Source: an optimization exercise on an open RTL-to-GDS flow (aim: small area and a short achievable clock period). Production flows keep margins and buffers that such runs may drop.
In this exercise RTL edits were held to simulation tests only and were not proved equivalent to the original.
The series may have gaps, and a smaller design here may also do less where the tests do not look.

==> flow/design.v <==
module fixed_point_alu (
    input clk,
    input rst,
    input [1:0] op,           
    input signed [15:0] a,    
    input signed [15:0] b,    
    output reg signed [23:0] out,   
    output reg overflow       
);
    localparam Q8_MAX_POS = 16'sh7FFF;    
    localparam Q8_MAX_NEG = 16'sh8000;    
    localparam Q16_MAX_POS = 24'sh7FFFFF;  
    localparam Q16_MAX_NEG = 24'sh800000;  
    reg signed [31:0] mul_result;   
    reg signed [23:0] add_sub_result;
    always @(posedge clk or posedge rst) begin
        if (rst) begin
            out <= 0;
            overflow <= 0;
        end else begin
            case (op)
                2'b00: begin
                    add_sub_result = a + b;
                    if ((a > 0 && b > 0 && add_sub_result < 0) || 
                        (a < 0 && b < 0 && add_sub_result > 0)) begin
                        overflow <= 1;
                        out <= (a[15] == 1) ? Q16_MAX_NEG : Q16_MAX_POS;
                    end else begin
                        overflow <= 0;
                        out <= { {8{add_sub_result[15]}}, add_sub_result };  
                    end
                end
                2'b01: begin
                    add_sub_result = a - b;
                    if ((a > 0 && b < 0 && add_sub_result < 0) || 
                        (a < 0 && b > 0 && add_sub_result > 0)) begin
                        overflow <= 1;
                        out <= (a[15] == 1) ? Q16_MAX_NEG : Q16_MAX_POS;
                    end else begin
                        overflow <= 0;
                        out <= { {8{add_sub_result[15]}}, add_sub_result };  
                    end
                end
               2'b10: begin
    mul_result = a * b;   
    if ($signed(mul_result[31:8]) > $signed(Q16_MAX_POS)) begin
        overflow <= 1;
        out <= Q16_MAX_POS;
    end else if ($signed(mul_result[31:8]) < $signed(Q16_MAX_NEG)) begin
        overflow <= 1;
        out <= Q16_MAX_NEG;
    end else begin
        overflow <= 0;
        out <= mul_result[31:8];   
    end
end
                2'b11: begin
                    if (b == 0) begin   
                        overflow <= 1;
                        out <= (a[15] == 1) ? Q16_MAX_NEG : Q16_MAX_POS;
                    end else begin
                        out <= (a << 8) / b;
                        overflow <= 0;
                    end
                end
                default: begin
                    out <= 0;
                    overflow <= 0;
                end
            endcase
        end
    end
endmodule
==> flow/run.sh <==
#!/bin/bash
# synth_recipe.tcl (not shown) runs the flow's synth.tcl, then flattens the netlist and writes it again
# the make line also repeats each setting of config.mk as NAME=value (left out here)
make -C /OpenROAD-flow-scripts/flow DESIGN_CONFIG=/design/flow/config.mk WORK_HOME=/design/flow/orfs CLKGATE_MAP_FILE= SYNTH_SCRIPT=/design/flow/synth_recipe.tcl finish
==> flow/config.mk <==
export PLATFORM = sky130hd
export DESIGN_NAME = fixed_point_alu
export DESIGN_NICKNAME = fixed_point_alu
export VERILOG_FILES = /design/flow/design.v
export SDC_FILE = /design/flow/constraint.sdc
export NUM_CORES = 4
export LEC_CHECK = 0
export CAP_MARGIN = 20
export CORE_MARGIN = 2
export CORE_UTILIZATION = 40
export SLEW_MARGIN = 20
==> flow/constraint.sdc <==
create_clock -name core_clock -period 60.0 [get_ports {clk}]
set_input_delay 12.0000 -clock core_clock [delete_from_list [all_inputs] [get_ports {clk}]]
set_output_delay 12.0000 -clock core_clock [all_outputs]
set_load 0.01 [all_outputs]
### Top view of the die, run 1

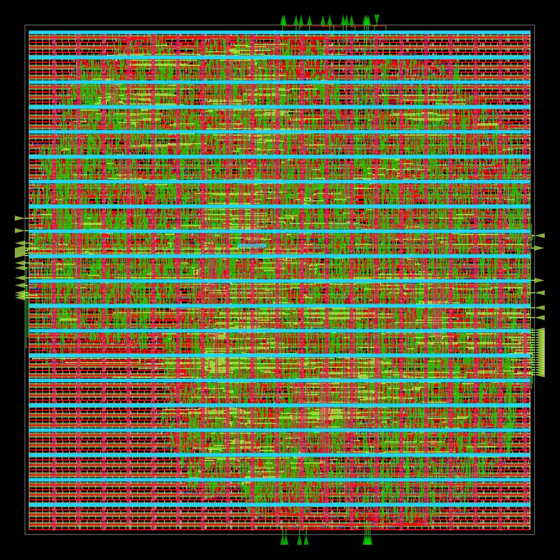
die outline height: 279 µm
DIE AREA: 77700 µm²
ports placed on the boundary: 61
Horiz. Die Dim: 279 µm

### Signal wires on met1, run 1

Supply wires on this layer in gray.
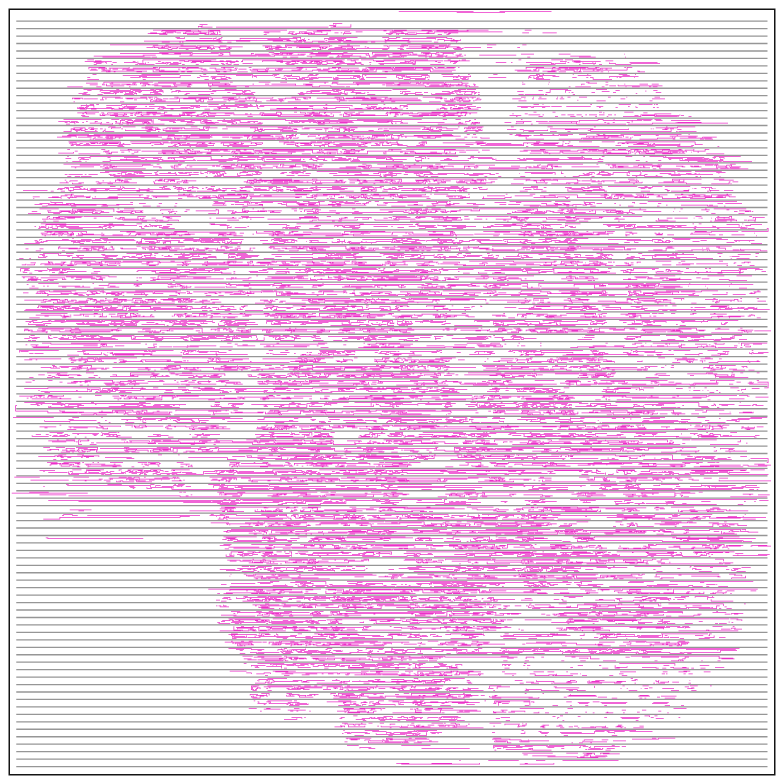
The longest straight run is 69.9 µm. The layer carries 49.4 mm of wire.

### Signal wires by layer, run 1

Two of the layers only.
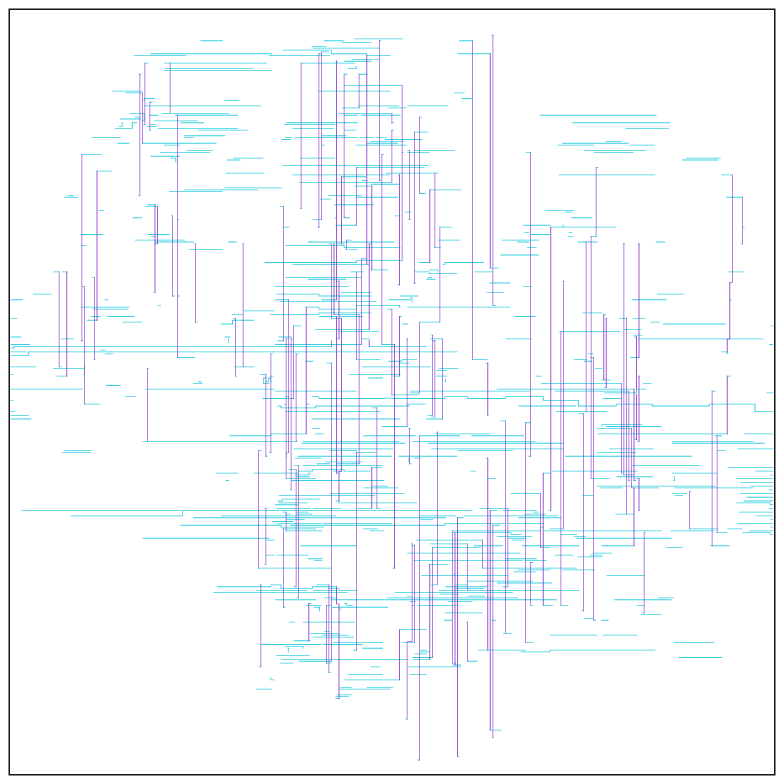
metal 3: in cyan, wire length 8060 µm. metal 4: in purple, wire length 6030 µm.

==> run summary, run 1 <==
Critical path:
- The startpoint kind of the worst setup timing path is an input port.
- The number of buffers and inverters on the critical path is 23.
- The critical path is of the input port to flop type.
- The peak per-stage delay on the critical path is 0.60 ns.

Clock network:
- The H-tree depth reported by CTS is 1.
- For this design, the sink count on the clock tree is 25.
- TritonCTS built the clock tree.
- After clock tree synthesis, the clock-pin slew on the worst setup and hold paths is ~0.1 ns.

Finish:
- Across the whole layout, storage elements account for about 630 µm².
- The share of the core filled with cells in the final layout is 47.3%.
- Of all the cell area in the finished design, the clock network holds 0.234%.
- The finished cells cover 35300 µm².
- The fraction of layout cells with a size suffix above 1 is between 10 and 15%.
- The non-clock buffer count in the final layout is ~360.
- The final layout contains a sequential cell count of 25.
- The layout contains a multi-input combinational cell count of 3493.
- The top cell class by occupied area is multi-input gates.
- In the final design database the tool counted 4983 nets.

Yosys:
- The post-synthesis cell count is 4031.
- Yosys mapped a number of flops with a built-in enable equal to 0.
- The part of the Yosys area used for sequential elements is 2.07%.
- The top cell type by area accounts for 17.5% of the synthesized area.
- The synthesized netlist devotes 8.11% of its cell area to XOR and XNOR gates.
- By area the synthesized netlist is led by fa_1, ha_1, xnor2_1, nand2_1, inv_1.
- The compound-cell area share of the yosys netlist is 25.4%.
- The count of warnings emitted by yosys is 1.
- The portion of synthesized area spent on multiplexers is 2.24%.
- The flip-flop and latch count after synthesis is 25.
- A synthesized cell averages 7.49 µm².

Placed design:
- The placement-stage cell area is ~34000 µm².
- The post-placement worst setup slack is -2.30 ns.
- During placement, the flow inserted port buffers numbering 60.
- The placed wire-length estimate is 94500 µm.

STA:
- The shortest clock period the worst path allows after layout is between 50 and 60 ns.
- The worst hold margin is 12.07 ns.
- Setup violations remaining at the end of the flow were counted as 0.
- The worst-case headroom to the max-slew limit is 34.3%.
- The count of endpoints failing hold in the final timing report is 0.

GRT:
- In the global route stage, met2 resource usage came out at 50.1%.
- The first global-routing pass estimated around 180000 µm of wire.
- The initial antenna violation count is 3.
- The number of global-route vias before repair is between 30000 and 40000.
- Across every metal layer, demand over resource in global routing totals 29.5%.
- The global routing usage on met3 is 4.16%.
- The global-route track usage on met1 is 37.7%.

Route:
- The first detailed-routing pass ran for 6 iterations.
- For this block, the routed nets add up to 119000 µm of wire.
- The post-route antenna net violation count is 0.

Run status:
- The run finished with no timing, DRC or antenna violations.
-- run 1: flip-flops by register name, indices dropped and copies added, names as in the netlist --
register / cells
out: 24
overflow: 1
-- run 1: worst min-delay path, cell delays in order --
cell             delay, ns
clkdlybuf4s50_1       0.39
inv_1                 0.05
buf_4                 0.39
-- run 1: layer usage --
metal  up-vias  share of wire [%]
li1      14733                  -
met5         -              0.011
met1     15127                 42
met2      1197                 46
met4         2                5.1
met3       310                6.8
-- run 1: worst paths after layout --
check / startpoint / cells after the start / endpoint
min: rst / 3 / out[7]
max in group asynchronous: rst / 3 / overflow
max: a[10] / 218 / out[4]
min in group core_clock: op[1] / 2 / overflow
-- run 1: placed cells by master, fill, tap and decap left out, drive strengths merged, types with 84 or more instances in the layout --
cell type  Yosys  routed
xor2          84      84
ha           407     407
buf           44     300
fa           264     264
a21o         117     117
o21a          86      86
o21ai        205     205
inv          393     394
nor3          96      96
nor2         336     337
xnor2        195     195
a21oi        242     242
nand2        438     438
nand3         86      86
### I/O nets highlighted, run 1

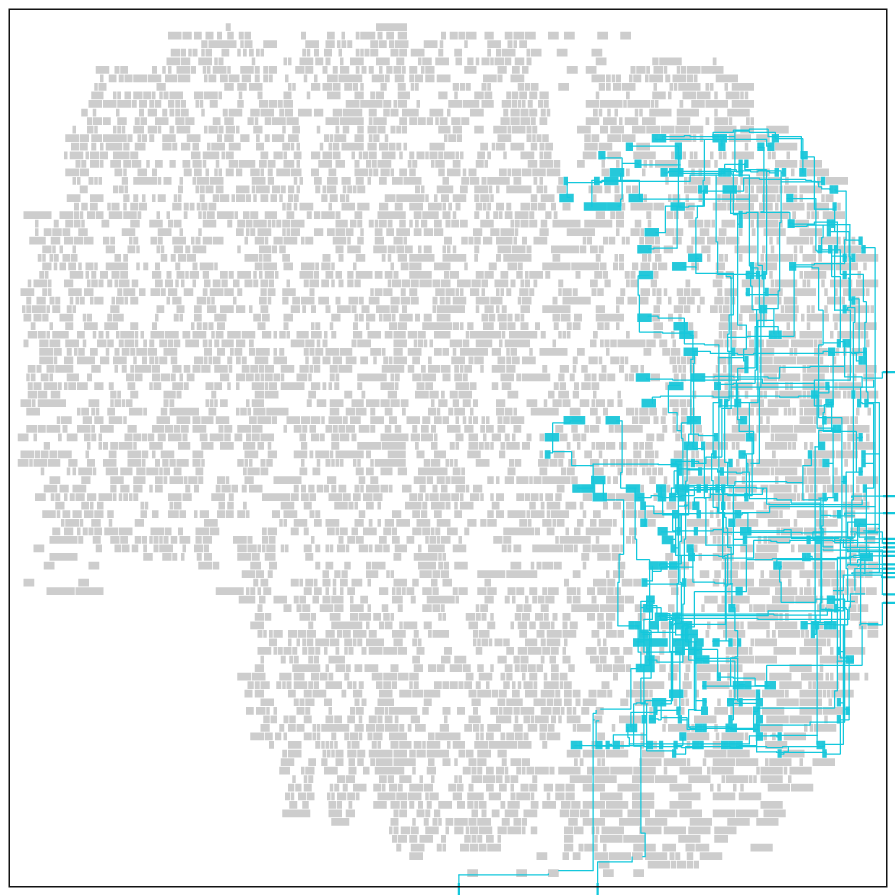

==> run 2, diff against run 1 <==
==> flow/design.v (replaced) <==
module fixed_point_alu (
    input clk,
    input rst,
    input [1:0] op,
    input signed [15:0] a,
    input signed [15:0] b,
    output signed [23:0] out,
    output overflow
);
    localparam K = 12;    
    wire [16:0] sum  = {a[15], a} + {b[15], b};
    wire [16:0] diff = {a[15], a} - {b[15], b};
    wire signed [31:0] prod = a * b;
    wire [15:0] na = a[15] ? -a : a;    
    wire [15:0] nb = b[15] ? -b : b;    
    wire [23:0] N = {na, 8'd0};
    wire [14:0] r [0:24];
    wire [23:0] q1;
    assign r[24] = 15'd0;
    genvar j;
    generate
        for (j = 23; j >= 24 - K; j = j - 1) begin : row1
            localparam integer WP = (24 - j) < 16 ? (24 - j) : 16;
            localparam integer WR = (24 - j) < 15 ? (24 - j) : 15;
            wire [WP-1:0] p;
            if (WP == 1) begin : p1
                assign p = N[j];
            end else begin : pn
                assign p = {r[j+1][WP-2:0], N[j]};
            end
            wire [WP:0] t = {1'b0, p} - {1'b0, nb[WP-1:0]};
            wire hi_zero;
            if (WP < 16) begin : hz
                assign hi_zero = ~|nb[15:WP];
            end else begin : hz1
                assign hi_zero = 1'b1;
            end
            assign q1[j] = hi_zero & ~t[WP];
            wire [WP-1:0] rn = q1[j] ? t[WP-1:0] : p;
            if (WR < 15) begin : rz
                assign r[j] = {{(15-WR){1'b0}}, rn[WR-1:0]};
            end else begin : rf
                assign r[j] = rn[14:0];
            end
        end
    endgenerate
    reg [1:0]  op_r;
    reg [23:0] res_r;       
    reg [15:0] d_r;         
    reg [15-K:0] n_r;       
    reg [14:0] rem_r;       
    reg sgn_r, neg_r, bz_r;
    always @(posedge clk or posedge rst) begin
        if (rst) begin
            op_r <= 2'd0;
            res_r <= 24'd0;
        end else begin
            op_r <= op;
            case (op)
                2'b00: res_r <= {{7{sum[16]}}, sum};
                2'b01: res_r <= {{7{diff[16]}}, diff};
                2'b10: res_r <= prod[31:8];
                default: res_r <= {q1[23:24-K], {(24-K){1'b0}}};
            endcase
        end
    end
    always @(posedge clk) begin
        d_r <= nb;
        n_r <= na[15-K:0];
        rem_r <= r[24-K];
        sgn_r <= a[15] ^ b[15];
        neg_r <= a[15];
        bz_r <= (b == 16'd0);
    end
    wire [14:0] s [0:24];
    wire [23:0] q;
    assign q[23:24-K] = res_r[23:24-K];
    assign s[24-K] = rem_r;
    wire [23:0] N2 = {{K{1'b0}}, n_r, 8'd0};
    generate
        for (j = 23 - K; j >= 0; j = j - 1) begin : row2
            localparam integer WP = (24 - j) < 16 ? (24 - j) : 16;
            localparam integer WR = (24 - j) < 15 ? (24 - j) : 15;
            wire [WP-1:0] p = {s[j+1][WP-2:0], N2[j]};
            wire [WP:0] t = {1'b0, p} - {1'b0, d_r[WP-1:0]};
            wire hi_zero;
            if (WP < 16) begin : hz
                assign hi_zero = ~|d_r[15:WP];
            end else begin : hz1
                assign hi_zero = 1'b1;
            end
            assign q[j] = hi_zero & ~t[WP];
            wire [WP-1:0] rn = q[j] ? t[WP-1:0] : p;
            if (WR < 15) begin : rz
                assign s[j] = {{(15-WR){1'b0}}, rn[WR-1:0]};
            end else begin : rf
                assign s[j] = rn[14:0];
            end
        end
    endgenerate
    wire [23:0] qs = sgn_r ? -q : q;
    wire div = (op_r == 2'b11);
    assign out = !div ? res_r : bz_r ? (neg_r ? 24'h800000 : 24'h7FFFFF) : qs;
    assign overflow = div & bz_r;
endmodule
--- a/flow/config.mk
+++ b/flow/config.mk
@@ -7,2 +7,3 @@
 export LEC_CHECK = 0
+export ABC_AREA = 1
 export CAP_MARGIN = 20
### I/O nets highlighted, run 2

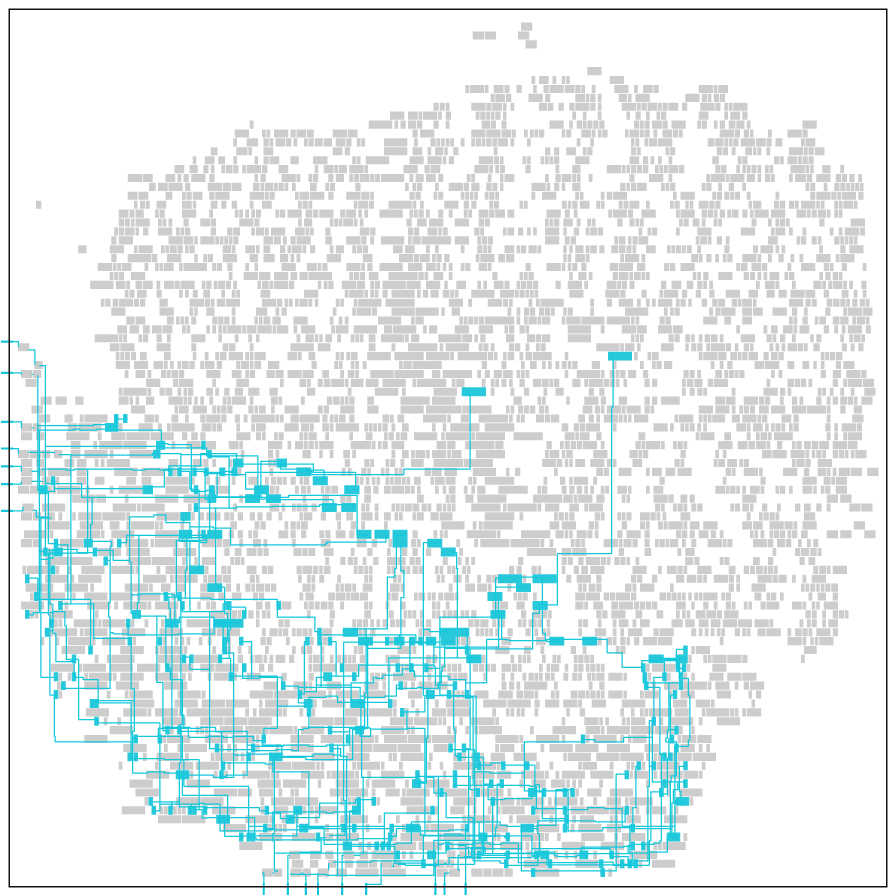
a: in cyan, bits 16, direction input, edge 9 bottom, 7 left, end cells 299, buffers 32, wire 7130 µm.

### Top view of the die, run 2

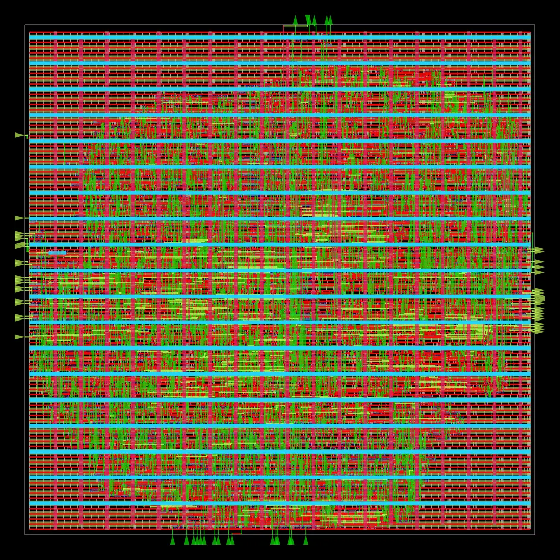
design area: 29600 µm²
number of placement rows: 96
DIE AREA: 71600 µm²

==> run 2 against run 1 <==
Critical path depth decreased by 76. Core utilization shrank 4.2 points. Synthesized cell count rose by 0.84%. Hold slack gained 0.16 ns. Final cell count down 4.7%. Global-route usage down 5.6 points.
==> run summary, run 2 <==
Placed design:
- The placed wire-length estimate is approximately 67000 µm.
- In this run the tool buffered the top-level ports with 60 buffer cells.
- The placed instances occupy a cell area of 29300 µm².

Finish:
- In the final layout, the registers with the most flip-flops are res_r: 24 flops, d_r: 16 flops, rem_r: 12 flops.
- In the layout the commonest cells are nand2_1, inv_1, ha_1, a21oi_1, fa_1.
- The register with the most flip-flops in the layout has 24 of them.
- The register with the most flip-flops in the final layout is res_r.
- The filler cells instantiated in the layout total 7248.
- Leaving out fill and tap cells, the most frequent cell in the layout is nand2_1.
- The post-layout net count is 4744.

Critical path:
- The setup path with the least slack is of type flop to output pin.
- The critical path endpoint is out[14].
- The number of buffers and inverters on the critical path is 18.
- The critical path runs through a total of 142 cells.
- The largest single stage delay on the critical path is between 0.7 and 0.8 ns.
- STA classifies the critical path startpoint as a flop.
- The startpoint of the worst setup timing path is d_r[1].

Yosys:
- In this run the mean area of a mapped cell was around 6.8 µm².
- The flip-flop and latch count after synthesis is 61.
- Counting flops with a built-in enable in the synthesized netlist gives 0.
- Sequential elements use under 10% of the synthesized area.
- The count of warnings emitted by yosys is 1.
- By area the synthesized netlist is led by fa_1, ha_1, nand2_1, inv_1, a21oi_1.
- The area share of the largest cell type after synthesis is 20.1%.

STA:
- The count of endpoints failing hold in the final timing report was 0.
- Subtracting the final worst setup slack from the clock period gives 41.59 ns.
- The worst hold margin is 12.24 ns.
- Setup violations remaining at the end of the flow were counted as 0.

Clock network:
- The number of sinks handled by clock tree synthesis is 61.
- In this run the number of H-tree levels came out at 3.
- The clock tree from TritonCTS is built.
- TritonCTS created 9 clock buffers.
- The clock slew seen by the registers of the worst setup and hold paths is about 0.060 ns.

Floorplanning:
- The die width is 268 µm.
- The top-level port count is 61.
- The height of the die is 268 µm.

Route:
- The number of detailed-routing iterations run before antenna repair is 5.
- The aggregate routed wire length is roughly 84000 µm.
- The detail route stage leaves a number of antenna-violating nets equal to 0.

GRT:
- The wire length of the first global-routing pass is 136000 µm.
- In the global route stage, overall resource usage came out at about a quarter.
- The initial antenna violation count is 2.

Hold path:
- The end of the worst hold path is d_r[0].
- The depth of the worst hold-timing path is 2.

Run status:
- The run finished with no timing, DRC or antenna violations.
### Gate families picked out, run 2

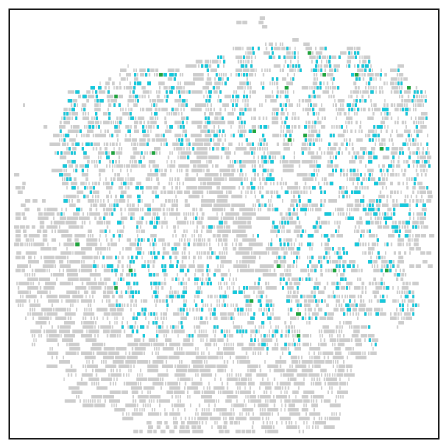
AND-OR and OR-AND gates: in green, cells 22, most used a21o_1. inverting AOI/OAI gates: in cyan, cells 701, most used a21oi_1.

### Signal wires on met1, run 2

Supply wires on this layer in gray.
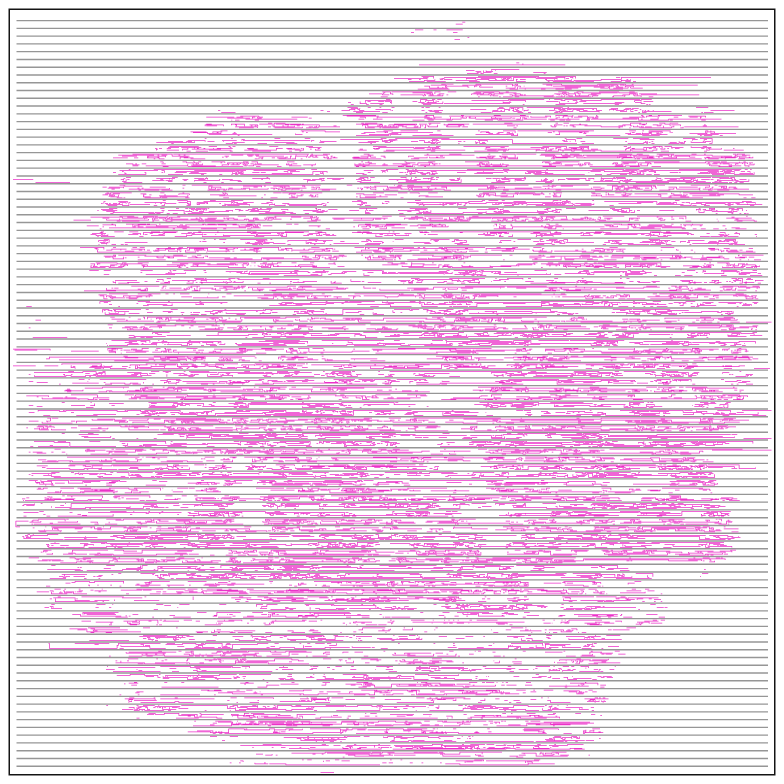
The layer carries 39.1 mm of wire. 4486 nets have wire on it. The wires run mostly horizontal. The layer holds 47% of the routed length.

## run 2: per-stage QoR
step	std cells	setup slack (ns)	utilization, %
detailed placement	4980	18.84	42.6
CTS	4996	18.38	43.1
finish	4996	18.41	43.1
global placement	4980	19.42	42.6
global route	4996	14.97	43.1
floorplan	4065	26.51	-
## run 2: cells by family (layout without fill, tap and decap cells)
kind of cell | Yosys count | count (layout) | synth area share (%)
fa+ha+maj | 648 | 648 | 36.7
buf+inv | 877 | 877 | 12.4
xor+xnor | 180 | 180 | 5.67
compound gates | 723 | 723 | 15.4
mux | 2 | 2 | 0.0721
simple gates | 1574 | 1574 | 24.9
flops | 61 | 61 | 4.86
## run 2: area by class of cell
class	count	area [µm²]	share of cell area, %
clock buffers	9	225	0.761
clock inverters	7	80.1	0.271
inverters	754	2830	9.57
multi-input cells	3127	23000	77.7
flip-flops and latches	61	1350	4.57
well taps	931	1160	3.94
repair buffers	107	948	3.20
## run 2: per-layer routing
metal	global-route usage [%]	vias to the layer above	wire, µm
met2	40.0	676	38200
met4	5.07	2	1780
li1	-	12965	-
met3	1.78	94	4670
met1	33.6	12097	39100
met5	0	-	7
### Signal wires by layer, run 2

Two of the layers only.
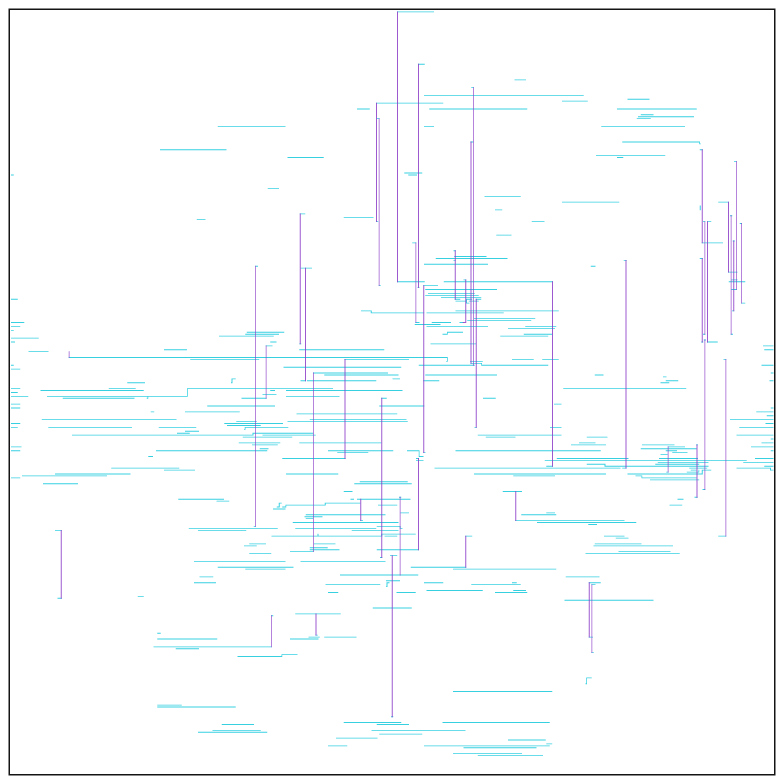

--- run 3 (changed files replaced; the others as in run 2) ---
removed: flow/run.sh
==> flow/design.v <==
module fixed_point_alu (
    input clk,
    input rst,
    input [1:0] op,
    input signed [15:0] a,
    input signed [15:0] b,
    output signed [23:0] out,
    output overflow
);
    wire sub = op[0];
    wire [16:0] bx = {b[15], b} ^ {17{sub}};
    wire [17:0] acy;
    wire [16:0] addsub;
    assign acy[0] = sub;
    genvar ai;
    generate for (ai = 0; ai < 17; ai = ai + 1) begin : asum
        wire xa = (ai == 16) ? a[15] : a[ai];
        assign addsub[ai] = xa ^ bx[ai] ^ acy[ai];
        assign acy[ai+1] = (xa & bx[ai]) | (xa & acy[ai]) | (bx[ai] & acy[ai]);
    end endgenerate
    wire [16:0] bb = {b, 1'b0};
    wire [16:0] ax = {a[15], a};
    wire [17:0] ax2 = {a[15], a, 1'b0};
    wire bone0 = bb[1] ^ bb[0];
    wire btwo0 = (bb[2] & ~bb[1] & ~bb[0]) | (~bb[2] & bb[1] & bb[0]);
    wire bneg0 = bb[2];
    wire [16:0] bpp0 = ({17{bone0}} & ax | {17{btwo0}} & ax2[16:0]) ^ {17{bneg0}};
    wire bone1 = bb[3] ^ bb[2];
    wire btwo1 = (bb[4] & ~bb[3] & ~bb[2]) | (~bb[4] & bb[3] & bb[2]);
    wire bneg1 = bb[4];
    wire [16:0] bpp1 = ({17{bone1}} & ax | {17{btwo1}} & ax2[16:0]) ^ {17{bneg1}};
    wire bone2 = bb[5] ^ bb[4];
    wire btwo2 = (bb[6] & ~bb[5] & ~bb[4]) | (~bb[6] & bb[5] & bb[4]);
    wire bneg2 = bb[6];
    wire [16:0] bpp2 = ({17{bone2}} & ax | {17{btwo2}} & ax2[16:0]) ^ {17{bneg2}};
    wire bone3 = bb[7] ^ bb[6];
    wire btwo3 = (bb[8] & ~bb[7] & ~bb[6]) | (~bb[8] & bb[7] & bb[6]);
    wire bneg3 = bb[8];
    wire [16:0] bpp3 = ({17{bone3}} & ax | {17{btwo3}} & ax2[16:0]) ^ {17{bneg3}};
    wire bone4 = bb[9] ^ bb[8];
    wire btwo4 = (bb[10] & ~bb[9] & ~bb[8]) | (~bb[10] & bb[9] & bb[8]);
    wire bneg4 = bb[10];
    wire [16:0] bpp4 = ({17{bone4}} & ax | {17{btwo4}} & ax2[16:0]) ^ {17{bneg4}};
    wire bone5 = bb[11] ^ bb[10];
    wire btwo5 = (bb[12] & ~bb[11] & ~bb[10]) | (~bb[12] & bb[11] & bb[10]);
    wire bneg5 = bb[12];
    wire [16:0] bpp5 = ({17{bone5}} & ax | {17{btwo5}} & ax2[16:0]) ^ {17{bneg5}};
    wire bone6 = bb[13] ^ bb[12];
    wire btwo6 = (bb[14] & ~bb[13] & ~bb[12]) | (~bb[14] & bb[13] & bb[12]);
    wire bneg6 = bb[14];
    wire [16:0] bpp6 = ({17{bone6}} & ax | {17{btwo6}} & ax2[16:0]) ^ {17{bneg6}};
    wire bone7 = bb[15] ^ bb[14];
    wire btwo7 = (bb[16] & ~bb[15] & ~bb[14]) | (~bb[16] & bb[15] & bb[14]);
    wire bneg7 = bb[16];
    wire [16:0] bpp7 = ({17{bone7}} & ax | {17{btwo7}} & ax2[16:0]) ^ {17{bneg7}};
    wire ms1 = bpp0[10] ^ bpp1[8];
    wire mc2 = bpp0[10] & bpp1[8];
    wire ms3 = bpp0[11] ^ bpp1[9];
    wire mc4 = bpp0[11] & bpp1[9];
    wire ms5 = bpp0[12] ^ bpp1[10] ^ bpp2[8];
    wire mc6 = (bpp0[12] & bpp1[10]) | (bpp0[12] & bpp2[8]) | (bpp1[10] & bpp2[8]);
    wire ms7 = bpp3[6] ^ bpp4[4];
    wire mc8 = bpp3[6] & bpp4[4];
    wire ms9 = bpp0[13] ^ bpp1[11] ^ bpp2[9];
    wire mc10 = (bpp0[13] & bpp1[11]) | (bpp0[13] & bpp2[9]) | (bpp1[11] & bpp2[9]);
    wire ms11 = bpp3[7] ^ bpp4[5];
    wire mc12 = bpp3[7] & bpp4[5];
    wire ms13 = bpp0[14] ^ bpp1[12] ^ bpp2[10];
    wire mc14 = (bpp0[14] & bpp1[12]) | (bpp0[14] & bpp2[10]) | (bpp1[12] & bpp2[10]);
    wire ms15 = bpp3[8] ^ bpp4[6] ^ bpp5[4];
    wire mc16 = (bpp3[8] & bpp4[6]) | (bpp3[8] & bpp5[4]) | (bpp4[6] & bpp5[4]);
    wire ms17 = bpp6[2] ^ bpp7[0];
    wire mc18 = bpp6[2] & bpp7[0];
    wire ms19 = bpp0[15] ^ bpp1[13] ^ bpp2[11];
    wire mc20 = (bpp0[15] & bpp1[13]) | (bpp0[15] & bpp2[11]) | (bpp1[13] & bpp2[11]);
    wire ms21 = bpp3[9] ^ bpp4[7] ^ bpp5[5];
    wire mc22 = (bpp3[9] & bpp4[7]) | (bpp3[9] & bpp5[5]) | (bpp4[7] & bpp5[5]);
    wire ms23 = bpp6[3] ^ bpp7[1];
    wire mc24 = bpp6[3] & bpp7[1];
    wire ms25 = ~bpp0[16] ^ bpp1[14] ^ bpp2[12];
    wire mc26 = (~bpp0[16] & bpp1[14]) | (~bpp0[16] & bpp2[12]) | (bpp1[14] & bpp2[12]);
    wire ms27 = bpp3[10] ^ bpp4[8] ^ bpp5[6];
    wire mc28 = (bpp3[10] & bpp4[8]) | (bpp3[10] & bpp5[6]) | (bpp4[8] & bpp5[6]);
    wire ms29 = bpp6[4] ^ bpp7[2] ^ 1'b1;
    wire mc30 = (bpp6[4] & bpp7[2]) | (bpp6[4] & 1'b1) | (bpp7[2] & 1'b1);
    wire ms31 = bpp1[15] ^ bpp2[13] ^ bpp3[11];
    wire mc32 = (bpp1[15] & bpp2[13]) | (bpp1[15] & bpp3[11]) | (bpp2[13] & bpp3[11]);
    wire ms33 = bpp4[9] ^ bpp5[7] ^ bpp6[5];
    wire mc34 = (bpp4[9] & bpp5[7]) | (bpp4[9] & bpp6[5]) | (bpp5[7] & bpp6[5]);
    wire ms35 = bpp7[3] ^ 1'b1;
    wire mc36 = bpp7[3] & 1'b1;
    wire ms37 = ~bpp1[16] ^ bpp2[14] ^ bpp3[12];
    wire mc38 = (~bpp1[16] & bpp2[14]) | (~bpp1[16] & bpp3[12]) | (bpp2[14] & bpp3[12]);
    wire ms39 = bpp4[10] ^ bpp5[8] ^ bpp6[6];
    wire mc40 = (bpp4[10] & bpp5[8]) | (bpp4[10] & bpp6[6]) | (bpp5[8] & bpp6[6]);
    wire ms41 = bpp2[15] ^ bpp3[13] ^ bpp4[11];
    wire mc42 = (bpp2[15] & bpp3[13]) | (bpp2[15] & bpp4[11]) | (bpp3[13] & bpp4[11]);
    wire ms43 = bpp5[9] ^ bpp6[7];
    wire mc44 = bpp5[9] & bpp6[7];
    wire ms45 = ~bpp2[16] ^ bpp3[14] ^ bpp4[12];
    wire mc46 = (~bpp2[16] & bpp3[14]) | (~bpp2[16] & bpp4[12]) | (bpp3[14] & bpp4[12]);
    wire ms47 = bpp3[15] ^ bpp4[13];
    wire mc48 = bpp3[15] & bpp4[13];
    wire ms49 = bpp0[6] ^ bpp1[4];
    wire mc50 = bpp0[6] & bpp1[4];
    wire ms51 = bpp0[7] ^ bpp1[5];
    wire mc52 = bpp0[7] & bpp1[5];
    wire ms53 = bpp0[8] ^ bpp1[6] ^ bpp2[4];
    wire mc54 = (bpp0[8] & bpp1[6]) | (bpp0[8] & bpp2[4]) | (bpp1[6] & bpp2[4]);
    wire ms55 = bpp3[2] ^ bpp4[0];
    wire mc56 = bpp3[2] & bpp4[0];
    wire ms57 = bpp0[9] ^ bpp1[7] ^ bpp2[5];
    wire mc58 = (bpp0[9] & bpp1[7]) | (bpp0[9] & bpp2[5]) | (bpp1[7] & bpp2[5]);
    wire ms59 = bpp3[3] ^ bpp4[1];
    wire mc60 = bpp3[3] & bpp4[1];
    wire ms61 = bpp2[6] ^ bpp3[4] ^ bpp4[2];
    wire mc62 = (bpp2[6] & bpp3[4]) | (bpp2[6] & bpp4[2]) | (bpp3[4] & bpp4[2]);
    wire ms63 = bpp5[0] ^ bneg5 ^ ms1;
    wire mc64 = (bpp5[0] & bneg5) | (bpp5[0] & ms1) | (bneg5 & ms1);
    wire ms65 = bpp2[7] ^ bpp3[5] ^ bpp4[3];
    wire mc66 = (bpp2[7] & bpp3[5]) | (bpp2[7] & bpp4[3]) | (bpp3[5] & bpp4[3]);
    wire ms67 = bpp5[1] ^ ms3 ^ mc2;
    wire mc68 = (bpp5[1] & ms3) | (bpp5[1] & mc2) | (ms3 & mc2);
    wire ms69 = bpp5[2] ^ bpp6[0] ^ bneg6;
    wire mc70 = (bpp5[2] & bpp6[0]) | (bpp5[2] & bneg6) | (bpp6[0] & bneg6);
    wire ms71 = ms5 ^ ms7 ^ mc4;
    wire mc72 = (ms5 & ms7) | (ms5 & mc4) | (ms7 & mc4);
    wire ms73 = bpp5[3] ^ bpp6[1] ^ ms9;
    wire mc74 = (bpp5[3] & bpp6[1]) | (bpp5[3] & ms9) | (bpp6[1] & ms9);
    wire ms75 = ms11 ^ mc6 ^ mc8;
    wire mc76 = (ms11 & mc6) | (ms11 & mc8) | (mc6 & mc8);
    wire ms77 = bneg7 ^ ms13 ^ ms15;
    wire mc78 = (bneg7 & ms13) | (bneg7 & ms15) | (ms13 & ms15);
    wire ms79 = ms17 ^ mc10 ^ mc12;
    wire mc80 = (ms17 & mc10) | (ms17 & mc12) | (mc10 & mc12);
    wire ms81 = ms19 ^ ms21 ^ ms23;
    wire mc82 = (ms19 & ms21) | (ms19 & ms23) | (ms21 & ms23);
    wire ms83 = mc14 ^ mc16 ^ mc18;
    wire mc84 = (mc14 & mc16) | (mc14 & mc18) | (mc16 & mc18);
    wire ms85 = ms25 ^ ms27 ^ ms29;
    wire mc86 = (ms25 & ms27) | (ms25 & ms29) | (ms27 & ms29);
    wire ms87 = mc20 ^ mc22 ^ mc24;
    wire mc88 = (mc20 & mc22) | (mc20 & mc24) | (mc22 & mc24);
    wire ms89 = ms31 ^ ms33 ^ ms35;
    wire mc90 = (ms31 & ms33) | (ms31 & ms35) | (ms33 & ms35);
    wire ms91 = mc26 ^ mc28 ^ mc30;
    wire mc92 = (mc26 & mc28) | (mc26 & mc30) | (mc28 & mc30);
    wire ms93 = bpp7[4] ^ ms37 ^ ms39;
    wire mc94 = (bpp7[4] & ms37) | (bpp7[4] & ms39) | (ms37 & ms39);
    wire ms95 = mc32 ^ mc34 ^ mc36;
    wire mc96 = (mc32 & mc34) | (mc32 & mc36) | (mc34 & mc36);
    wire ms97 = bpp7[5] ^ 1'b1 ^ ms41;
    wire mc98 = (bpp7[5] & 1'b1) | (bpp7[5] & ms41) | (1'b1 & ms41);
    wire ms99 = ms43 ^ mc38 ^ mc40;
    wire mc100 = (ms43 & mc38) | (ms43 & mc40) | (mc38 & mc40);
    wire ms101 = bpp5[10] ^ bpp6[8] ^ bpp7[6];
    wire mc102 = (bpp5[10] & bpp6[8]) | (bpp5[10] & bpp7[6]) | (bpp6[8] & bpp7[6]);
    wire ms103 = ms45 ^ mc42 ^ mc44;
    wire mc104 = (ms45 & mc42) | (ms45 & mc44) | (mc42 & mc44);
    wire ms105 = bpp5[11] ^ bpp6[9] ^ bpp7[7];
    wire mc106 = (bpp5[11] & bpp6[9]) | (bpp5[11] & bpp7[7]) | (bpp6[9] & bpp7[7]);
    wire ms107 = 1'b1 ^ ms47 ^ mc46;
    wire mc108 = (1'b1 & ms47) | (1'b1 & mc46) | (ms47 & mc46);
    wire ms109 = ~bpp3[16] ^ bpp4[14] ^ bpp5[12];
    wire mc110 = (~bpp3[16] & bpp4[14]) | (~bpp3[16] & bpp5[12]) | (bpp4[14] & bpp5[12]);
    wire ms111 = bpp6[10] ^ bpp7[8] ^ mc48;
    wire mc112 = (bpp6[10] & bpp7[8]) | (bpp6[10] & mc48) | (bpp7[8] & mc48);
    wire ms113 = bpp4[15] ^ bpp5[13] ^ bpp6[11];
    wire mc114 = (bpp4[15] & bpp5[13]) | (bpp4[15] & bpp6[11]) | (bpp5[13] & bpp6[11]);
    wire ms115 = bpp7[9] ^ 1'b1;
    wire mc116 = bpp7[9] & 1'b1;
    wire ms117 = ~bpp4[16] ^ bpp5[14] ^ bpp6[12];
    wire mc118 = (~bpp4[16] & bpp5[14]) | (~bpp4[16] & bpp6[12]) | (bpp5[14] & bpp6[12]);
    wire ms119 = bpp5[15] ^ bpp6[13];
    wire mc120 = bpp5[15] & bpp6[13];
    wire ms121 = bpp0[4] ^ bpp1[2];
    wire mc122 = bpp0[4] & bpp1[2];
    wire ms123 = bpp0[5] ^ bpp1[3];
    wire mc124 = bpp0[5] & bpp1[3];
    wire ms125 = bpp2[2] ^ bpp3[0] ^ bneg3;
    wire mc126 = (bpp2[2] & bpp3[0]) | (bpp2[2] & bneg3) | (bpp3[0] & bneg3);
    wire ms127 = bpp2[3] ^ bpp3[1] ^ ms51;
    wire mc128 = (bpp2[3] & bpp3[1]) | (bpp2[3] & ms51) | (bpp3[1] & ms51);
    wire ms129 = bneg4 ^ ms53 ^ ms55;
    wire mc130 = (bneg4 & ms53) | (bneg4 & ms55) | (ms53 & ms55);
    wire ms131 = ms57 ^ ms59 ^ mc54;
    wire mc132 = (ms57 & ms59) | (ms57 & mc54) | (ms59 & mc54);
    wire ms133 = ms61 ^ ms63 ^ mc58;
    wire mc134 = (ms61 & ms63) | (ms61 & mc58) | (ms63 & mc58);
    wire ms135 = ms65 ^ ms67 ^ mc62;
    wire mc136 = (ms65 & ms67) | (ms65 & mc62) | (ms67 & mc62);
    wire ms137 = ms69 ^ ms71 ^ mc66;
    wire mc138 = (ms69 & ms71) | (ms69 & mc66) | (ms71 & mc66);
    wire ms139 = ms73 ^ ms75 ^ mc70;
    wire mc140 = (ms73 & ms75) | (ms73 & mc70) | (ms75 & mc70);
    wire ms141 = ms77 ^ ms79 ^ mc74;
    wire mc142 = (ms77 & ms79) | (ms77 & mc74) | (ms79 & mc74);
    wire ms143 = ms81 ^ ms83 ^ mc78;
    wire mc144 = (ms81 & ms83) | (ms81 & mc78) | (ms83 & mc78);
    wire ms145 = ms85 ^ ms87 ^ mc82;
    wire mc146 = (ms85 & ms87) | (ms85 & mc82) | (ms87 & mc82);
    wire ms147 = ms89 ^ ms91 ^ mc86;
    wire mc148 = (ms89 & ms91) | (ms89 & mc86) | (ms91 & mc86);
    wire ms149 = ms93 ^ ms95 ^ mc90;
    wire mc150 = (ms93 & ms95) | (ms93 & mc90) | (ms95 & mc90);
    wire ms151 = ms97 ^ ms99 ^ mc94;
    wire mc152 = (ms97 & ms99) | (ms97 & mc94) | (ms99 & mc94);
    wire ms153 = ms101 ^ ms103 ^ mc98;
    wire mc154 = (ms101 & ms103) | (ms101 & mc98) | (ms103 & mc98);
    wire ms155 = ms105 ^ ms107 ^ mc102;
    wire mc156 = (ms105 & ms107) | (ms105 & mc102) | (ms107 & mc102);
    wire ms157 = ms109 ^ ms111 ^ mc106;
    wire mc158 = (ms109 & ms111) | (ms109 & mc106) | (ms111 & mc106);
    wire ms159 = ms113 ^ ms115 ^ mc110;
    wire mc160 = (ms113 & ms115) | (ms113 & mc110) | (ms115 & mc110);
    wire ms161 = bpp7[10] ^ ms117 ^ mc114;
    wire mc162 = (bpp7[10] & ms117) | (bpp7[10] & mc114) | (ms117 & mc114);
    wire ms163 = bpp7[11] ^ 1'b1 ^ ms119;
    wire mc164 = (bpp7[11] & 1'b1) | (bpp7[11] & ms119) | (1'b1 & ms119);
    wire ms165 = ~bpp5[16] ^ bpp6[14] ^ bpp7[12];
    wire mc166 = (~bpp5[16] & bpp6[14]) | (~bpp5[16] & bpp7[12]) | (bpp6[14] & bpp7[12]);
    wire ms167 = bpp6[15] ^ bpp7[13];
    wire mc168 = bpp6[15] & bpp7[13];
    wire ms169 = bpp0[2] ^ bpp1[0];
    wire mc170 = bpp0[2] & bpp1[0];
    wire ms171 = bpp0[3] ^ bpp1[1];
    wire mc172 = bpp0[3] & bpp1[1];
    wire ms173 = bpp2[0] ^ bneg2 ^ ms121;
    wire mc174 = (bpp2[0] & bneg2) | (bpp2[0] & ms121) | (bneg2 & ms121);
    wire ms175 = bpp2[1] ^ ms123 ^ mc122;
    wire mc176 = (bpp2[1] & ms123) | (bpp2[1] & mc122) | (ms123 & mc122);
    wire ms177 = ms49 ^ ms125 ^ mc124;
    wire mc178 = (ms49 & ms125) | (ms49 & mc124) | (ms125 & mc124);
    wire ms179 = mc50 ^ ms127 ^ mc126;
    wire mc180 = (mc50 & ms127) | (mc50 & mc126) | (ms127 & mc126);
    wire ms181 = mc52 ^ ms129 ^ mc128;
    wire mc182 = (mc52 & ms129) | (mc52 & mc128) | (ms129 & mc128);
    wire ms183 = mc56 ^ ms131 ^ mc130;
    wire mc184 = (mc56 & ms131) | (mc56 & mc130) | (ms131 & mc130);
    wire ms185 = mc60 ^ ms133 ^ mc132;
    wire mc186 = (mc60 & ms133) | (mc60 & mc132) | (ms133 & mc132);
    wire ms187 = mc64 ^ ms135 ^ mc134;
    wire mc188 = (mc64 & ms135) | (mc64 & mc134) | (ms135 & mc134);
    wire ms189 = mc68 ^ ms137 ^ mc136;
    wire mc190 = (mc68 & ms137) | (mc68 & mc136) | (ms137 & mc136);
    wire ms191 = mc72 ^ ms139 ^ mc138;
    wire mc192 = (mc72 & ms139) | (mc72 & mc138) | (ms139 & mc138);
    wire ms193 = mc76 ^ ms141 ^ mc140;
    wire mc194 = (mc76 & ms141) | (mc76 & mc140) | (ms141 & mc140);
    wire ms195 = mc80 ^ ms143 ^ mc142;
    wire mc196 = (mc80 & ms143) | (mc80 & mc142) | (ms143 & mc142);
    wire ms197 = mc84 ^ ms145 ^ mc144;
    wire mc198 = (mc84 & ms145) | (mc84 & mc144) | (ms145 & mc144);
    wire ms199 = mc88 ^ ms147 ^ mc146;
    wire mc200 = (mc88 & ms147) | (mc88 & mc146) | (ms147 & mc146);
    wire ms201 = mc92 ^ ms149 ^ mc148;
    wire mc202 = (mc92 & ms149) | (mc92 & mc148) | (ms149 & mc148);
    wire ms203 = mc96 ^ ms151 ^ mc150;
    wire mc204 = (mc96 & ms151) | (mc96 & mc150) | (ms151 & mc150);
    wire ms205 = mc100 ^ ms153 ^ mc152;
    wire mc206 = (mc100 & ms153) | (mc100 & mc152) | (ms153 & mc152);
    wire ms207 = mc104 ^ ms155 ^ mc154;
    wire mc208 = (mc104 & ms155) | (mc104 & mc154) | (ms155 & mc154);
    wire ms209 = mc108 ^ ms157 ^ mc156;
    wire mc210 = (mc108 & ms157) | (mc108 & mc156) | (ms157 & mc156);
    wire ms211 = mc112 ^ ms159 ^ mc158;
    wire mc212 = (mc112 & ms159) | (mc112 & mc158) | (ms159 & mc158);
    wire ms213 = mc116 ^ ms161 ^ mc160;
    wire mc214 = (mc116 & ms161) | (mc116 & mc160) | (ms161 & mc160);
    wire ms215 = mc118 ^ ms163 ^ mc162;
    wire mc216 = (mc118 & ms163) | (mc118 & mc162) | (ms163 & mc162);
    wire ms217 = mc120 ^ ms165 ^ mc164;
    wire mc218 = (mc120 & ms165) | (mc120 & mc164) | (ms165 & mc164);
    wire ms219 = 1'b1 ^ ms167 ^ mc166;
    wire mc220 = (1'b1 & ms167) | (1'b1 & mc166) | (ms167 & mc166);
    wire ms221 = ~bpp6[16] ^ bpp7[14] ^ mc168;
    wire mc222 = (~bpp6[16] & bpp7[14]) | (~bpp6[16] & mc168) | (bpp7[14] & mc168);
    wire ms223 = bpp7[15] ^ 1'b1;
    wire mc224 = bpp7[15] & 1'b1;
    wire [31:0] mra = {1'b1, ~bpp7[16], ms223, ms221, ms219, ms217, ms215, ms213, ms211, ms209, ms207, ms205, ms203, ms201, ms199, ms197, ms195, ms193, ms191, ms189, ms187, ms185, ms183, ms181, ms179, ms177, ms175, ms173, ms171, bneg1, bpp0[1], bpp0[0]};
    wire [31:0] mrb = {1'b0, mc224, mc222, mc220, mc218, mc216, mc214, mc212, mc210, mc208, mc206, mc204, mc202, mc200, mc198, mc196, mc194, mc192, mc190, mc188, mc186, mc184, mc182, mc180, mc178, mc176, mc174, mc172, mc170, ms169, 1'b0, bneg0};
    wire [32:0] mcy;
    wire [31:0] prod;
    assign mcy[0] = 1'b0;
    genvar mi;
    generate for (mi = 0; mi < 32; mi = mi + 1) begin : mcpa
        assign prod[mi] = mra[mi] ^ mrb[mi] ^ mcy[mi];
        assign mcy[mi+1] = (mra[mi] & mrb[mi]) | (mra[mi] & mcy[mi]) | (mrb[mi] & mcy[mi]);
    end endgenerate
    wire [15:0] na = a[15] ? -a : a;
    wire [15:0] E = b[15] ? b : ~b;
    wire cin = ~b[15];
    wire [23:0] N = {na, 8'd0};
    wire [23:0] q1;
    wire [0:0] d1_p23 = N[23];
    wire [1:0] d1_r23_t = {1'b0, d1_p23} + {1'b1, E[0:0]} + cin;
    assign q1[23] = (&E[15:1]) & ~d1_r23_t[1];
    wire [0:0] d1_rn23 = q1[23] ? d1_r23_t[0:0] : d1_p23;
    wire [14:0] d1_rem23 = {14'd0, d1_rn23[0:0]};
    wire [1:0] d1_p22 = {d1_rem23[0:0], N[22]};
    wire [2:0] d1_r22_t = {1'b0, d1_p22} + {1'b1, E[1:0]} + cin;
    assign q1[22] = (&E[15:2]) & ~d1_r22_t[2];
    wire [1:0] d1_rn22 = q1[22] ? d1_r22_t[1:0] : d1_p22;
    wire [14:0] d1_rem22 = {13'd0, d1_rn22[1:0]};
    wire [2:0] d1_p21 = {d1_rem22[1:0], N[21]};
    wire [3:0] d1_r21_t = {1'b0, d1_p21} + {1'b1, E[2:0]} + cin;
    assign q1[21] = (&E[15:3]) & ~d1_r21_t[3];
    wire [2:0] d1_rn21 = q1[21] ? d1_r21_t[2:0] : d1_p21;
    wire [14:0] d1_rem21 = {12'd0, d1_rn21[2:0]};
    wire [3:0] d1_p20 = {d1_rem21[2:0], N[20]};
    wire [4:0] d1_r20_t = {1'b0, d1_p20} + {1'b1, E[3:0]} + cin;
    assign q1[20] = (&E[15:4]) & ~d1_r20_t[4];
    wire [3:0] d1_rn20 = q1[20] ? d1_r20_t[3:0] : d1_p20;
    wire [14:0] d1_rem20 = {11'd0, d1_rn20[3:0]};
    wire [4:0] d1_p19 = {d1_rem20[3:0], N[19]};
    wire [5:0] d1_r19_t = {1'b0, d1_p19} + {1'b1, E[4:0]} + cin;
    assign q1[19] = (&E[15:5]) & ~d1_r19_t[5];
    wire [4:0] d1_rn19 = q1[19] ? d1_r19_t[4:0] : d1_p19;
    wire [14:0] d1_rem19 = {10'd0, d1_rn19[4:0]};
    wire [5:0] d1_p18 = {d1_rem19[4:0], N[18]};
    wire [6:0] d1_r18_t = {1'b0, d1_p18} + {1'b1, E[5:0]} + cin;
    assign q1[18] = (&E[15:6]) & ~d1_r18_t[6];
    wire [5:0] d1_rn18 = q1[18] ? d1_r18_t[5:0] : d1_p18;
    wire [14:0] d1_rem18 = {9'd0, d1_rn18[5:0]};
    wire [6:0] d1_p17 = {d1_rem18[5:0], N[17]};
    wire [7:0] d1_r17_t = {1'b0, d1_p17} + {1'b1, E[6:0]} + cin;
    assign q1[17] = (&E[15:7]) & ~d1_r17_t[7];
    wire [6:0] d1_rn17 = q1[17] ? d1_r17_t[6:0] : d1_p17;
    wire [14:0] d1_rem17 = {8'd0, d1_rn17[6:0]};
    wire [7:0] d1_p16 = {d1_rem17[6:0], N[16]};
    wire [8:0] d1_r16_t = {1'b0, d1_p16} + {1'b1, E[7:0]} + cin;
    assign q1[16] = (&E[15:8]) & ~d1_r16_t[8];
    wire [7:0] d1_rn16 = q1[16] ? d1_r16_t[7:0] : d1_p16;
    wire [14:0] d1_rem16 = {7'd0, d1_rn16[7:0]};
    wire [8:0] d1_p15 = {d1_rem16[7:0], N[15]};
    wire [9:0] d1_r15_t = {1'b0, d1_p15} + {1'b1, E[8:0]} + cin;
    assign q1[15] = (&E[15:9]) & ~d1_r15_t[9];
    wire [8:0] d1_rn15 = q1[15] ? d1_r15_t[8:0] : d1_p15;
    wire [14:0] d1_rem15 = {6'd0, d1_rn15[8:0]};
    wire [9:0] d1_p14 = {d1_rem15[8:0], N[14]};
    wire [10:0] d1_r14_t = {1'b0, d1_p14} + {1'b1, E[9:0]} + cin;
    assign q1[14] = (&E[15:10]) & ~d1_r14_t[10];
    wire [9:0] d1_rn14 = q1[14] ? d1_r14_t[9:0] : d1_p14;
    wire [14:0] d1_rem14 = {5'd0, d1_rn14[9:0]};
    wire [10:0] d1_p13 = {d1_rem14[9:0], N[13]};
    wire [11:0] d1_r13_t = {1'b0, d1_p13} + {1'b1, E[10:0]} + cin;
    assign q1[13] = (&E[15:11]) & ~d1_r13_t[11];
    wire [10:0] d1_rn13 = q1[13] ? d1_r13_t[10:0] : d1_p13;
    wire [14:0] d1_rem13 = {4'd0, d1_rn13[10:0]};
    wire [11:0] d1_p12 = {d1_rem13[10:0], N[12]};
    wire [12:0] d1_r12_t = {1'b0, d1_p12} + {1'b1, E[11:0]} + cin;
    assign q1[12] = (&E[15:12]) & ~d1_r12_t[12];
    wire [11:0] d1_rn12 = q1[12] ? d1_r12_t[11:0] : d1_p12;
    wire [14:0] d1_rem12 = {3'd0, d1_rn12[11:0]};
    wire [12:0] d1_p11 = {d1_rem12[11:0], N[11]};
    wire [13:0] d1_r11_t = {1'b0, d1_p11} + {1'b1, E[12:0]} + cin;
    assign q1[11] = (&E[15:13]) & ~d1_r11_t[13];
    wire [12:0] d1_rn11 = q1[11] ? d1_r11_t[12:0] : d1_p11;
    wire [14:0] d1_rem11 = {2'd0, d1_rn11[12:0]};
    wire [13:0] d1_p10 = {d1_rem11[12:0], N[10]};
    wire [14:0] d1_r10_t = {1'b0, d1_p10} + {1'b1, E[13:0]} + cin;
    assign q1[10] = (&E[15:14]) & ~d1_r10_t[14];
    wire [13:0] d1_rn10 = q1[10] ? d1_r10_t[13:0] : d1_p10;
    wire [14:0] d1_rem10 = {1'd0, d1_rn10[13:0]};
    reg [1:0] op_r;
    reg [23:0] res_r;   
    reg [14:0] e_r;     
    reg cin_r, a15_r;
    reg [4:0] remh_r;   
    reg [1:0] n_r;     
    always @(posedge clk or posedge rst) begin
        if (rst) begin
            op_r <= 2'd0;
            res_r <= 24'd0;
        end else begin
            op_r <= op;
            case (op)
                2'b00, 2'b01: res_r <= {{7{addsub[16]}}, addsub};
                2'b10: res_r <= prod[31:8];
                default: res_r <= {q1[23:10], d1_rem10[9:0]};
            endcase
        end
    end
    always @(posedge clk) begin
        e_r <= E[14:0];
        cin_r <= cin;
        a15_r <= a[15];
        n_r <= na[1:0];
        remh_r <= d1_rem10[14:10];
    end
    wire [15:0] E2 = {1'b1, e_r};
    wire [14:0] rem2 = {remh_r, res_r[9:0]};
    wire [23:0] N2 = {14'd0, n_r, 8'd0};
    wire [23:0] q;
    assign q[23:10] = res_r[23:10];
    wire [14:0] d2_p9 = {rem2[13:0], N2[9]};
    wire [15:0] d2_r9_t = {1'b0, d2_p9} + {1'b1, E2[14:0]} + cin_r;
    assign q[9] = (&E2[15:15]) & ~d2_r9_t[15];
    wire [14:0] d2_rn9 = q[9] ? d2_r9_t[14:0] : d2_p9;
    wire [14:0] d2_rem9 = d2_rn9[14:0];
    wire [15:0] d2_p8 = {d2_rem9[14:0], N2[8]};
    wire [16:0] d2_r8_t = {1'b0, d2_p8} + {1'b1, E2[15:0]} + cin_r;
    assign q[8] = 1'b1 & ~d2_r8_t[16];
    wire [15:0] d2_rn8 = q[8] ? d2_r8_t[15:0] : d2_p8;
    wire [14:0] d2_rem8 = d2_rn8[14:0];
    wire [15:0] d2_p7 = {d2_rem8[14:0], N2[7]};
    wire [16:0] d2_r7_t = {1'b0, d2_p7} + {1'b1, E2[15:0]} + cin_r;
    assign q[7] = 1'b1 & ~d2_r7_t[16];
    wire [15:0] d2_rn7 = q[7] ? d2_r7_t[15:0] : d2_p7;
    wire [14:0] d2_rem7 = d2_rn7[14:0];
    wire [15:0] d2_p6 = {d2_rem7[14:0], N2[6]};
    wire [16:0] d2_r6_t = {1'b0, d2_p6} + {1'b1, E2[15:0]} + cin_r;
    assign q[6] = 1'b1 & ~d2_r6_t[16];
    wire [15:0] d2_rn6 = q[6] ? d2_r6_t[15:0] : d2_p6;
    wire [14:0] d2_rem6 = d2_rn6[14:0];
    wire [15:0] d2_p5 = {d2_rem6[14:0], N2[5]};
    wire [16:0] d2_r5_t = {1'b0, d2_p5} + {1'b1, E2[15:0]} + cin_r;
    assign q[5] = 1'b1 & ~d2_r5_t[16];
    wire [15:0] d2_rn5 = q[5] ? d2_r5_t[15:0] : d2_p5;
    wire [14:0] d2_rem5 = d2_rn5[14:0];
    wire [15:0] d2_p4 = {d2_rem5[14:0], N2[4]};
    wire [16:0] d2_r4_t = {1'b0, d2_p4} + {1'b1, E2[15:0]} + cin_r;
    assign q[4] = 1'b1 & ~d2_r4_t[16];
    wire [15:0] d2_rn4 = q[4] ? d2_r4_t[15:0] : d2_p4;
    wire [14:0] d2_rem4 = d2_rn4[14:0];
    wire [15:0] d2_p3 = {d2_rem4[14:0], N2[3]};
    wire [16:0] d2_r3_t = {1'b0, d2_p3} + {1'b1, E2[15:0]} + cin_r;
    assign q[3] = 1'b1 & ~d2_r3_t[16];
    wire [15:0] d2_rn3 = q[3] ? d2_r3_t[15:0] : d2_p3;
    wire [14:0] d2_rem3 = d2_rn3[14:0];
    wire [15:0] d2_p2 = {d2_rem3[14:0], N2[2]};
    wire [16:0] d2_r2_t = {1'b0, d2_p2} + {1'b1, E2[15:0]} + cin_r;
    assign q[2] = 1'b1 & ~d2_r2_t[16];
    wire [15:0] d2_rn2 = q[2] ? d2_r2_t[15:0] : d2_p2;
    wire [14:0] d2_rem2 = d2_rn2[14:0];
    wire [15:0] d2_p1 = {d2_rem2[14:0], N2[1]};
    wire [16:0] d2_r1_t = {1'b0, d2_p1} + {1'b1, E2[15:0]} + cin_r;
    assign q[1] = 1'b1 & ~d2_r1_t[16];
    wire [15:0] d2_rn1 = q[1] ? d2_r1_t[15:0] : d2_p1;
    wire [14:0] d2_rem1 = d2_rn1[14:0];
    wire [15:0] d2_p0 = {d2_rem1[14:0], N2[0]};
    wire [16:0] d2_r0_t = {1'b0, d2_p0} + {1'b1, E2[15:0]} + cin_r;
    assign q[0] = 1'b1 & ~d2_r0_t[16];
    wire [15:0] d2_rn0 = q[0] ? d2_r0_t[15:0] : d2_p0;
    wire [14:0] d2_rem0 = d2_rn0[14:0];
    wire sgn = a15_r ^ ~cin_r;
    wire bz = cin_r & (&e_r);
    wire [23:0] qs;
    assign qs[0] = q[0];
    genvar qi;
    generate for (qi = 1; qi < 24; qi = qi + 1) begin : qneg
        assign qs[qi] = q[qi] ^ (sgn & (|q[qi-1:0]));
    end endgenerate
    wire div = op_r[1] & op_r[0];
    assign out = !div ? res_r : bz ? {a15_r, {23{~a15_r}}} : qs;
    assign overflow = div & bz;
endmodule
==> flow/flow/run.sh <==
#!/bin/bash
# The standard layout (standard.sh), with timing repair asked for more setup
# slack than the clock needs, so that it sizes up the critical paths.
export SETUP_SLACK_MARGIN=23

bash standard.sh > standard.log 2>&1
==> flow/standard.sh <==
#!/bin/bash
# synth_recipe.tcl (not shown) runs the flow's synth.tcl, then flattens the netlist and writes it again
# the make line also repeats each setting of config.mk as NAME=value (left out here)
make -C /OpenROAD-flow-scripts/flow DESIGN_CONFIG=/design/flow/config.mk WORK_HOME=/design/flow/orfs CLKGATE_MAP_FILE= SYNTH_SCRIPT=/design/flow/synth_recipe.tcl "${@:-finish}"
### Signal wires by layer, run 3

Two of the layers only.
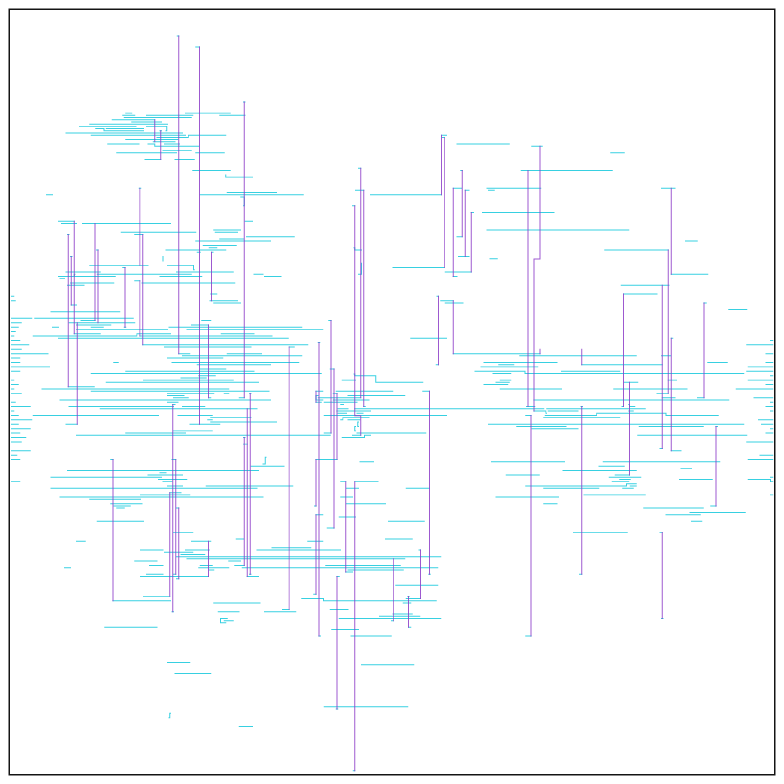
overall routing resource usage: 24.8%
overall via count from detail_route: 21807

### The clock tree on the layout, run 3

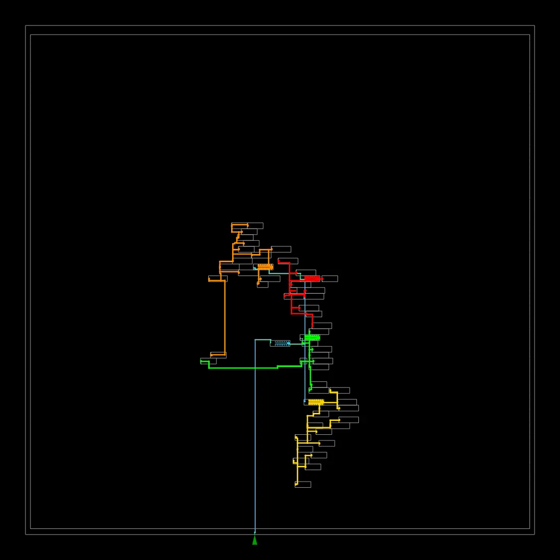
flip-flop and latch count: 49
sink count of the clock tree: 49

### Gate families picked out, run 3

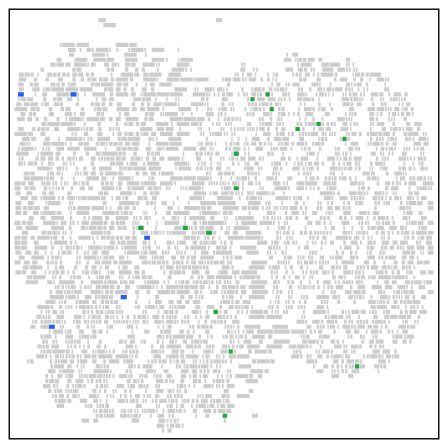
post-layout instance count excluding filler cells: 4009
fraction of area in multi-input gates: 76.8%
commonest non-fill, non-tap cell in the layout: nand2_1

### Top view of the die, run 3

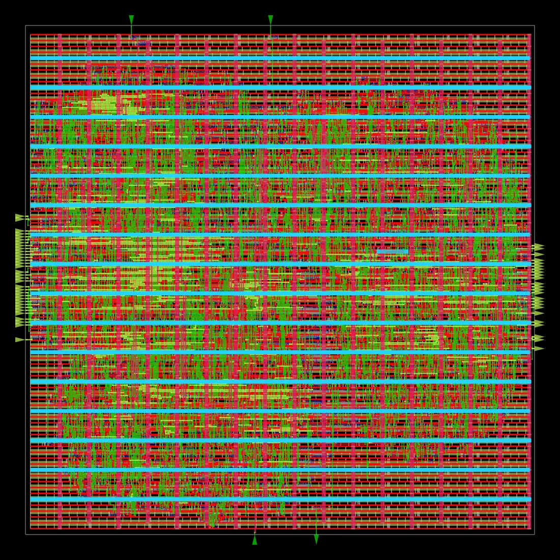
Horiz. Die Dim: 235 µm
final core occ: 46.3%
number of placement rows: 84
die outline height: 235 µm

==> run 3 against run 2 <==
Still clean on timing, DRC and antenna. Die area down 23%. Sequential share of layout area hardly changed. Non-clock buffer count grew 89. Wire length shrank 14%.
==> run summary, run 3 <==
Run status:
- The flow ran to the end and the layout has no timing, DRC or antenna violations.

Finish:
- Ranked by total area, the top cell class in this layout is multi-input gates.
- Cells with a size suffix above 1 make up 10.6% of the layout.
- The count of filler cells inserted in the layout is 5518.
- The area of combinational cells with multiple inputs is around 19000 µm².
- The largest registers in the layout are res_r: 24 flops, e_r: 15 flops, remh_r: 4 flops.
- In the final layout, clock buffers and inverters account for less than 1% of the cell area.
- In the final layout, non-clock buffers account for 7.15% of the cell area.
- Leaving out fill and tap cells, the most frequent cells in the layout are nand2_1, inv_1, xor2_1, ha_1, a21oi_1.
- The sequential cells in the finished layout cover a total of 1110 µm².

Yosys:
- The area share of the largest cell type after synthesis is roughly 15%.
- The part of the Yosys area used for sequential elements is under 10%.
- The flip-flop and latch count after synthesis is 49.
- The parity-gate share of the synthesized area counting xor and xnor cells is 14.0%.
- The number of enable flip-flop cells after synthesis is 0.
- Summing the areas of all and, or, nand and nor instances in the mapped netlist gives 23.2% of the synthesized area.
- After synthesis, the mean cell area works out to 6.68 µm².

Route:
- The first detailed-routing pass took 6 iterations.

Critical path:
- The critical path endpoint is res_r[10].
- The critical path runs through a total of 150 cells.

Placed design:
- The quantity of I/O buffers inserted on ports is 60.
- The post-placement worst setup slack is ~19 ns.
- The placed wire-length estimate is 54800 µm.

STA:
- The final-report setup violation count is 0.
- The final setup slack of the worst path is 24.67 ns.
- The count of endpoints failing hold in the final timing report is 0.

Floorplanning:
- For this design the top-level I/O count stands at about 60.
- The die outline area is 55400 µm².

GRT:
- Global routing consumed, on the met3 layer, 3.38% of the routing resources.
- The initial antenna violation count is 1.
- The most used routing layer is met2.
- The global-route track usage on met1 is 33.6%.
- Global routing used 40.9% of the available met2 tracks.

Clock network:
- CTS built an H-tree with a depth of 2.
- TritonCTS built the clock tree.
## run 3: cell types whose count changed after synthesis, moves of 38 or more
cell	delta
fa_1	-135
nand3_1	-58
o22ai_1	+116
xor2_1	+151
inv_1	-330
a21oi_1	-60
nor2_1	-47
o21ai_0	+38
nand2_1	-222
ha_1	-112
## run 3: what timing repair did
item / 4_1_cts / 5_1_grt
pin swaps: 3 / 46
gates cloned: 4 / 12
buffers inserted: 10 / 75
endpoints found under the setup margin: 40 / 40
hold buffers: 0 / 0
resized for setup: 49 / 154
## run 3: cells by family after synthesis
logic type	Yosys count
fa+ha+maj	407
flops	49
mux	5
xor+xnor	343
simple gates	1149
buf+inv	549
compound gates	705
## run 3: metal layers
layer  part of all wire, %  up-vias
li1                      -    10859
met1                    45    10065
met2                    45      741
met3                   6.9      140
met4                   3.5        2
met5                 0.017        -
## run 3: per-stage QoR
step	hold WS, ns	area (µm²)	instances
after floorplan	12.03	21400	3207
after global placement	12.71	22800	3898
after detailed placement	12.72	22800	3898
after CTS	12.17	23200	3920
after global routing	12.12	24400	4008
final	12.07	24400	4009
### I/O nets highlighted, run 3

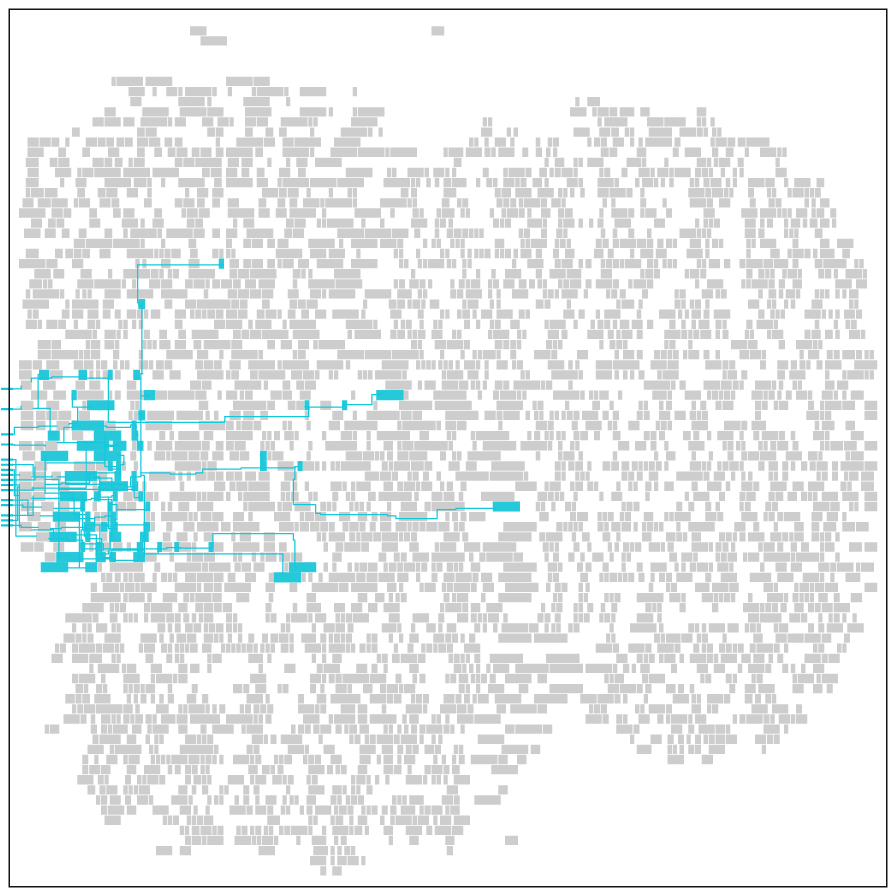

==> run 4, diff against run 3 <==
==> flow/run.sh (new file) <==
#!/bin/bash
# synth_recipe.tcl (not shown) runs the flow's synth.tcl, then flattens the netlist and writes it again
# the make line also repeats each setting of config.mk as NAME=value (left out here)
make -C /OpenROAD-flow-scripts/flow DESIGN_CONFIG=/design/flow/config.mk WORK_HOME=/design/flow/orfs CLKGATE_MAP_FILE= SYNTH_SCRIPT=/design/flow/synth_recipe.tcl finish
removed: flow/flow/run.sh
removed: flow/standard.sh
### I/O nets highlighted, run 4

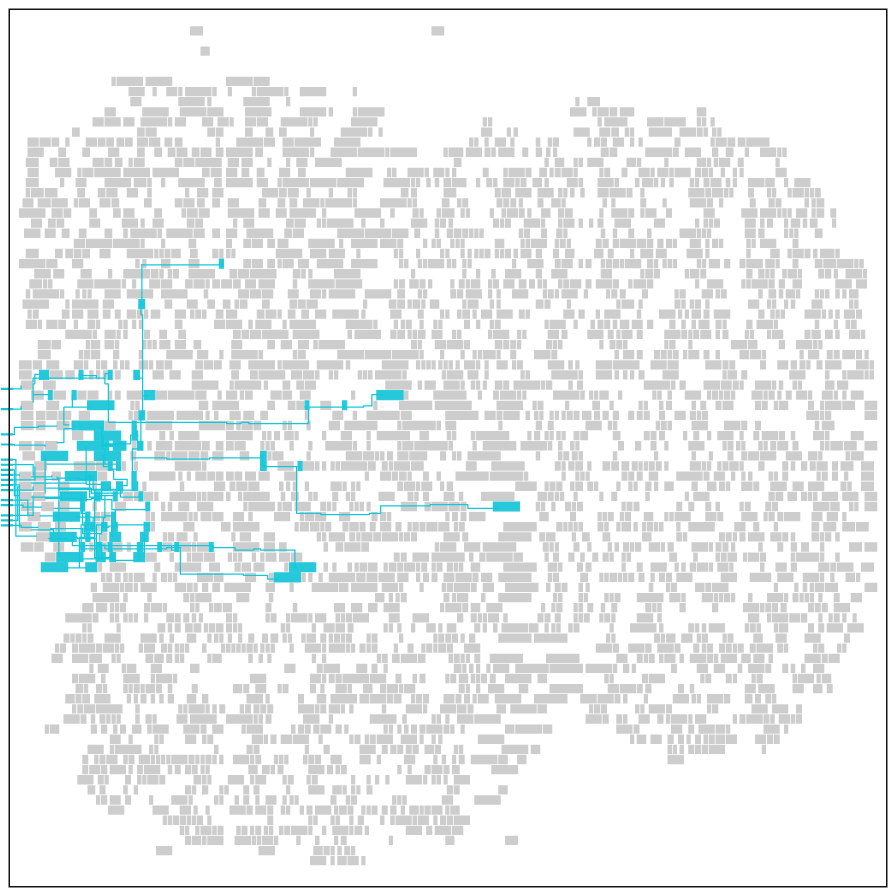
input/output buffers: 60

### Top view of the die, run 4

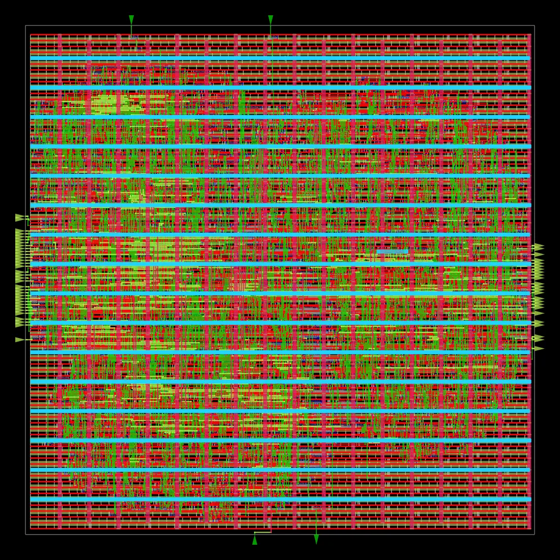
wire length after detailed routing: 69300 µm
DIE AREA: 55400 µm²
final core occ: 43.6%
post-layout instance count excluding filler cells: 3907
design area: 23000 µm²

==> run 4 against run 3 <==
Hold slack worse by 0.0011 ns. Setup slack worse by 5.3 ns. Global-route usage down 0.22 points. Clock-buffer cell count unchanged. Critical endpoint is now res_r[8]. Non-clock buffer count down 87. Area after synthesis unchanged.
==> run summary, run 4 <==
Finish:
- The count of filler cells inserted in the layout is 5613.
- For this run, combinational gates with multiple inputs come to 2609.
- The post-layout net count is 3655.
- In the layout the commonest cells are nand2_1, inv_1, xor2_1, ha_1, a21oi_1.
- The largest registers in the layout are res_r: 24 flops, e_r: 15 flops, remh_r: 4 flops.
- The largest register by flop count is res_r.
- The most common cell after layout, fill and taps aside is nand2_1.
- The count of inverters not on the clock network in the layout is 444.
- Sequential cells placed in the final layout were counted as 49.
- After layout, the clock buffer instance count stands at 6.
- The data-path buffer share of cell area in the final layout is 4.30%.

GRT:
- The number of global-route vias before repair is 20363.
- The first global-routing pass estimated 110000 µm of wire.

Route:
- The post-route antenna net violation count is 0.
- The first TritonRoute pass finished after 6 iterations.
- Summing over every cut layer, the via total after detailed routing is 21156.

STA:
- The shortest clock period the worst path allows after layout is around 41 ns.
- Setup violations remaining at the end of the flow were counted as 0.
- The count of endpoints failing hold in the final timing report came to 0.

Yosys:
- In this run, synthesis inferred 0 flip-flops with an integrated enable.
- For this run, the number of Yosys warnings is 1.
- The mux share of post-synthesis cell area is less than 1%.
- Summing the areas of all fa, ha and maj instances in the mapped netlist gives between 20 and 30% of the synthesized area.
- The share of the Yosys chip area taken by registers is roughly 5.2%.
- The simple-gate area share of the yosys netlist is 23.2%.
- Summing the areas of all compound-gate instances in the mapped netlist gives 18.7% of the synthesized area.
- Sorting the synthesized cells by area gives the leading types as ha_1, fa_1, nand2_1, xor2_1, inv_1.

Clock network:
- After clock tree synthesis, the clock-pin slew on the worst setup and hold paths is 0.07 ns.
- Once the clock tree was built, the resizer swapped 0 gates to a different size.
- The number of sinks handled by clock tree synthesis is 49.
- The number of hold-repair buffers added at the cts stage is 0.

Critical path:
- The worst setup path is launched from an input port.
- The number of buffers and inverters on the critical path is 20.
- The peak per-stage delay on the critical path is 0.60 ns.

Floorplanning:
- The total number of tap cells is approximately 690.

Run status:
- The run finished with no timing, DRC or antenna violations.
### Signal wires on met1, run 4

Supply wires on this layer in gray.
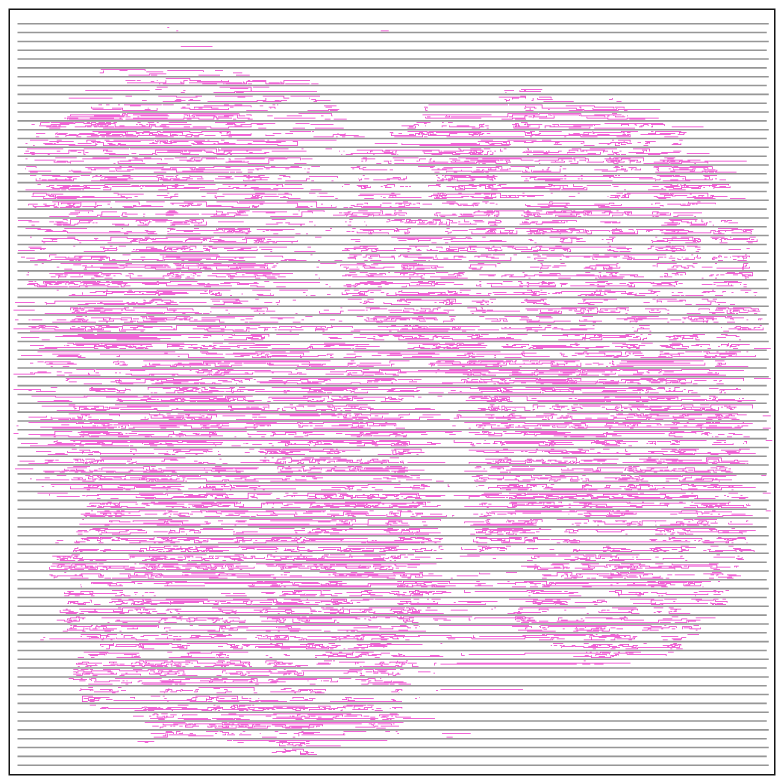
The layer holds 45% of the routed length. 3455 nets have wire on it. The wires run mostly horizontal. The layer carries 31.2 mm of wire.

### The clock tree on the layout, run 4

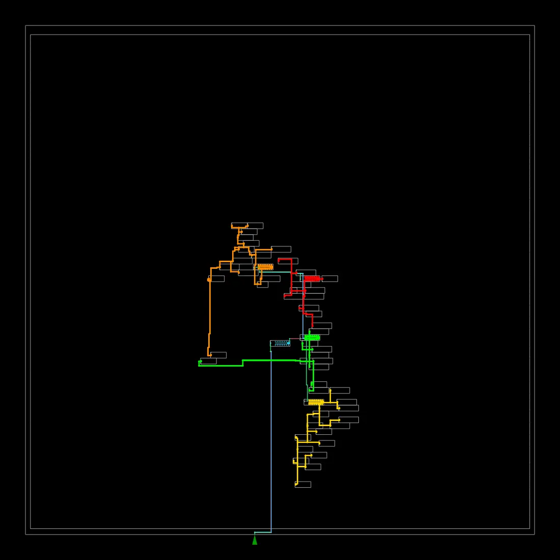
cell at the root of the clock tree: clkbuf_16
total number of H-tree levels: 2

run 4: cell counts after synthesis:
No cell type changed its count.
run 4: per-layer routing:
metal  vias up  global-route usage, %  wire, µm
met4         2                   8.28      2330
met5         -                      0        12
li1      10639                      -         -
met1      9677                   33.2     31200
met3       132                   3.55      4990
met2       706                   40.2     30800
run 4: how the worst max path moves through the flow:
stage / from / to / cells past startpoint
global route: b[15] / res_r[7] / 166
floorplan: b[15] / res_r[7] / 160
global placement: b[15] / res_r[1] / 164
CTS: b[15] / res_r[8] / 164
finish: b[15] / res_r[8] / 164
detailed placement: b[15] / res_r[1] / 164
run 4: metrics by stage:
step / utilization [%] / area, µm² / instances / hold slack [ns] / setup slack [ns]
3_5_place_dp: 43.2 / 22800 / 3898 / 12.72 / 19.37
5_1_grt: 43.6 / 23000 / 3907 / 12.12 / 15.62
6_report: 43.6 / 23000 / 3907 / 12.07 / 19.37
3_3_place_gp: 43.2 / 22800 / 3898 / 12.71 / 20.22
4_1_cts: 43.5 / 23000 / 3906 / 12.40 / 19.56
2_1_floorplan: - / 21400 / 3207 / 12.03 / 24.75
### Gate families picked out, run 4

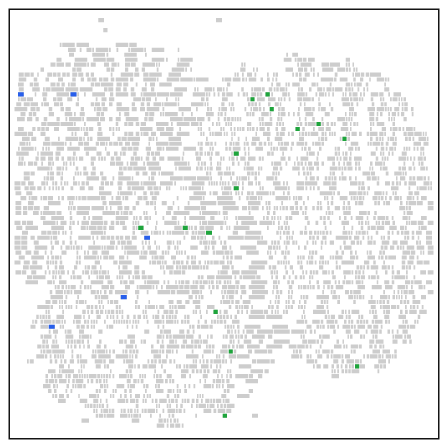

==> run 5, diff against run 4 <==
--- a/flow/design.v
+++ b/flow/design.v
@@ -359,7 +359,2 @@
     wire [14:0] d1_rem11 = {2'd0, d1_rn11[12:0]};
-    wire [13:0] d1_p10 = {d1_rem11[12:0], N[10]};
-    wire [14:0] d1_r10_t = {1'b0, d1_p10} + {1'b1, E[13:0]} + cin;
-    assign q1[10] = (&E[15:14]) & ~d1_r10_t[14];
-    wire [13:0] d1_rn10 = q1[10] ? d1_r10_t[13:0] : d1_p10;
-    wire [14:0] d1_rem10 = {1'd0, d1_rn10[13:0]};
     reg [1:0] op_r;
@@ -368,4 +363,4 @@
     reg cin_r, a15_r;
-    reg [4:0] remh_r;   
-    reg [1:0] n_r;     
+    reg [3:0] remh_r;   
+    reg [2:0] n_r;     
     always @(posedge clk or posedge rst) begin
@@ -379,3 +374,3 @@
                 2'b10: res_r <= prod[31:8];
-                default: res_r <= {q1[23:10], d1_rem10[9:0]};
+                default: res_r <= {q1[23:11], d1_rem11[10:0]};
             endcase
@@ -387,11 +382,16 @@
         a15_r <= a[15];
-        n_r <= na[1:0];
-        remh_r <= d1_rem10[14:10];
+        n_r <= na[2:0];
+        remh_r <= d1_rem11[14:11];
     end
     wire [15:0] E2 = {1'b1, e_r};
-    wire [14:0] rem2 = {remh_r, res_r[9:0]};
-    wire [23:0] N2 = {14'd0, n_r, 8'd0};
+    wire [14:0] rem2 = {remh_r, res_r[10:0]};
+    wire [23:0] N2 = {13'd0, n_r, 8'd0};
     wire [23:0] q;
-    assign q[23:10] = res_r[23:10];
-    wire [14:0] d2_p9 = {rem2[13:0], N2[9]};
+    assign q[23:11] = res_r[23:11];
+    wire [13:0] d2_p10 = {rem2[12:0], N2[10]};
+    wire [14:0] d2_r10_t = {1'b0, d2_p10} + {1'b1, E2[13:0]} + cin_r;
+    assign q[10] = (&E2[15:14]) & ~d2_r10_t[14];
+    wire [13:0] d2_rn10 = q[10] ? d2_r10_t[13:0] : d2_p10;
+    wire [14:0] d2_rem10 = {1'd0, d2_rn10[13:0]};
+    wire [14:0] d2_p9 = {d2_rem10[13:0], N2[9]};
     wire [15:0] d2_r9_t = {1'b0, d2_p9} + {1'b1, E2[14:0]} + cin_r;
==> flow/flow/run.sh (new file) <==
#!/bin/bash
# Standard layout, with timing repair asked for more setup slack than the
# clock needs, so that the critical paths get sized up.
export SETUP_SLACK_MARGIN=20
bash standard.sh > standard.log 2>&1
==> flow/standard.sh (new file) <==
#!/bin/bash
# synth_recipe.tcl (not shown) runs the flow's synth.tcl, then flattens the netlist and writes it again
# the make line also repeats each setting of config.mk as NAME=value (left out here)
make -C /OpenROAD-flow-scripts/flow DESIGN_CONFIG=/design/flow/config.mk WORK_HOME=/design/flow/orfs CLKGATE_MAP_FILE= SYNTH_SCRIPT=/design/flow/synth_recipe.tcl "${@:-finish}"
removed: flow/run.sh
### Gate families picked out, run 5

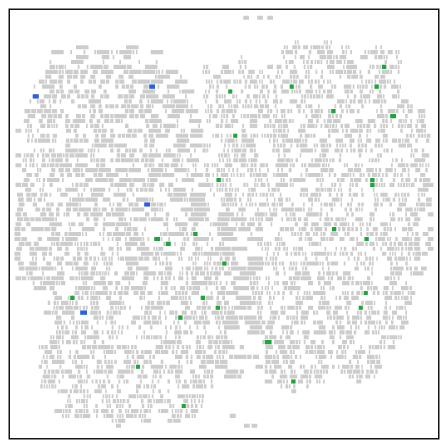
post-layout instance count excluding filler cells: 3944
fraction of area in multi-input gates: 79.2%

### Signal wires on met1, run 5

Supply wires on this layer in gray.
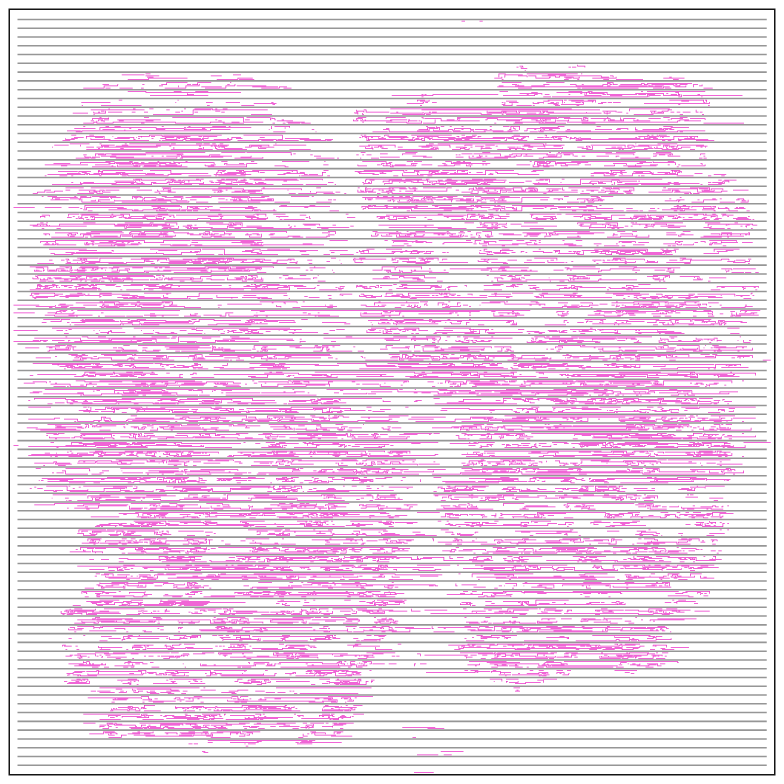
3485 nets have wire on it. The layer carries 32.0 mm of wire. The longest straight run is 86.5 µm. The wires run mostly horizontal.

### Signal wires by layer, run 5

Two of the layers only.
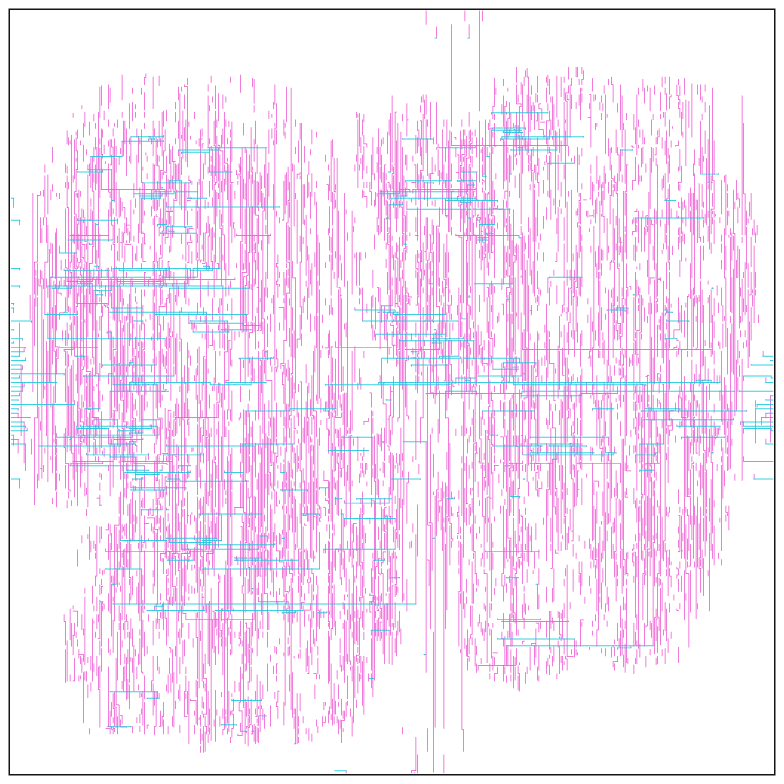
metal 3: in cyan, wire length 3780 µm. metal 2: in magenta, wire length 33.1 mm.

### I/O nets highlighted, run 5

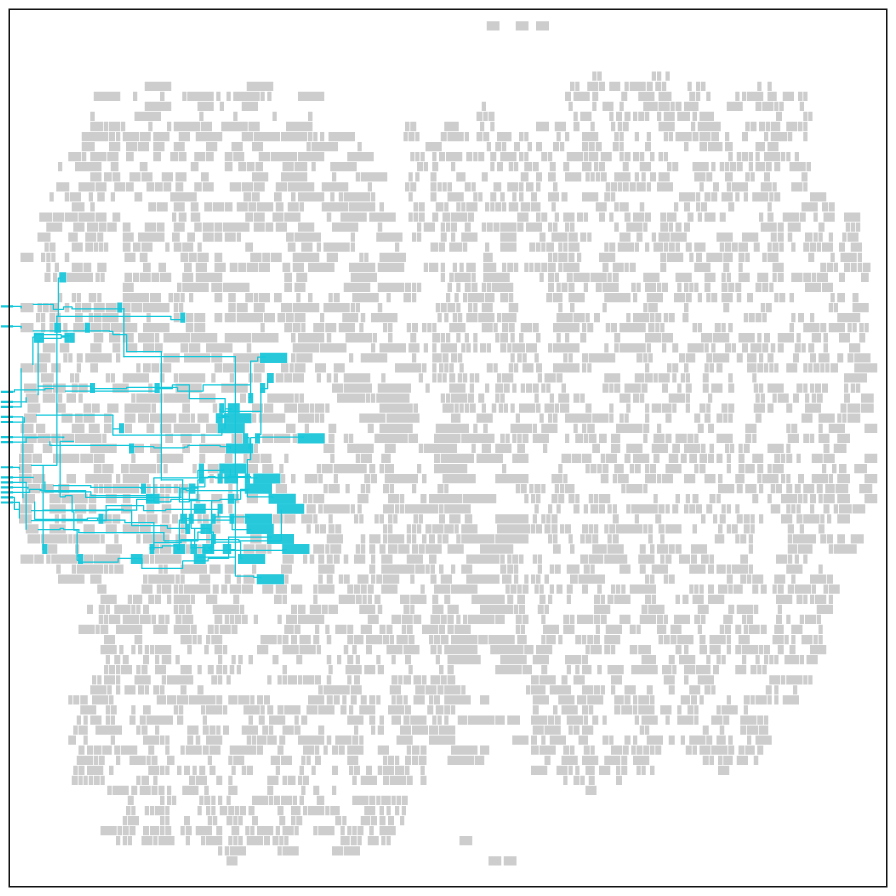
a: in cyan, bits 16, direction input, edge left, end cells 67, buffers 16, wire 1630 µm.

==> run 5 against run 4 <==
Via count rose by 1.5%. Wire length rose by 2.6%. Clock-buffer cell count fell by 1. Core utilization fell by 0.10 points. Design area rose by 1.6%. Highest routed layer is now met4.
==> run summary, run 5 <==
Finish:
- The library cell used most frequently in the layout, excluding fill and tap cells, is nand2_1.
- The count of inverters not on the clock network in the layout is between 400 and 500.
- The multi-input combinational cells in the finished layout cover a total of approximately 18000 µm².
- Registers take 1090 µm².
- The number of multi-input logic gates is 2621.
- The non-clock buffer count in the final layout is 109.
- In the layout the commonest cells are nand2_1, inv_1, xor2_1, ha_1, a21oi_1.
- The share of the core filled with cells in the final layout is 43.5%.
- res_r holds more flip-flops than any other register.
- The largest registers in the layout are res_r: 24 flops, e_r: 15 flops, n_r: 3 flops.
- The fraction of layout cells with a size suffix above 1 is 5.02%.
- The final sequential cell count is 48.
- The post-layout net count is around 3700.
- Measured on the final layout, buffering overhead outside the clock network stands at approximately 4.2%.
- The area of all placed cells without fillers is 23300 µm².

STA:
- The count of endpoints failing hold in the final timing report came to 0.
- The shortest clock period the worst path allows after layout is 37.44 ns.
- The worst hold margin is 12.23 ns.
- In this run the tightest slew margin relative to its limit is 36.0%.
- The final setup slack of the worst path is 22.56 ns.
- Setup violations remaining at the end of the flow were counted as 0.

Yosys:
- After technology mapping, the gate count stands at 3232.
- The count of warnings emitted by yosys is 1.
- In this run, synthesis inferred 0 flip-flops with an integrated enable.
- After synthesis, the cell types taking the most area are ha_1, fa_1, nand2_1, xor2_1, inv_1.
- The average footprint of a synthesized cell is 6.71 µm².

Floorplanning:
- 61 I/O pins were placed.
- The floorplan step set the die width to 237 µm.
- The floorplan has 85 rows.
- The die outline area is 56100 µm².

Route:
- Once detail routing completed, the nets flagged for antenna violations numbered 0.

Clock network:
- The CTS buffer count is 5.
- TritonCTS built the clock tree.
- The clock net in this run drives a total of 48 sinks.
- The H-tree generated during clock tree synthesis spans 2 levels.
- In this run, post-CTS hold repair placed 0 buffers.
- The number of gates resized after CTS was 1.

Critical path:
- The largest single stage delay on the critical path is 0.60 ns.
- The start-to-end type of the worst setup path is flop to output pin.

GRT:
- Across every metal layer, demand over resource in global routing totals around 25%.
- The global-route track usage on met1 is between 30% and 40%.
- In the global route stage, met3 resource usage came out at 1.64%.
- The number of global-route vias before repair was 20586.
- The global routing usage on met2 is 42.5%.

Run status:
- The flow ran to the end and the layout has no timing, DRC or antenna violations.

Placed design:
- The placement-stage cell area is 23000 µm².
run 5: worst max-delay path, delay by kind of cell (launching register included):
kind,cells,cell delay [ns]
flops,1,0.31
simple gates,55,6.42
buf+inv,16,2.83
compound gates,61,11.41
fa+ha+maj,11,4.08
run 5: metal layers:
metal / share of wire (%) / up-vias
li1: - / 10722
met5: 0 / -
met3: 5.3 / 117
met1: 45 / 9963
met4: 3.2 / 0
met2: 47 / 677
run 5: cells by family after synthesis:
group	Yosys count	synth area share (%)
and+or+nand+nor	1128	22.8
AOI/OAI and AO/OA	726	19.0
buffers and inverters	564	10.1
adders and majority gates	415	28.9
xor gates and xnor gates	347	14.0
DFF	48	5.03
muxes	4	0.190
run 5: final timing paths:
path                         from        end  slack (ns)  cells after the start
worst min-delay path          rst   res_r[5]       12.23                      2
max in group asynchronous     rst  res_r[14]       47.33                      2
worst max-delay path       e_r[1]    out[10]       22.56                    143
min in group core_clock      a[0]     n_r[0]       12.39                      1
### Top view of the die, run 5

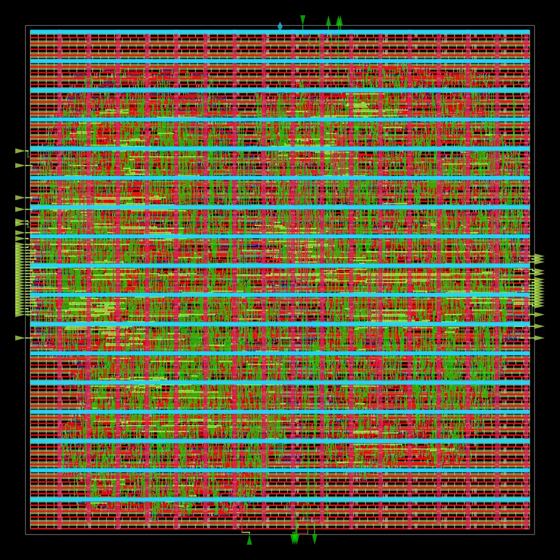

==> run 6, diff against run 5 <==
==> flow/flow/run.sh (replaced) <==
#!/bin/bash
# Standard layout, with timing repair asked for more setup slack than the
# clock needs, so that the critical paths get sized up.
export SETUP_SLACK_MARGIN=30
bash standard.sh > standard.log 2>&1
### Top view of the die, run 6

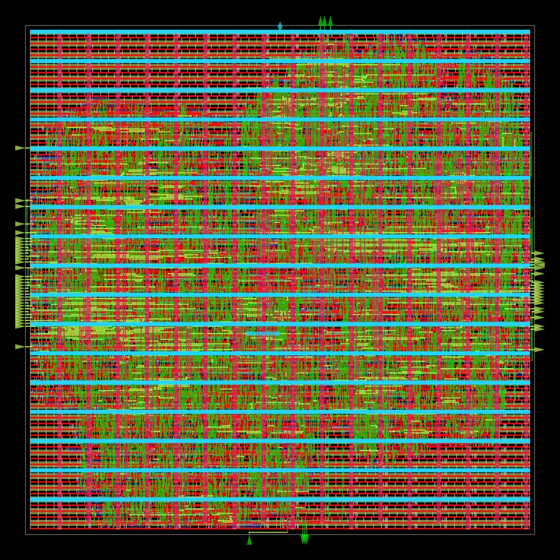
die outline height: 237 µm
Horiz. Die Dim: 237 µm
post-layout instance count excluding filler cells: 4420

### The clock tree on the layout, run 6

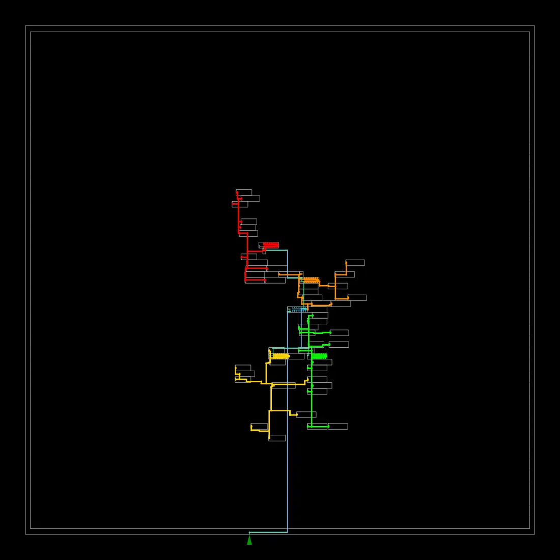
sink count of the clock tree: 48
flip-flop and latch count: 48

==> run 6 against run 5 <==
Design area is 36% higher. Non-clock buffer count is 456 higher. Largest cell class unchanged. Critical path type unchanged. First-iteration DRC count is 5.9% higher.
==> run summary, run 6 <==
GRT:
- The number of global-route vias before repair came to 23627.
- The initial antenna violation count is 2.

Clock network:
- The H-tree was split into 2 levels.
- The clock tree from TritonCTS is built.
- Buffers inserted during clock tree synthesis total 5.
- After clock tree synthesis, the repair step resized 516 gates.
- The post-CTS setup-driven buffer insertion count is slightly below 300.
- After clock tree synthesis, the flow added hold-fix buffers numbering 0.

Critical path:
- On the worst path, the slowest cell contributes a delay of 0.45 ns.
- The startpoint kind of the worst setup timing path is a flop.
- The start-to-end type of the worst setup path is flop to output pin.
- The family of cells with the greatest summed delay on the critical path is buffers and inverters.
- The number of buffers and inverters on the critical path is 53.

Route:
- The final route contains ~25000 vias.
- The number of detailed-routing iterations run before antenna repair is 7.
- The aggregate routed wire length is 86800 µm.

Yosys:
- For this run, the number of Yosys warnings is 1.
- The parity-gate share of the synthesized area counting xor and xnor cells is between 10% and 20%.
- The average footprint of a synthesized cell is 6.71 µm².
- In this run, synthesis produced a sequential element count of 48.
- The area share of the largest cell type after synthesis is 15.2%.
- The post-synthesis cell count is 3232.
- Summing the areas of all compound-gate instances in the mapped netlist gives 19.0% of the synthesized area.
- By area the synthesized netlist is led by ha_1, fa_1, nand2_1, xor2_1, inv_1.
- Of the total synthesized cell area, the portion taken by AND, OR, NAND and NOR gates is between 20% and 30%.
- For this run, the register share of the synthesized area comes to 5.03%.
- The number of enable flip-flop cells after synthesis is 0.

STA:
- The count of endpoints failing hold in the final timing report is 0.
- The shortest clock period the worst path allows after layout is between 30 and 40 ns.
- The worst-case headroom to the max-slew limit is 16.4%.
- The final setup slack of the worst path is 27.62 ns.
- Setup violations remaining at the end of the flow were counted as 0.

Placed design:
- The number of placed instances, taps included is 3926.
- The post-placement worst setup slack is 24.31 ns.
- After legalization and detailed placement, the total HPWL measured ~57000 µm.
- The placement-stage cell area is roughly 24000 µm².
- Buffers placed on the I/O ports in this run total 60.

Finish:
- The post-layout net count is 4168.
- The largest register by flop count is res_r.
- Registers take 1120 µm².
- The library cell used most frequently in the layout, excluding fill and tap cells, is nand2_1.
- The post-route netlist has 35.6% of its cells at a drive strength greater than 1.
- The flip-flop count of the largest register after layout is 24.
- With fillers left out, the area of the finished cells amounts to 31800 µm².
- The multi-input combinational cells in the finished layout cover a total of 22800 µm².
- The count of filler cells inserted in the layout is 4667.

Floorplanning:
- In this run the count of I/O pins placed on the die edge is 61.
- The die outline area is 56100 µm².

Run status:
- The run finished with no timing, DRC or antenna violations.
### Signal wires on met1, run 6

Supply wires on this layer in gray.
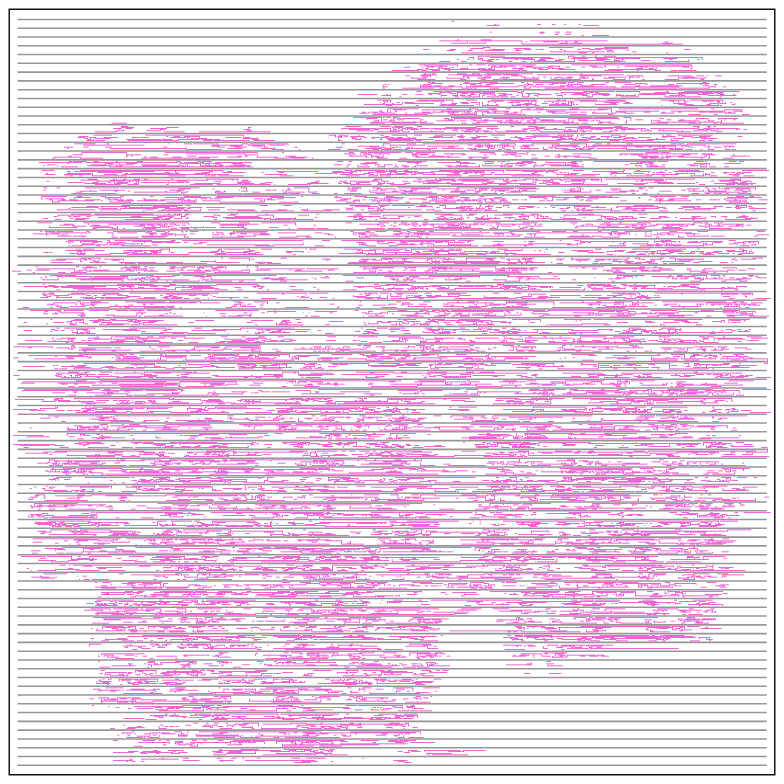
3943 nets have wire on it. The wires run mostly horizontal.

### Signal wires by layer, run 6

Two of the layers only.
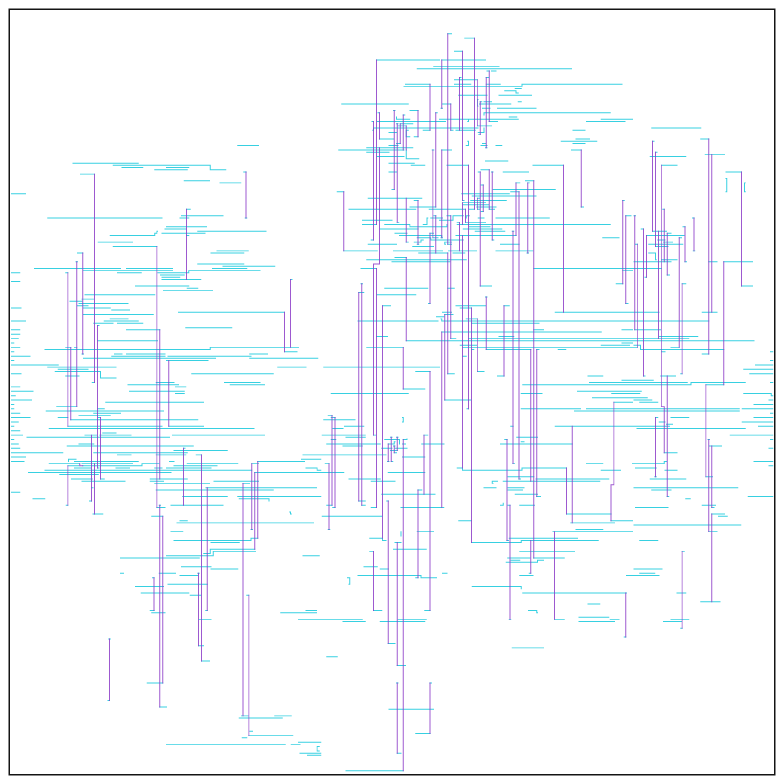
metal 4: in purple, wire length 4540 µm. metal 3: in cyan, wire length 6030 µm.

==> run 6: cell type report <==
class / count / share of cell area [%]
clock buffers: 6 / 0.405
clock inverters: 2 / 0.110
inverters: 458 / 5.91
multi-input cells: 2634 / 71.6
flip-flops and latches: 48 / 3.51
well taps: 696 / 2.74
repair buffers: 565 / 15.4
repair inverters: 11 / 0.318
==> run 6: path summary, 6_finish.rpt <==
kind	from	to	cells past startpoint
max	e_r[0]	out[9]	149
min	b[15]	e_r[0]	2
max in group asynchronous	rst	res_r[12]	3
min in group asynchronous	rst	res_r[0]	2
==> run 6: routing by layer <==
layer  share of wire, %  vias to the layer above  global-route usage, %
li1                   -                    11705                      -
met1                 41                    11748                   36.7
met2                 47                     1106                   48.7
met3                6.9                      324                   2.39
met4                5.2                        2                   10.9
met5              0.015                        -                      0
==> run 6: per-stage QoR <==
step,hold WS (ns),util [%]
2_1_floorplan,12.03,-
3_3_place_gp,12.67,44.6
3_5_place_dp,12.67,44.6
4_1_cts,12.16,52.7
5_1_grt,12.03,59.3
6_report,12.03,59.3
### Gate families picked out, run 6

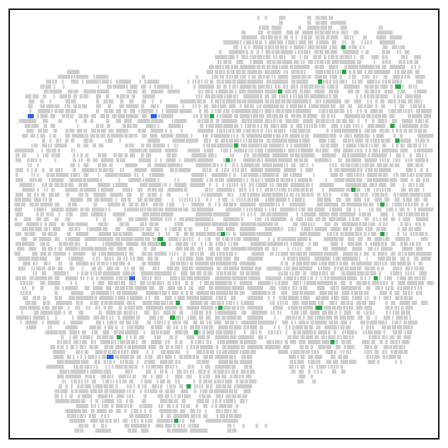

==> run 7, diff against run 6 <==
==> flow/flow/run.sh (replaced) <==
#!/bin/bash
# Standard layout, with timing repair asked for more setup slack than the
# clock needs, so that the critical paths get sized up.
export SETUP_SLACK_MARGIN=25
bash standard.sh > standard.log 2>&1
### Gate families picked out, run 7

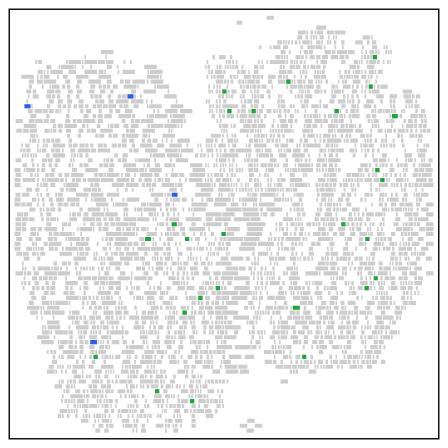
fraction of area in multi-input gates: 76.1%
post-layout instance count excluding filler cells: 4084

### The clock tree on the layout, run 7

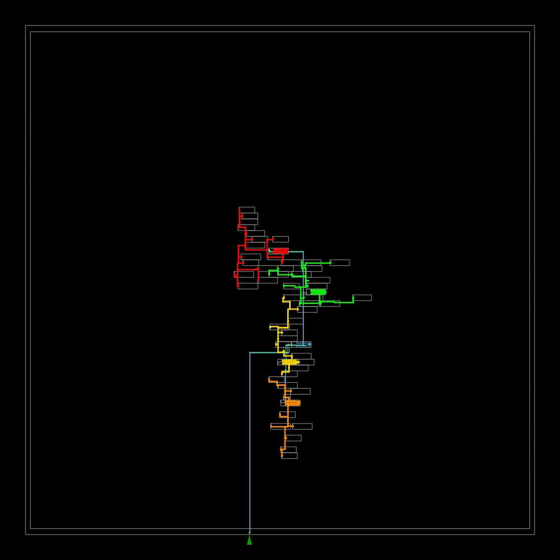
Inserted Clock Buffers: 5

### Top view of the die, run 7

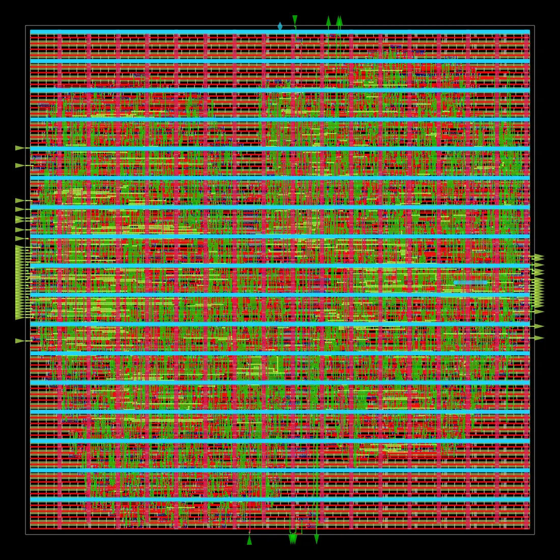
design area: 25400 µm²
final core occ: 47.3%
number of placement rows: 85
wire length after detailed routing: 73800 µm
DIE AREA: 56100 µm²

### Signal wires on met1, run 7

Supply wires on this layer in gray.
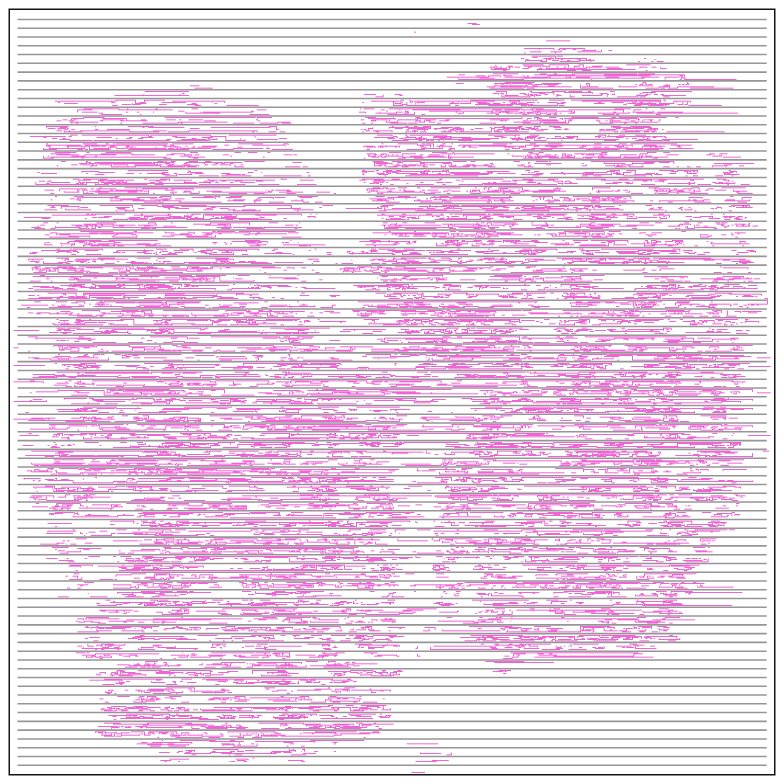
3607 nets have wire on it. The wires run mostly horizontal. The layer holds 44% of the routed length.

==> run 7 against run 6 <==
Setup slack worse by 1.3 ns. Clock-buffer cell count is 1 lower. Still clean on timing, DRC and antenna. Critical endpoint is now out[1]. Critical path type unchanged. Wire length is 15% lower.
==> run summary, run 7 <==
Run status:
- The flow ran to the end and the layout has no timing, DRC or antenna violations.

Hold path:
- For hold timing, the worst endpoint is n_r[0].
- Along the worst hold path, the cell count comes to 1.

Clock network:
- After clock tree synthesis, the clock-pin slew on the worst setup and hold paths is ~0.060 ns.
- The H-tree was split into 2 levels.

Placed design:
- The quantity of I/O buffers inserted on ports is 60.
- The number of placed instances, taps included is 3925.
- The post-placement worst setup slack is 21.52 ns.

Route:
- After detailed routing, no signal wire sits above met5.
- The via total after detailed routing is 22308.

Finish:
- The flip-flop count of the largest register after layout is 24.
- Ranked by flip-flop count, first place goes to res_r.

Critical path:
- The critical path endpoint is out[1].
- The startpoint of the worst setup timing path is res_r[6].
- The number of logic stages on the critical path including buffering is between 100 and 150.
- The start-to-end type of the worst setup path is flop to output pin.
- The family of cells with the greatest summed delay on the critical path is compound AO/OA/AOI/OAI gates.

Yosys:
- The number of enable flip-flop cells after synthesis is 0.
- The post-synthesis cell count is 3232.
- After synthesis, the mean cell area works out to 6.71 µm².

STA:
- The worst-case headroom to the max-slew limit is 32.3%.
- The final setup slack of the worst path is about 26 ns.
- Final hold analysis gives a worst-case slack of 12.22 ns.

GRT:
- The overall track demand over capacity in global routing is between 20% and 30%.
- The global routing usage on met2 is 42.8%.
- The number of global-route vias before repair is about 21000.
- The initial antenna violation count was 1.
- met2 is the most crowded layer.

Floorplanning:
- The top-level port count is between 60 and 70.
==> run 7: cell types whose count changed in the layout (fill, tap and decap cells not counted), sizes merged, moves of 2 or more <==
cell and delta:
clkbuf -2, nand2 -3, buf -354, dlymetal6s2s +8, inv -7, clkinv -5, clkdlybuf4s50 +20, clkinvlp +9
==> run 7: layout make-up <==
cell class                      count  area [µm²]  share of cell area, %
Multi-Input combinational cell   2629       19300                   76.1
Timing Repair Buffer              238        2080                   8.19
Inverter                          458        1790                   7.03
Sequential cell                    48        1100                   4.35
Tap cell                          696         871                   3.43
Clock buffer                        5         125                  0.493
Timing Repair inverter              7        47.5                  0.187
Clock inverter                      3        46.3                  0.182
==> run 7: logic make-up after synthesis <==
group / Yosys count / synth area share (%)
AO/OA/AOI/OAI: 726 / 19.0
XOR/XNOR: 347 / 14.0
adder cells (fa/ha/maj): 415 / 28.9
buffers and inverters: 564 / 10.1
flip-flops: 48 / 5.03
multiplexers: 4 / 0.190
AND/OR/NAND/NOR: 1128 / 22.8
==> run 7: what timing repair did <==
action | CTS | global route
pin swaps | 10 | 84
endpoints found under the setup margin | 39 | 38
cloned | 7 | 10
resized for setup | 107 | 223
setup buffers | 17 | 116
### I/O nets highlighted, run 7

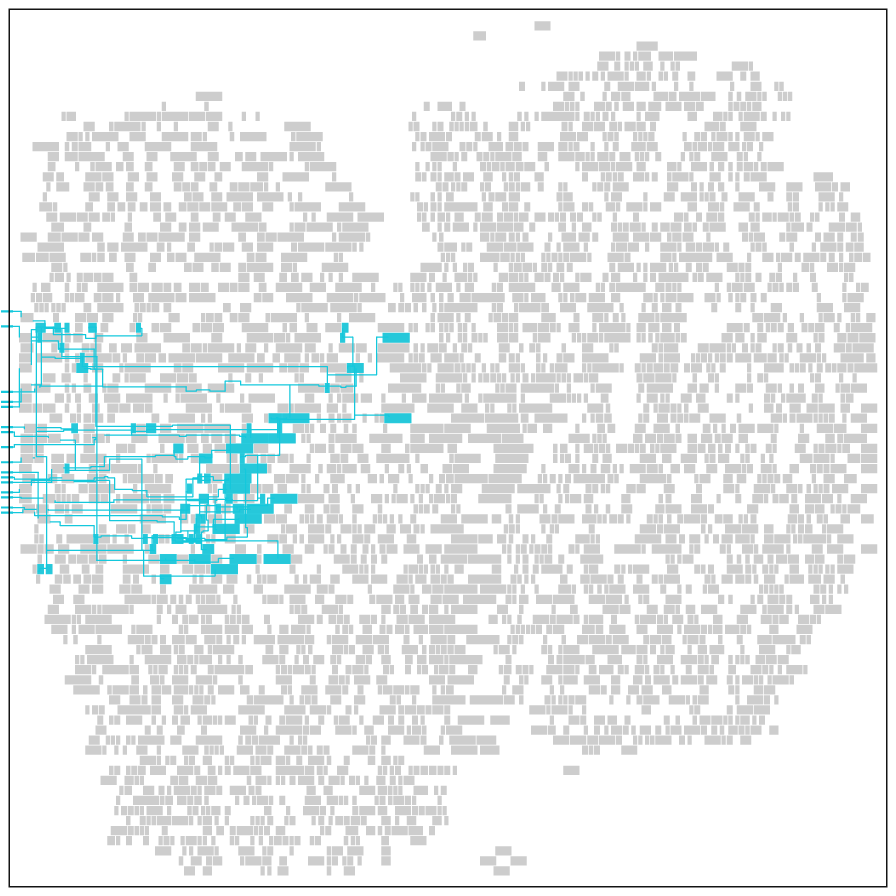

==> run 8, diff against run 7 <==
==> flow/flow/run.sh (replaced) <==
#!/bin/bash
# Standard layout, with timing repair asked for more setup slack than the
# clock needs, so that the critical paths get sized up.
export SETUP_SLACK_MARGIN=23
bash standard.sh > standard.log 2>&1
### I/O nets highlighted, run 8

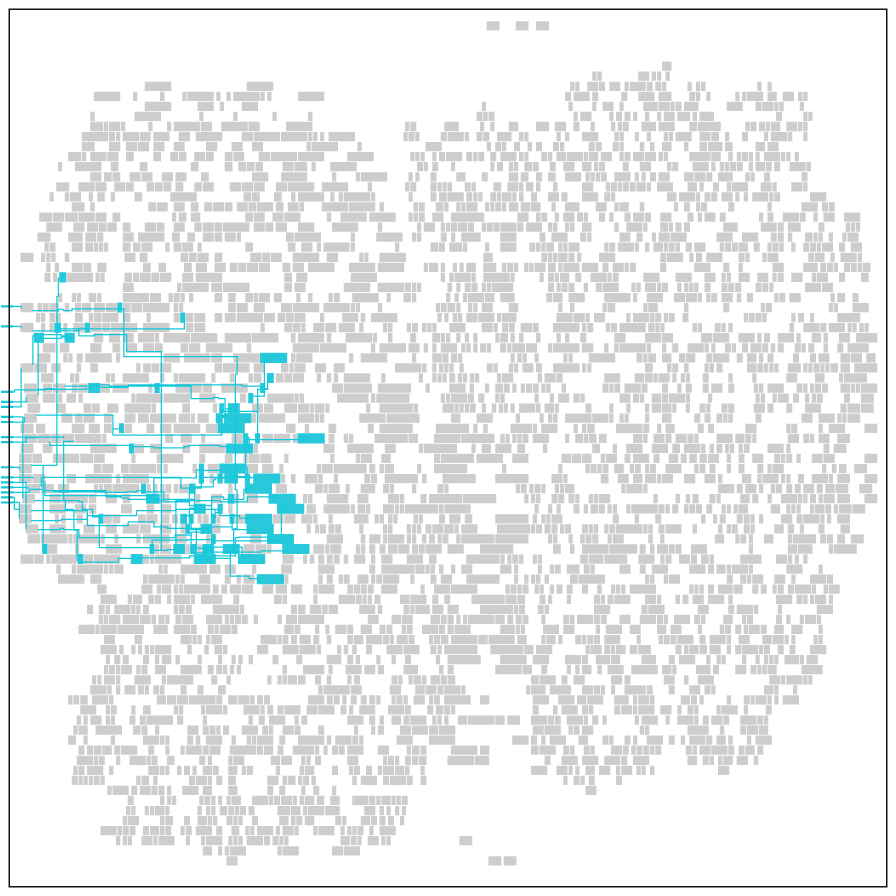
a: in cyan, bits 16, direction input, edge left, end cells 67, buffers 16, wire 1630 µm.

### Signal wires by layer, run 8

Two of the layers only.
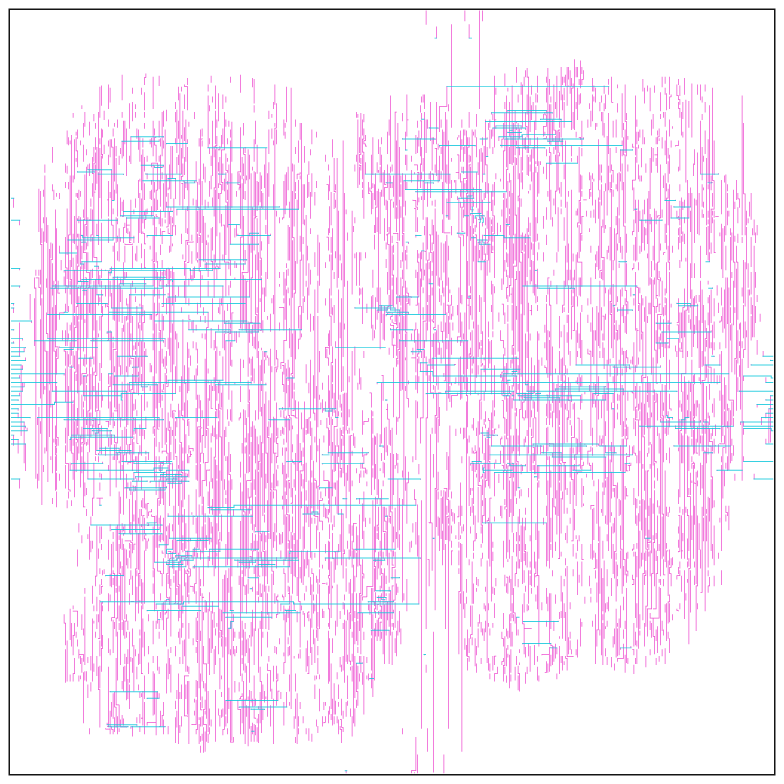
wire length after detailed routing: 72600 µm
average detailed-routed wire length per instance: 18.2 µm
overall via count from detail_route: 21879
overall routing resource usage: 25.2%

==> run 8 against run 7 <==
Sequential cell count did not move. Synthesized cell count is the same. Global-route usage increased by 0.096 points. Setup slack got worse by 1.5 ns. Die area unchanged. Final cell count down 2.2%. Fmax down 4.2%. Non-clock buffer count is 83 lower. Area after synthesis unchanged. Via count fell by 1.9%.
==> run summary, run 8 <==
Finish:
- The area of all placed cells without fillers is between 20000 and 25000 µm².
- Counting flops per register, the top entry is res_r.
- After the last flow step, the layout net total stands at roughly 3700.
- The largest registers in the layout are res_r: 24 flops, e_r: 15 flops, n_r: 3 flops.
- Counting the fill cells in the layout gives 5614.
- The fraction of layout cells with a size suffix above 1 is under 10%.
- At the end of the flow the core is filled with cells to 44.9%.

Clock network:
- The clock tree from TritonCTS is built.
- Once the clock tree was built, the resizer swapped 47 gates to a different size.
- Buffers inserted during clock tree synthesis total 5.
- The cell sitting at the root of the clock tree is a clkbuf_16.
- The post-CTS setup-driven buffer insertion count is 7.

Yosys:
- The post-synthesis cell count is between 3000 and 4000.
- Summing the areas of all and, or, nand and nor instances in the mapped netlist gives 22.8% of the synthesized area.
- The number of enable flip-flop cells after synthesis is 0.
- Yosys attributes the largest share of cell area to ha_1, fa_1, nand2_1, xor2_1, inv_1.
- Summing the sequential cell areas from Yosys gives about 5.0% of the chip area.
- The area share of the largest cell type after synthesis is 15.2%.
- The mux share of post-synthesis cell area is less than 1%.
- Summing the areas of all compound-gate instances in the mapped netlist gives 19.0% of the synthesized area.

STA:
- Setup violations remaining at the end of the flow were counted as 0.
- The final setup slack of the worst path is 24.85 ns.
- The count of endpoints failing hold in the final timing report is 0.
- The shortest clock period the worst path allows after layout is around 35 ns.
- The worst-case headroom to the max-slew limit is 19.6%.

Placed design:
- The count of buffers added on input and output ports is 60.
- Prior to clock tree synthesis, the placed netlist has a worst setup slack of 20.32 ns.

Run status:
- The flow ran to the end and the layout has no timing, DRC or antenna violations.

Critical path:
- By startpoint and endpoint, the worst setup path is classified as flop to output pin.
- The worst setup path is launched from a flop.

Floorplanning:
- The initialized floorplan defines 85 standard-cell rows.
- The die width is about 240 µm.

GRT:
- The number of global-route vias before repair is around 21000.
- The global routing usage on met2 is 43.2%.
- The initial antenna violation count is 2.
- Global routing used between 30% and 40% of the available met1 tracks.
- The first global-routing pass estimated approximately 110000 µm of wire.

Route:
- The post-route antenna net violation count is 0.
- In the detailed route, the total length drawn on met3 is 3980 µm.
- The top routing layer in use is met4.
### The clock tree on the layout, run 8

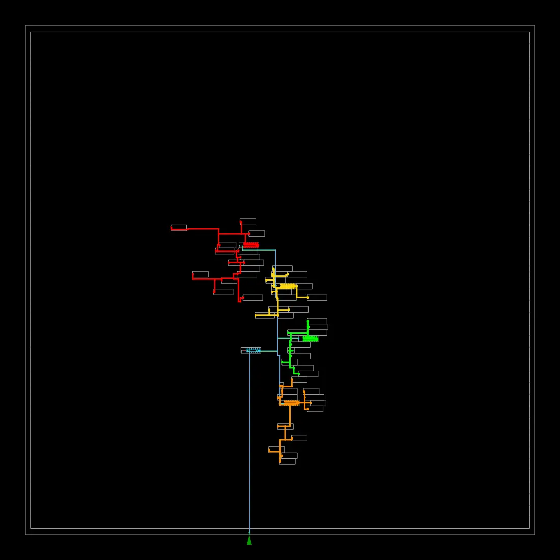

### Gate families picked out, run 8

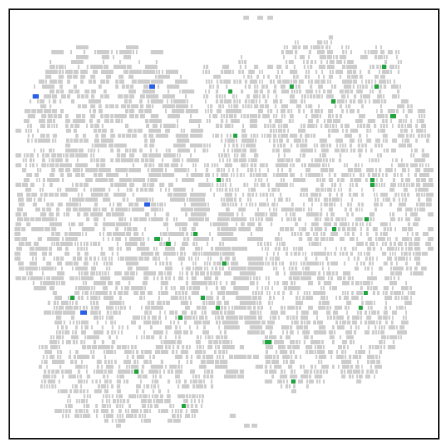
fraction of area in multi-input gates: 78.2%
post-layout instance count excluding filler cells: 3995

## run 8: cell types whose count changed in the layout (fill, tap and decap cells not counted), moves of 16 or more
cell | previous run | this run
a21oi_1 | 185 | 211
buf_4 | 166 | 91
o21ai_2 | 31 | 15
a21oi_2 | 37 | 15
dlymetal6s2s_1 | 23 | 0
clkdlybuf4s50_1 | 34 | 60
o21ai_0 | 145 | 172
## run 8: how the worst max path moves through the flow
stage            from         to  slack [ns]  cells past startpoint
2_1_floorplan  e_r[1]     out[4]       24.43                    155
3_3_place_gp   e_r[1]    out[19]       20.22                    144
3_5_place_dp   e_r[1]    out[19]       20.32                    144
4_1_cts         b[15]  res_r[10]       23.00                    149
5_1_grt         cin_r    out[10]       22.76                    149
6_report       e_r[1]    out[10]       24.85                    142
## run 8: cell type report
| cell class | instances | share of cell area [%] |
|---|---|---|
| Multi-Input combinational cell | 2625 | 78.2 |
| Sequential cell | 48 | 4.55 |
| Tap cell | 696 | 3.61 |
| Timing Repair inverter | 4 | 0.104 |
| Antenna cell | 1 | 0.0104 |
| Timing Repair Buffer | 155 | 5.55 |
| Clock inverter | 3 | 0.0778 |
| Clock buffer | 5 | 0.519 |
| Inverter | 458 | 7.36 |

==> re-timing with driven ports <==
Ports are ideal in the flow. The routed layouts listed here were re-timed in OpenROAD. Step 1: set_driving_cell puts a clkbuf_16 on clk and a buf_2 on each other input, an assumption about the parent block. Step 2 adds t to the input delays and takes it off the output delays; t is the mean of the earliest and latest rising clock arrival at the registers after step 1. Input paths then give back, and output paths get back, about the clock's delay inside the block. Slacks: no drivers / after step 1 / after step 2; pairs: no drivers / after step 1.
| run | t (ns) | slack for setup (ns) | hold slack, ns | worst data-port slew with drivers (ns) |
|---|---|---|---|---|
| run 1 | 0.353 | 1.873 / 1.905 / 1.552 | 12.073 / 12.045 / 12.398 | 0.16 |
| run 2 | 0.370 | 18.409 / 18.367 / 18.738 | 12.235 / 12.214 / 12.584 | 0.04 |
| run 3 | 0.330 | 24.673 / 24.688 / 24.358 | 12.070 / 12.051 / 12.380 | 0.04 |
| run 4 | 0.326 | 19.369 / 19.385 / 19.059 | 12.069 / 12.051 / 12.377 | 0.04 |
| run 5 | 0.330 | 22.558 / 22.518 / 22.686 | 12.229 / 12.209 / 12.538 | 0.04 |
| run 6 | 0.330 | 27.617 / 27.573 / 27.903 | 12.034 / 12.022 / 12.352 | 0.20 |
| run 7 | 0.331 | 26.315 / 26.272 / 26.363 | 12.216 / 12.192 / 12.523 | 0.05 |
| run 8 | 0.329 | 24.846 / 24.807 / 24.884 | 12.233 / 12.214 / 12.543 | 0.04 |
After both steps setup and hold are still met in every run listed. The setup slack of run 1, which loses most, moves by +0.032 ns with the drivers and by -0.321 ns with both steps.
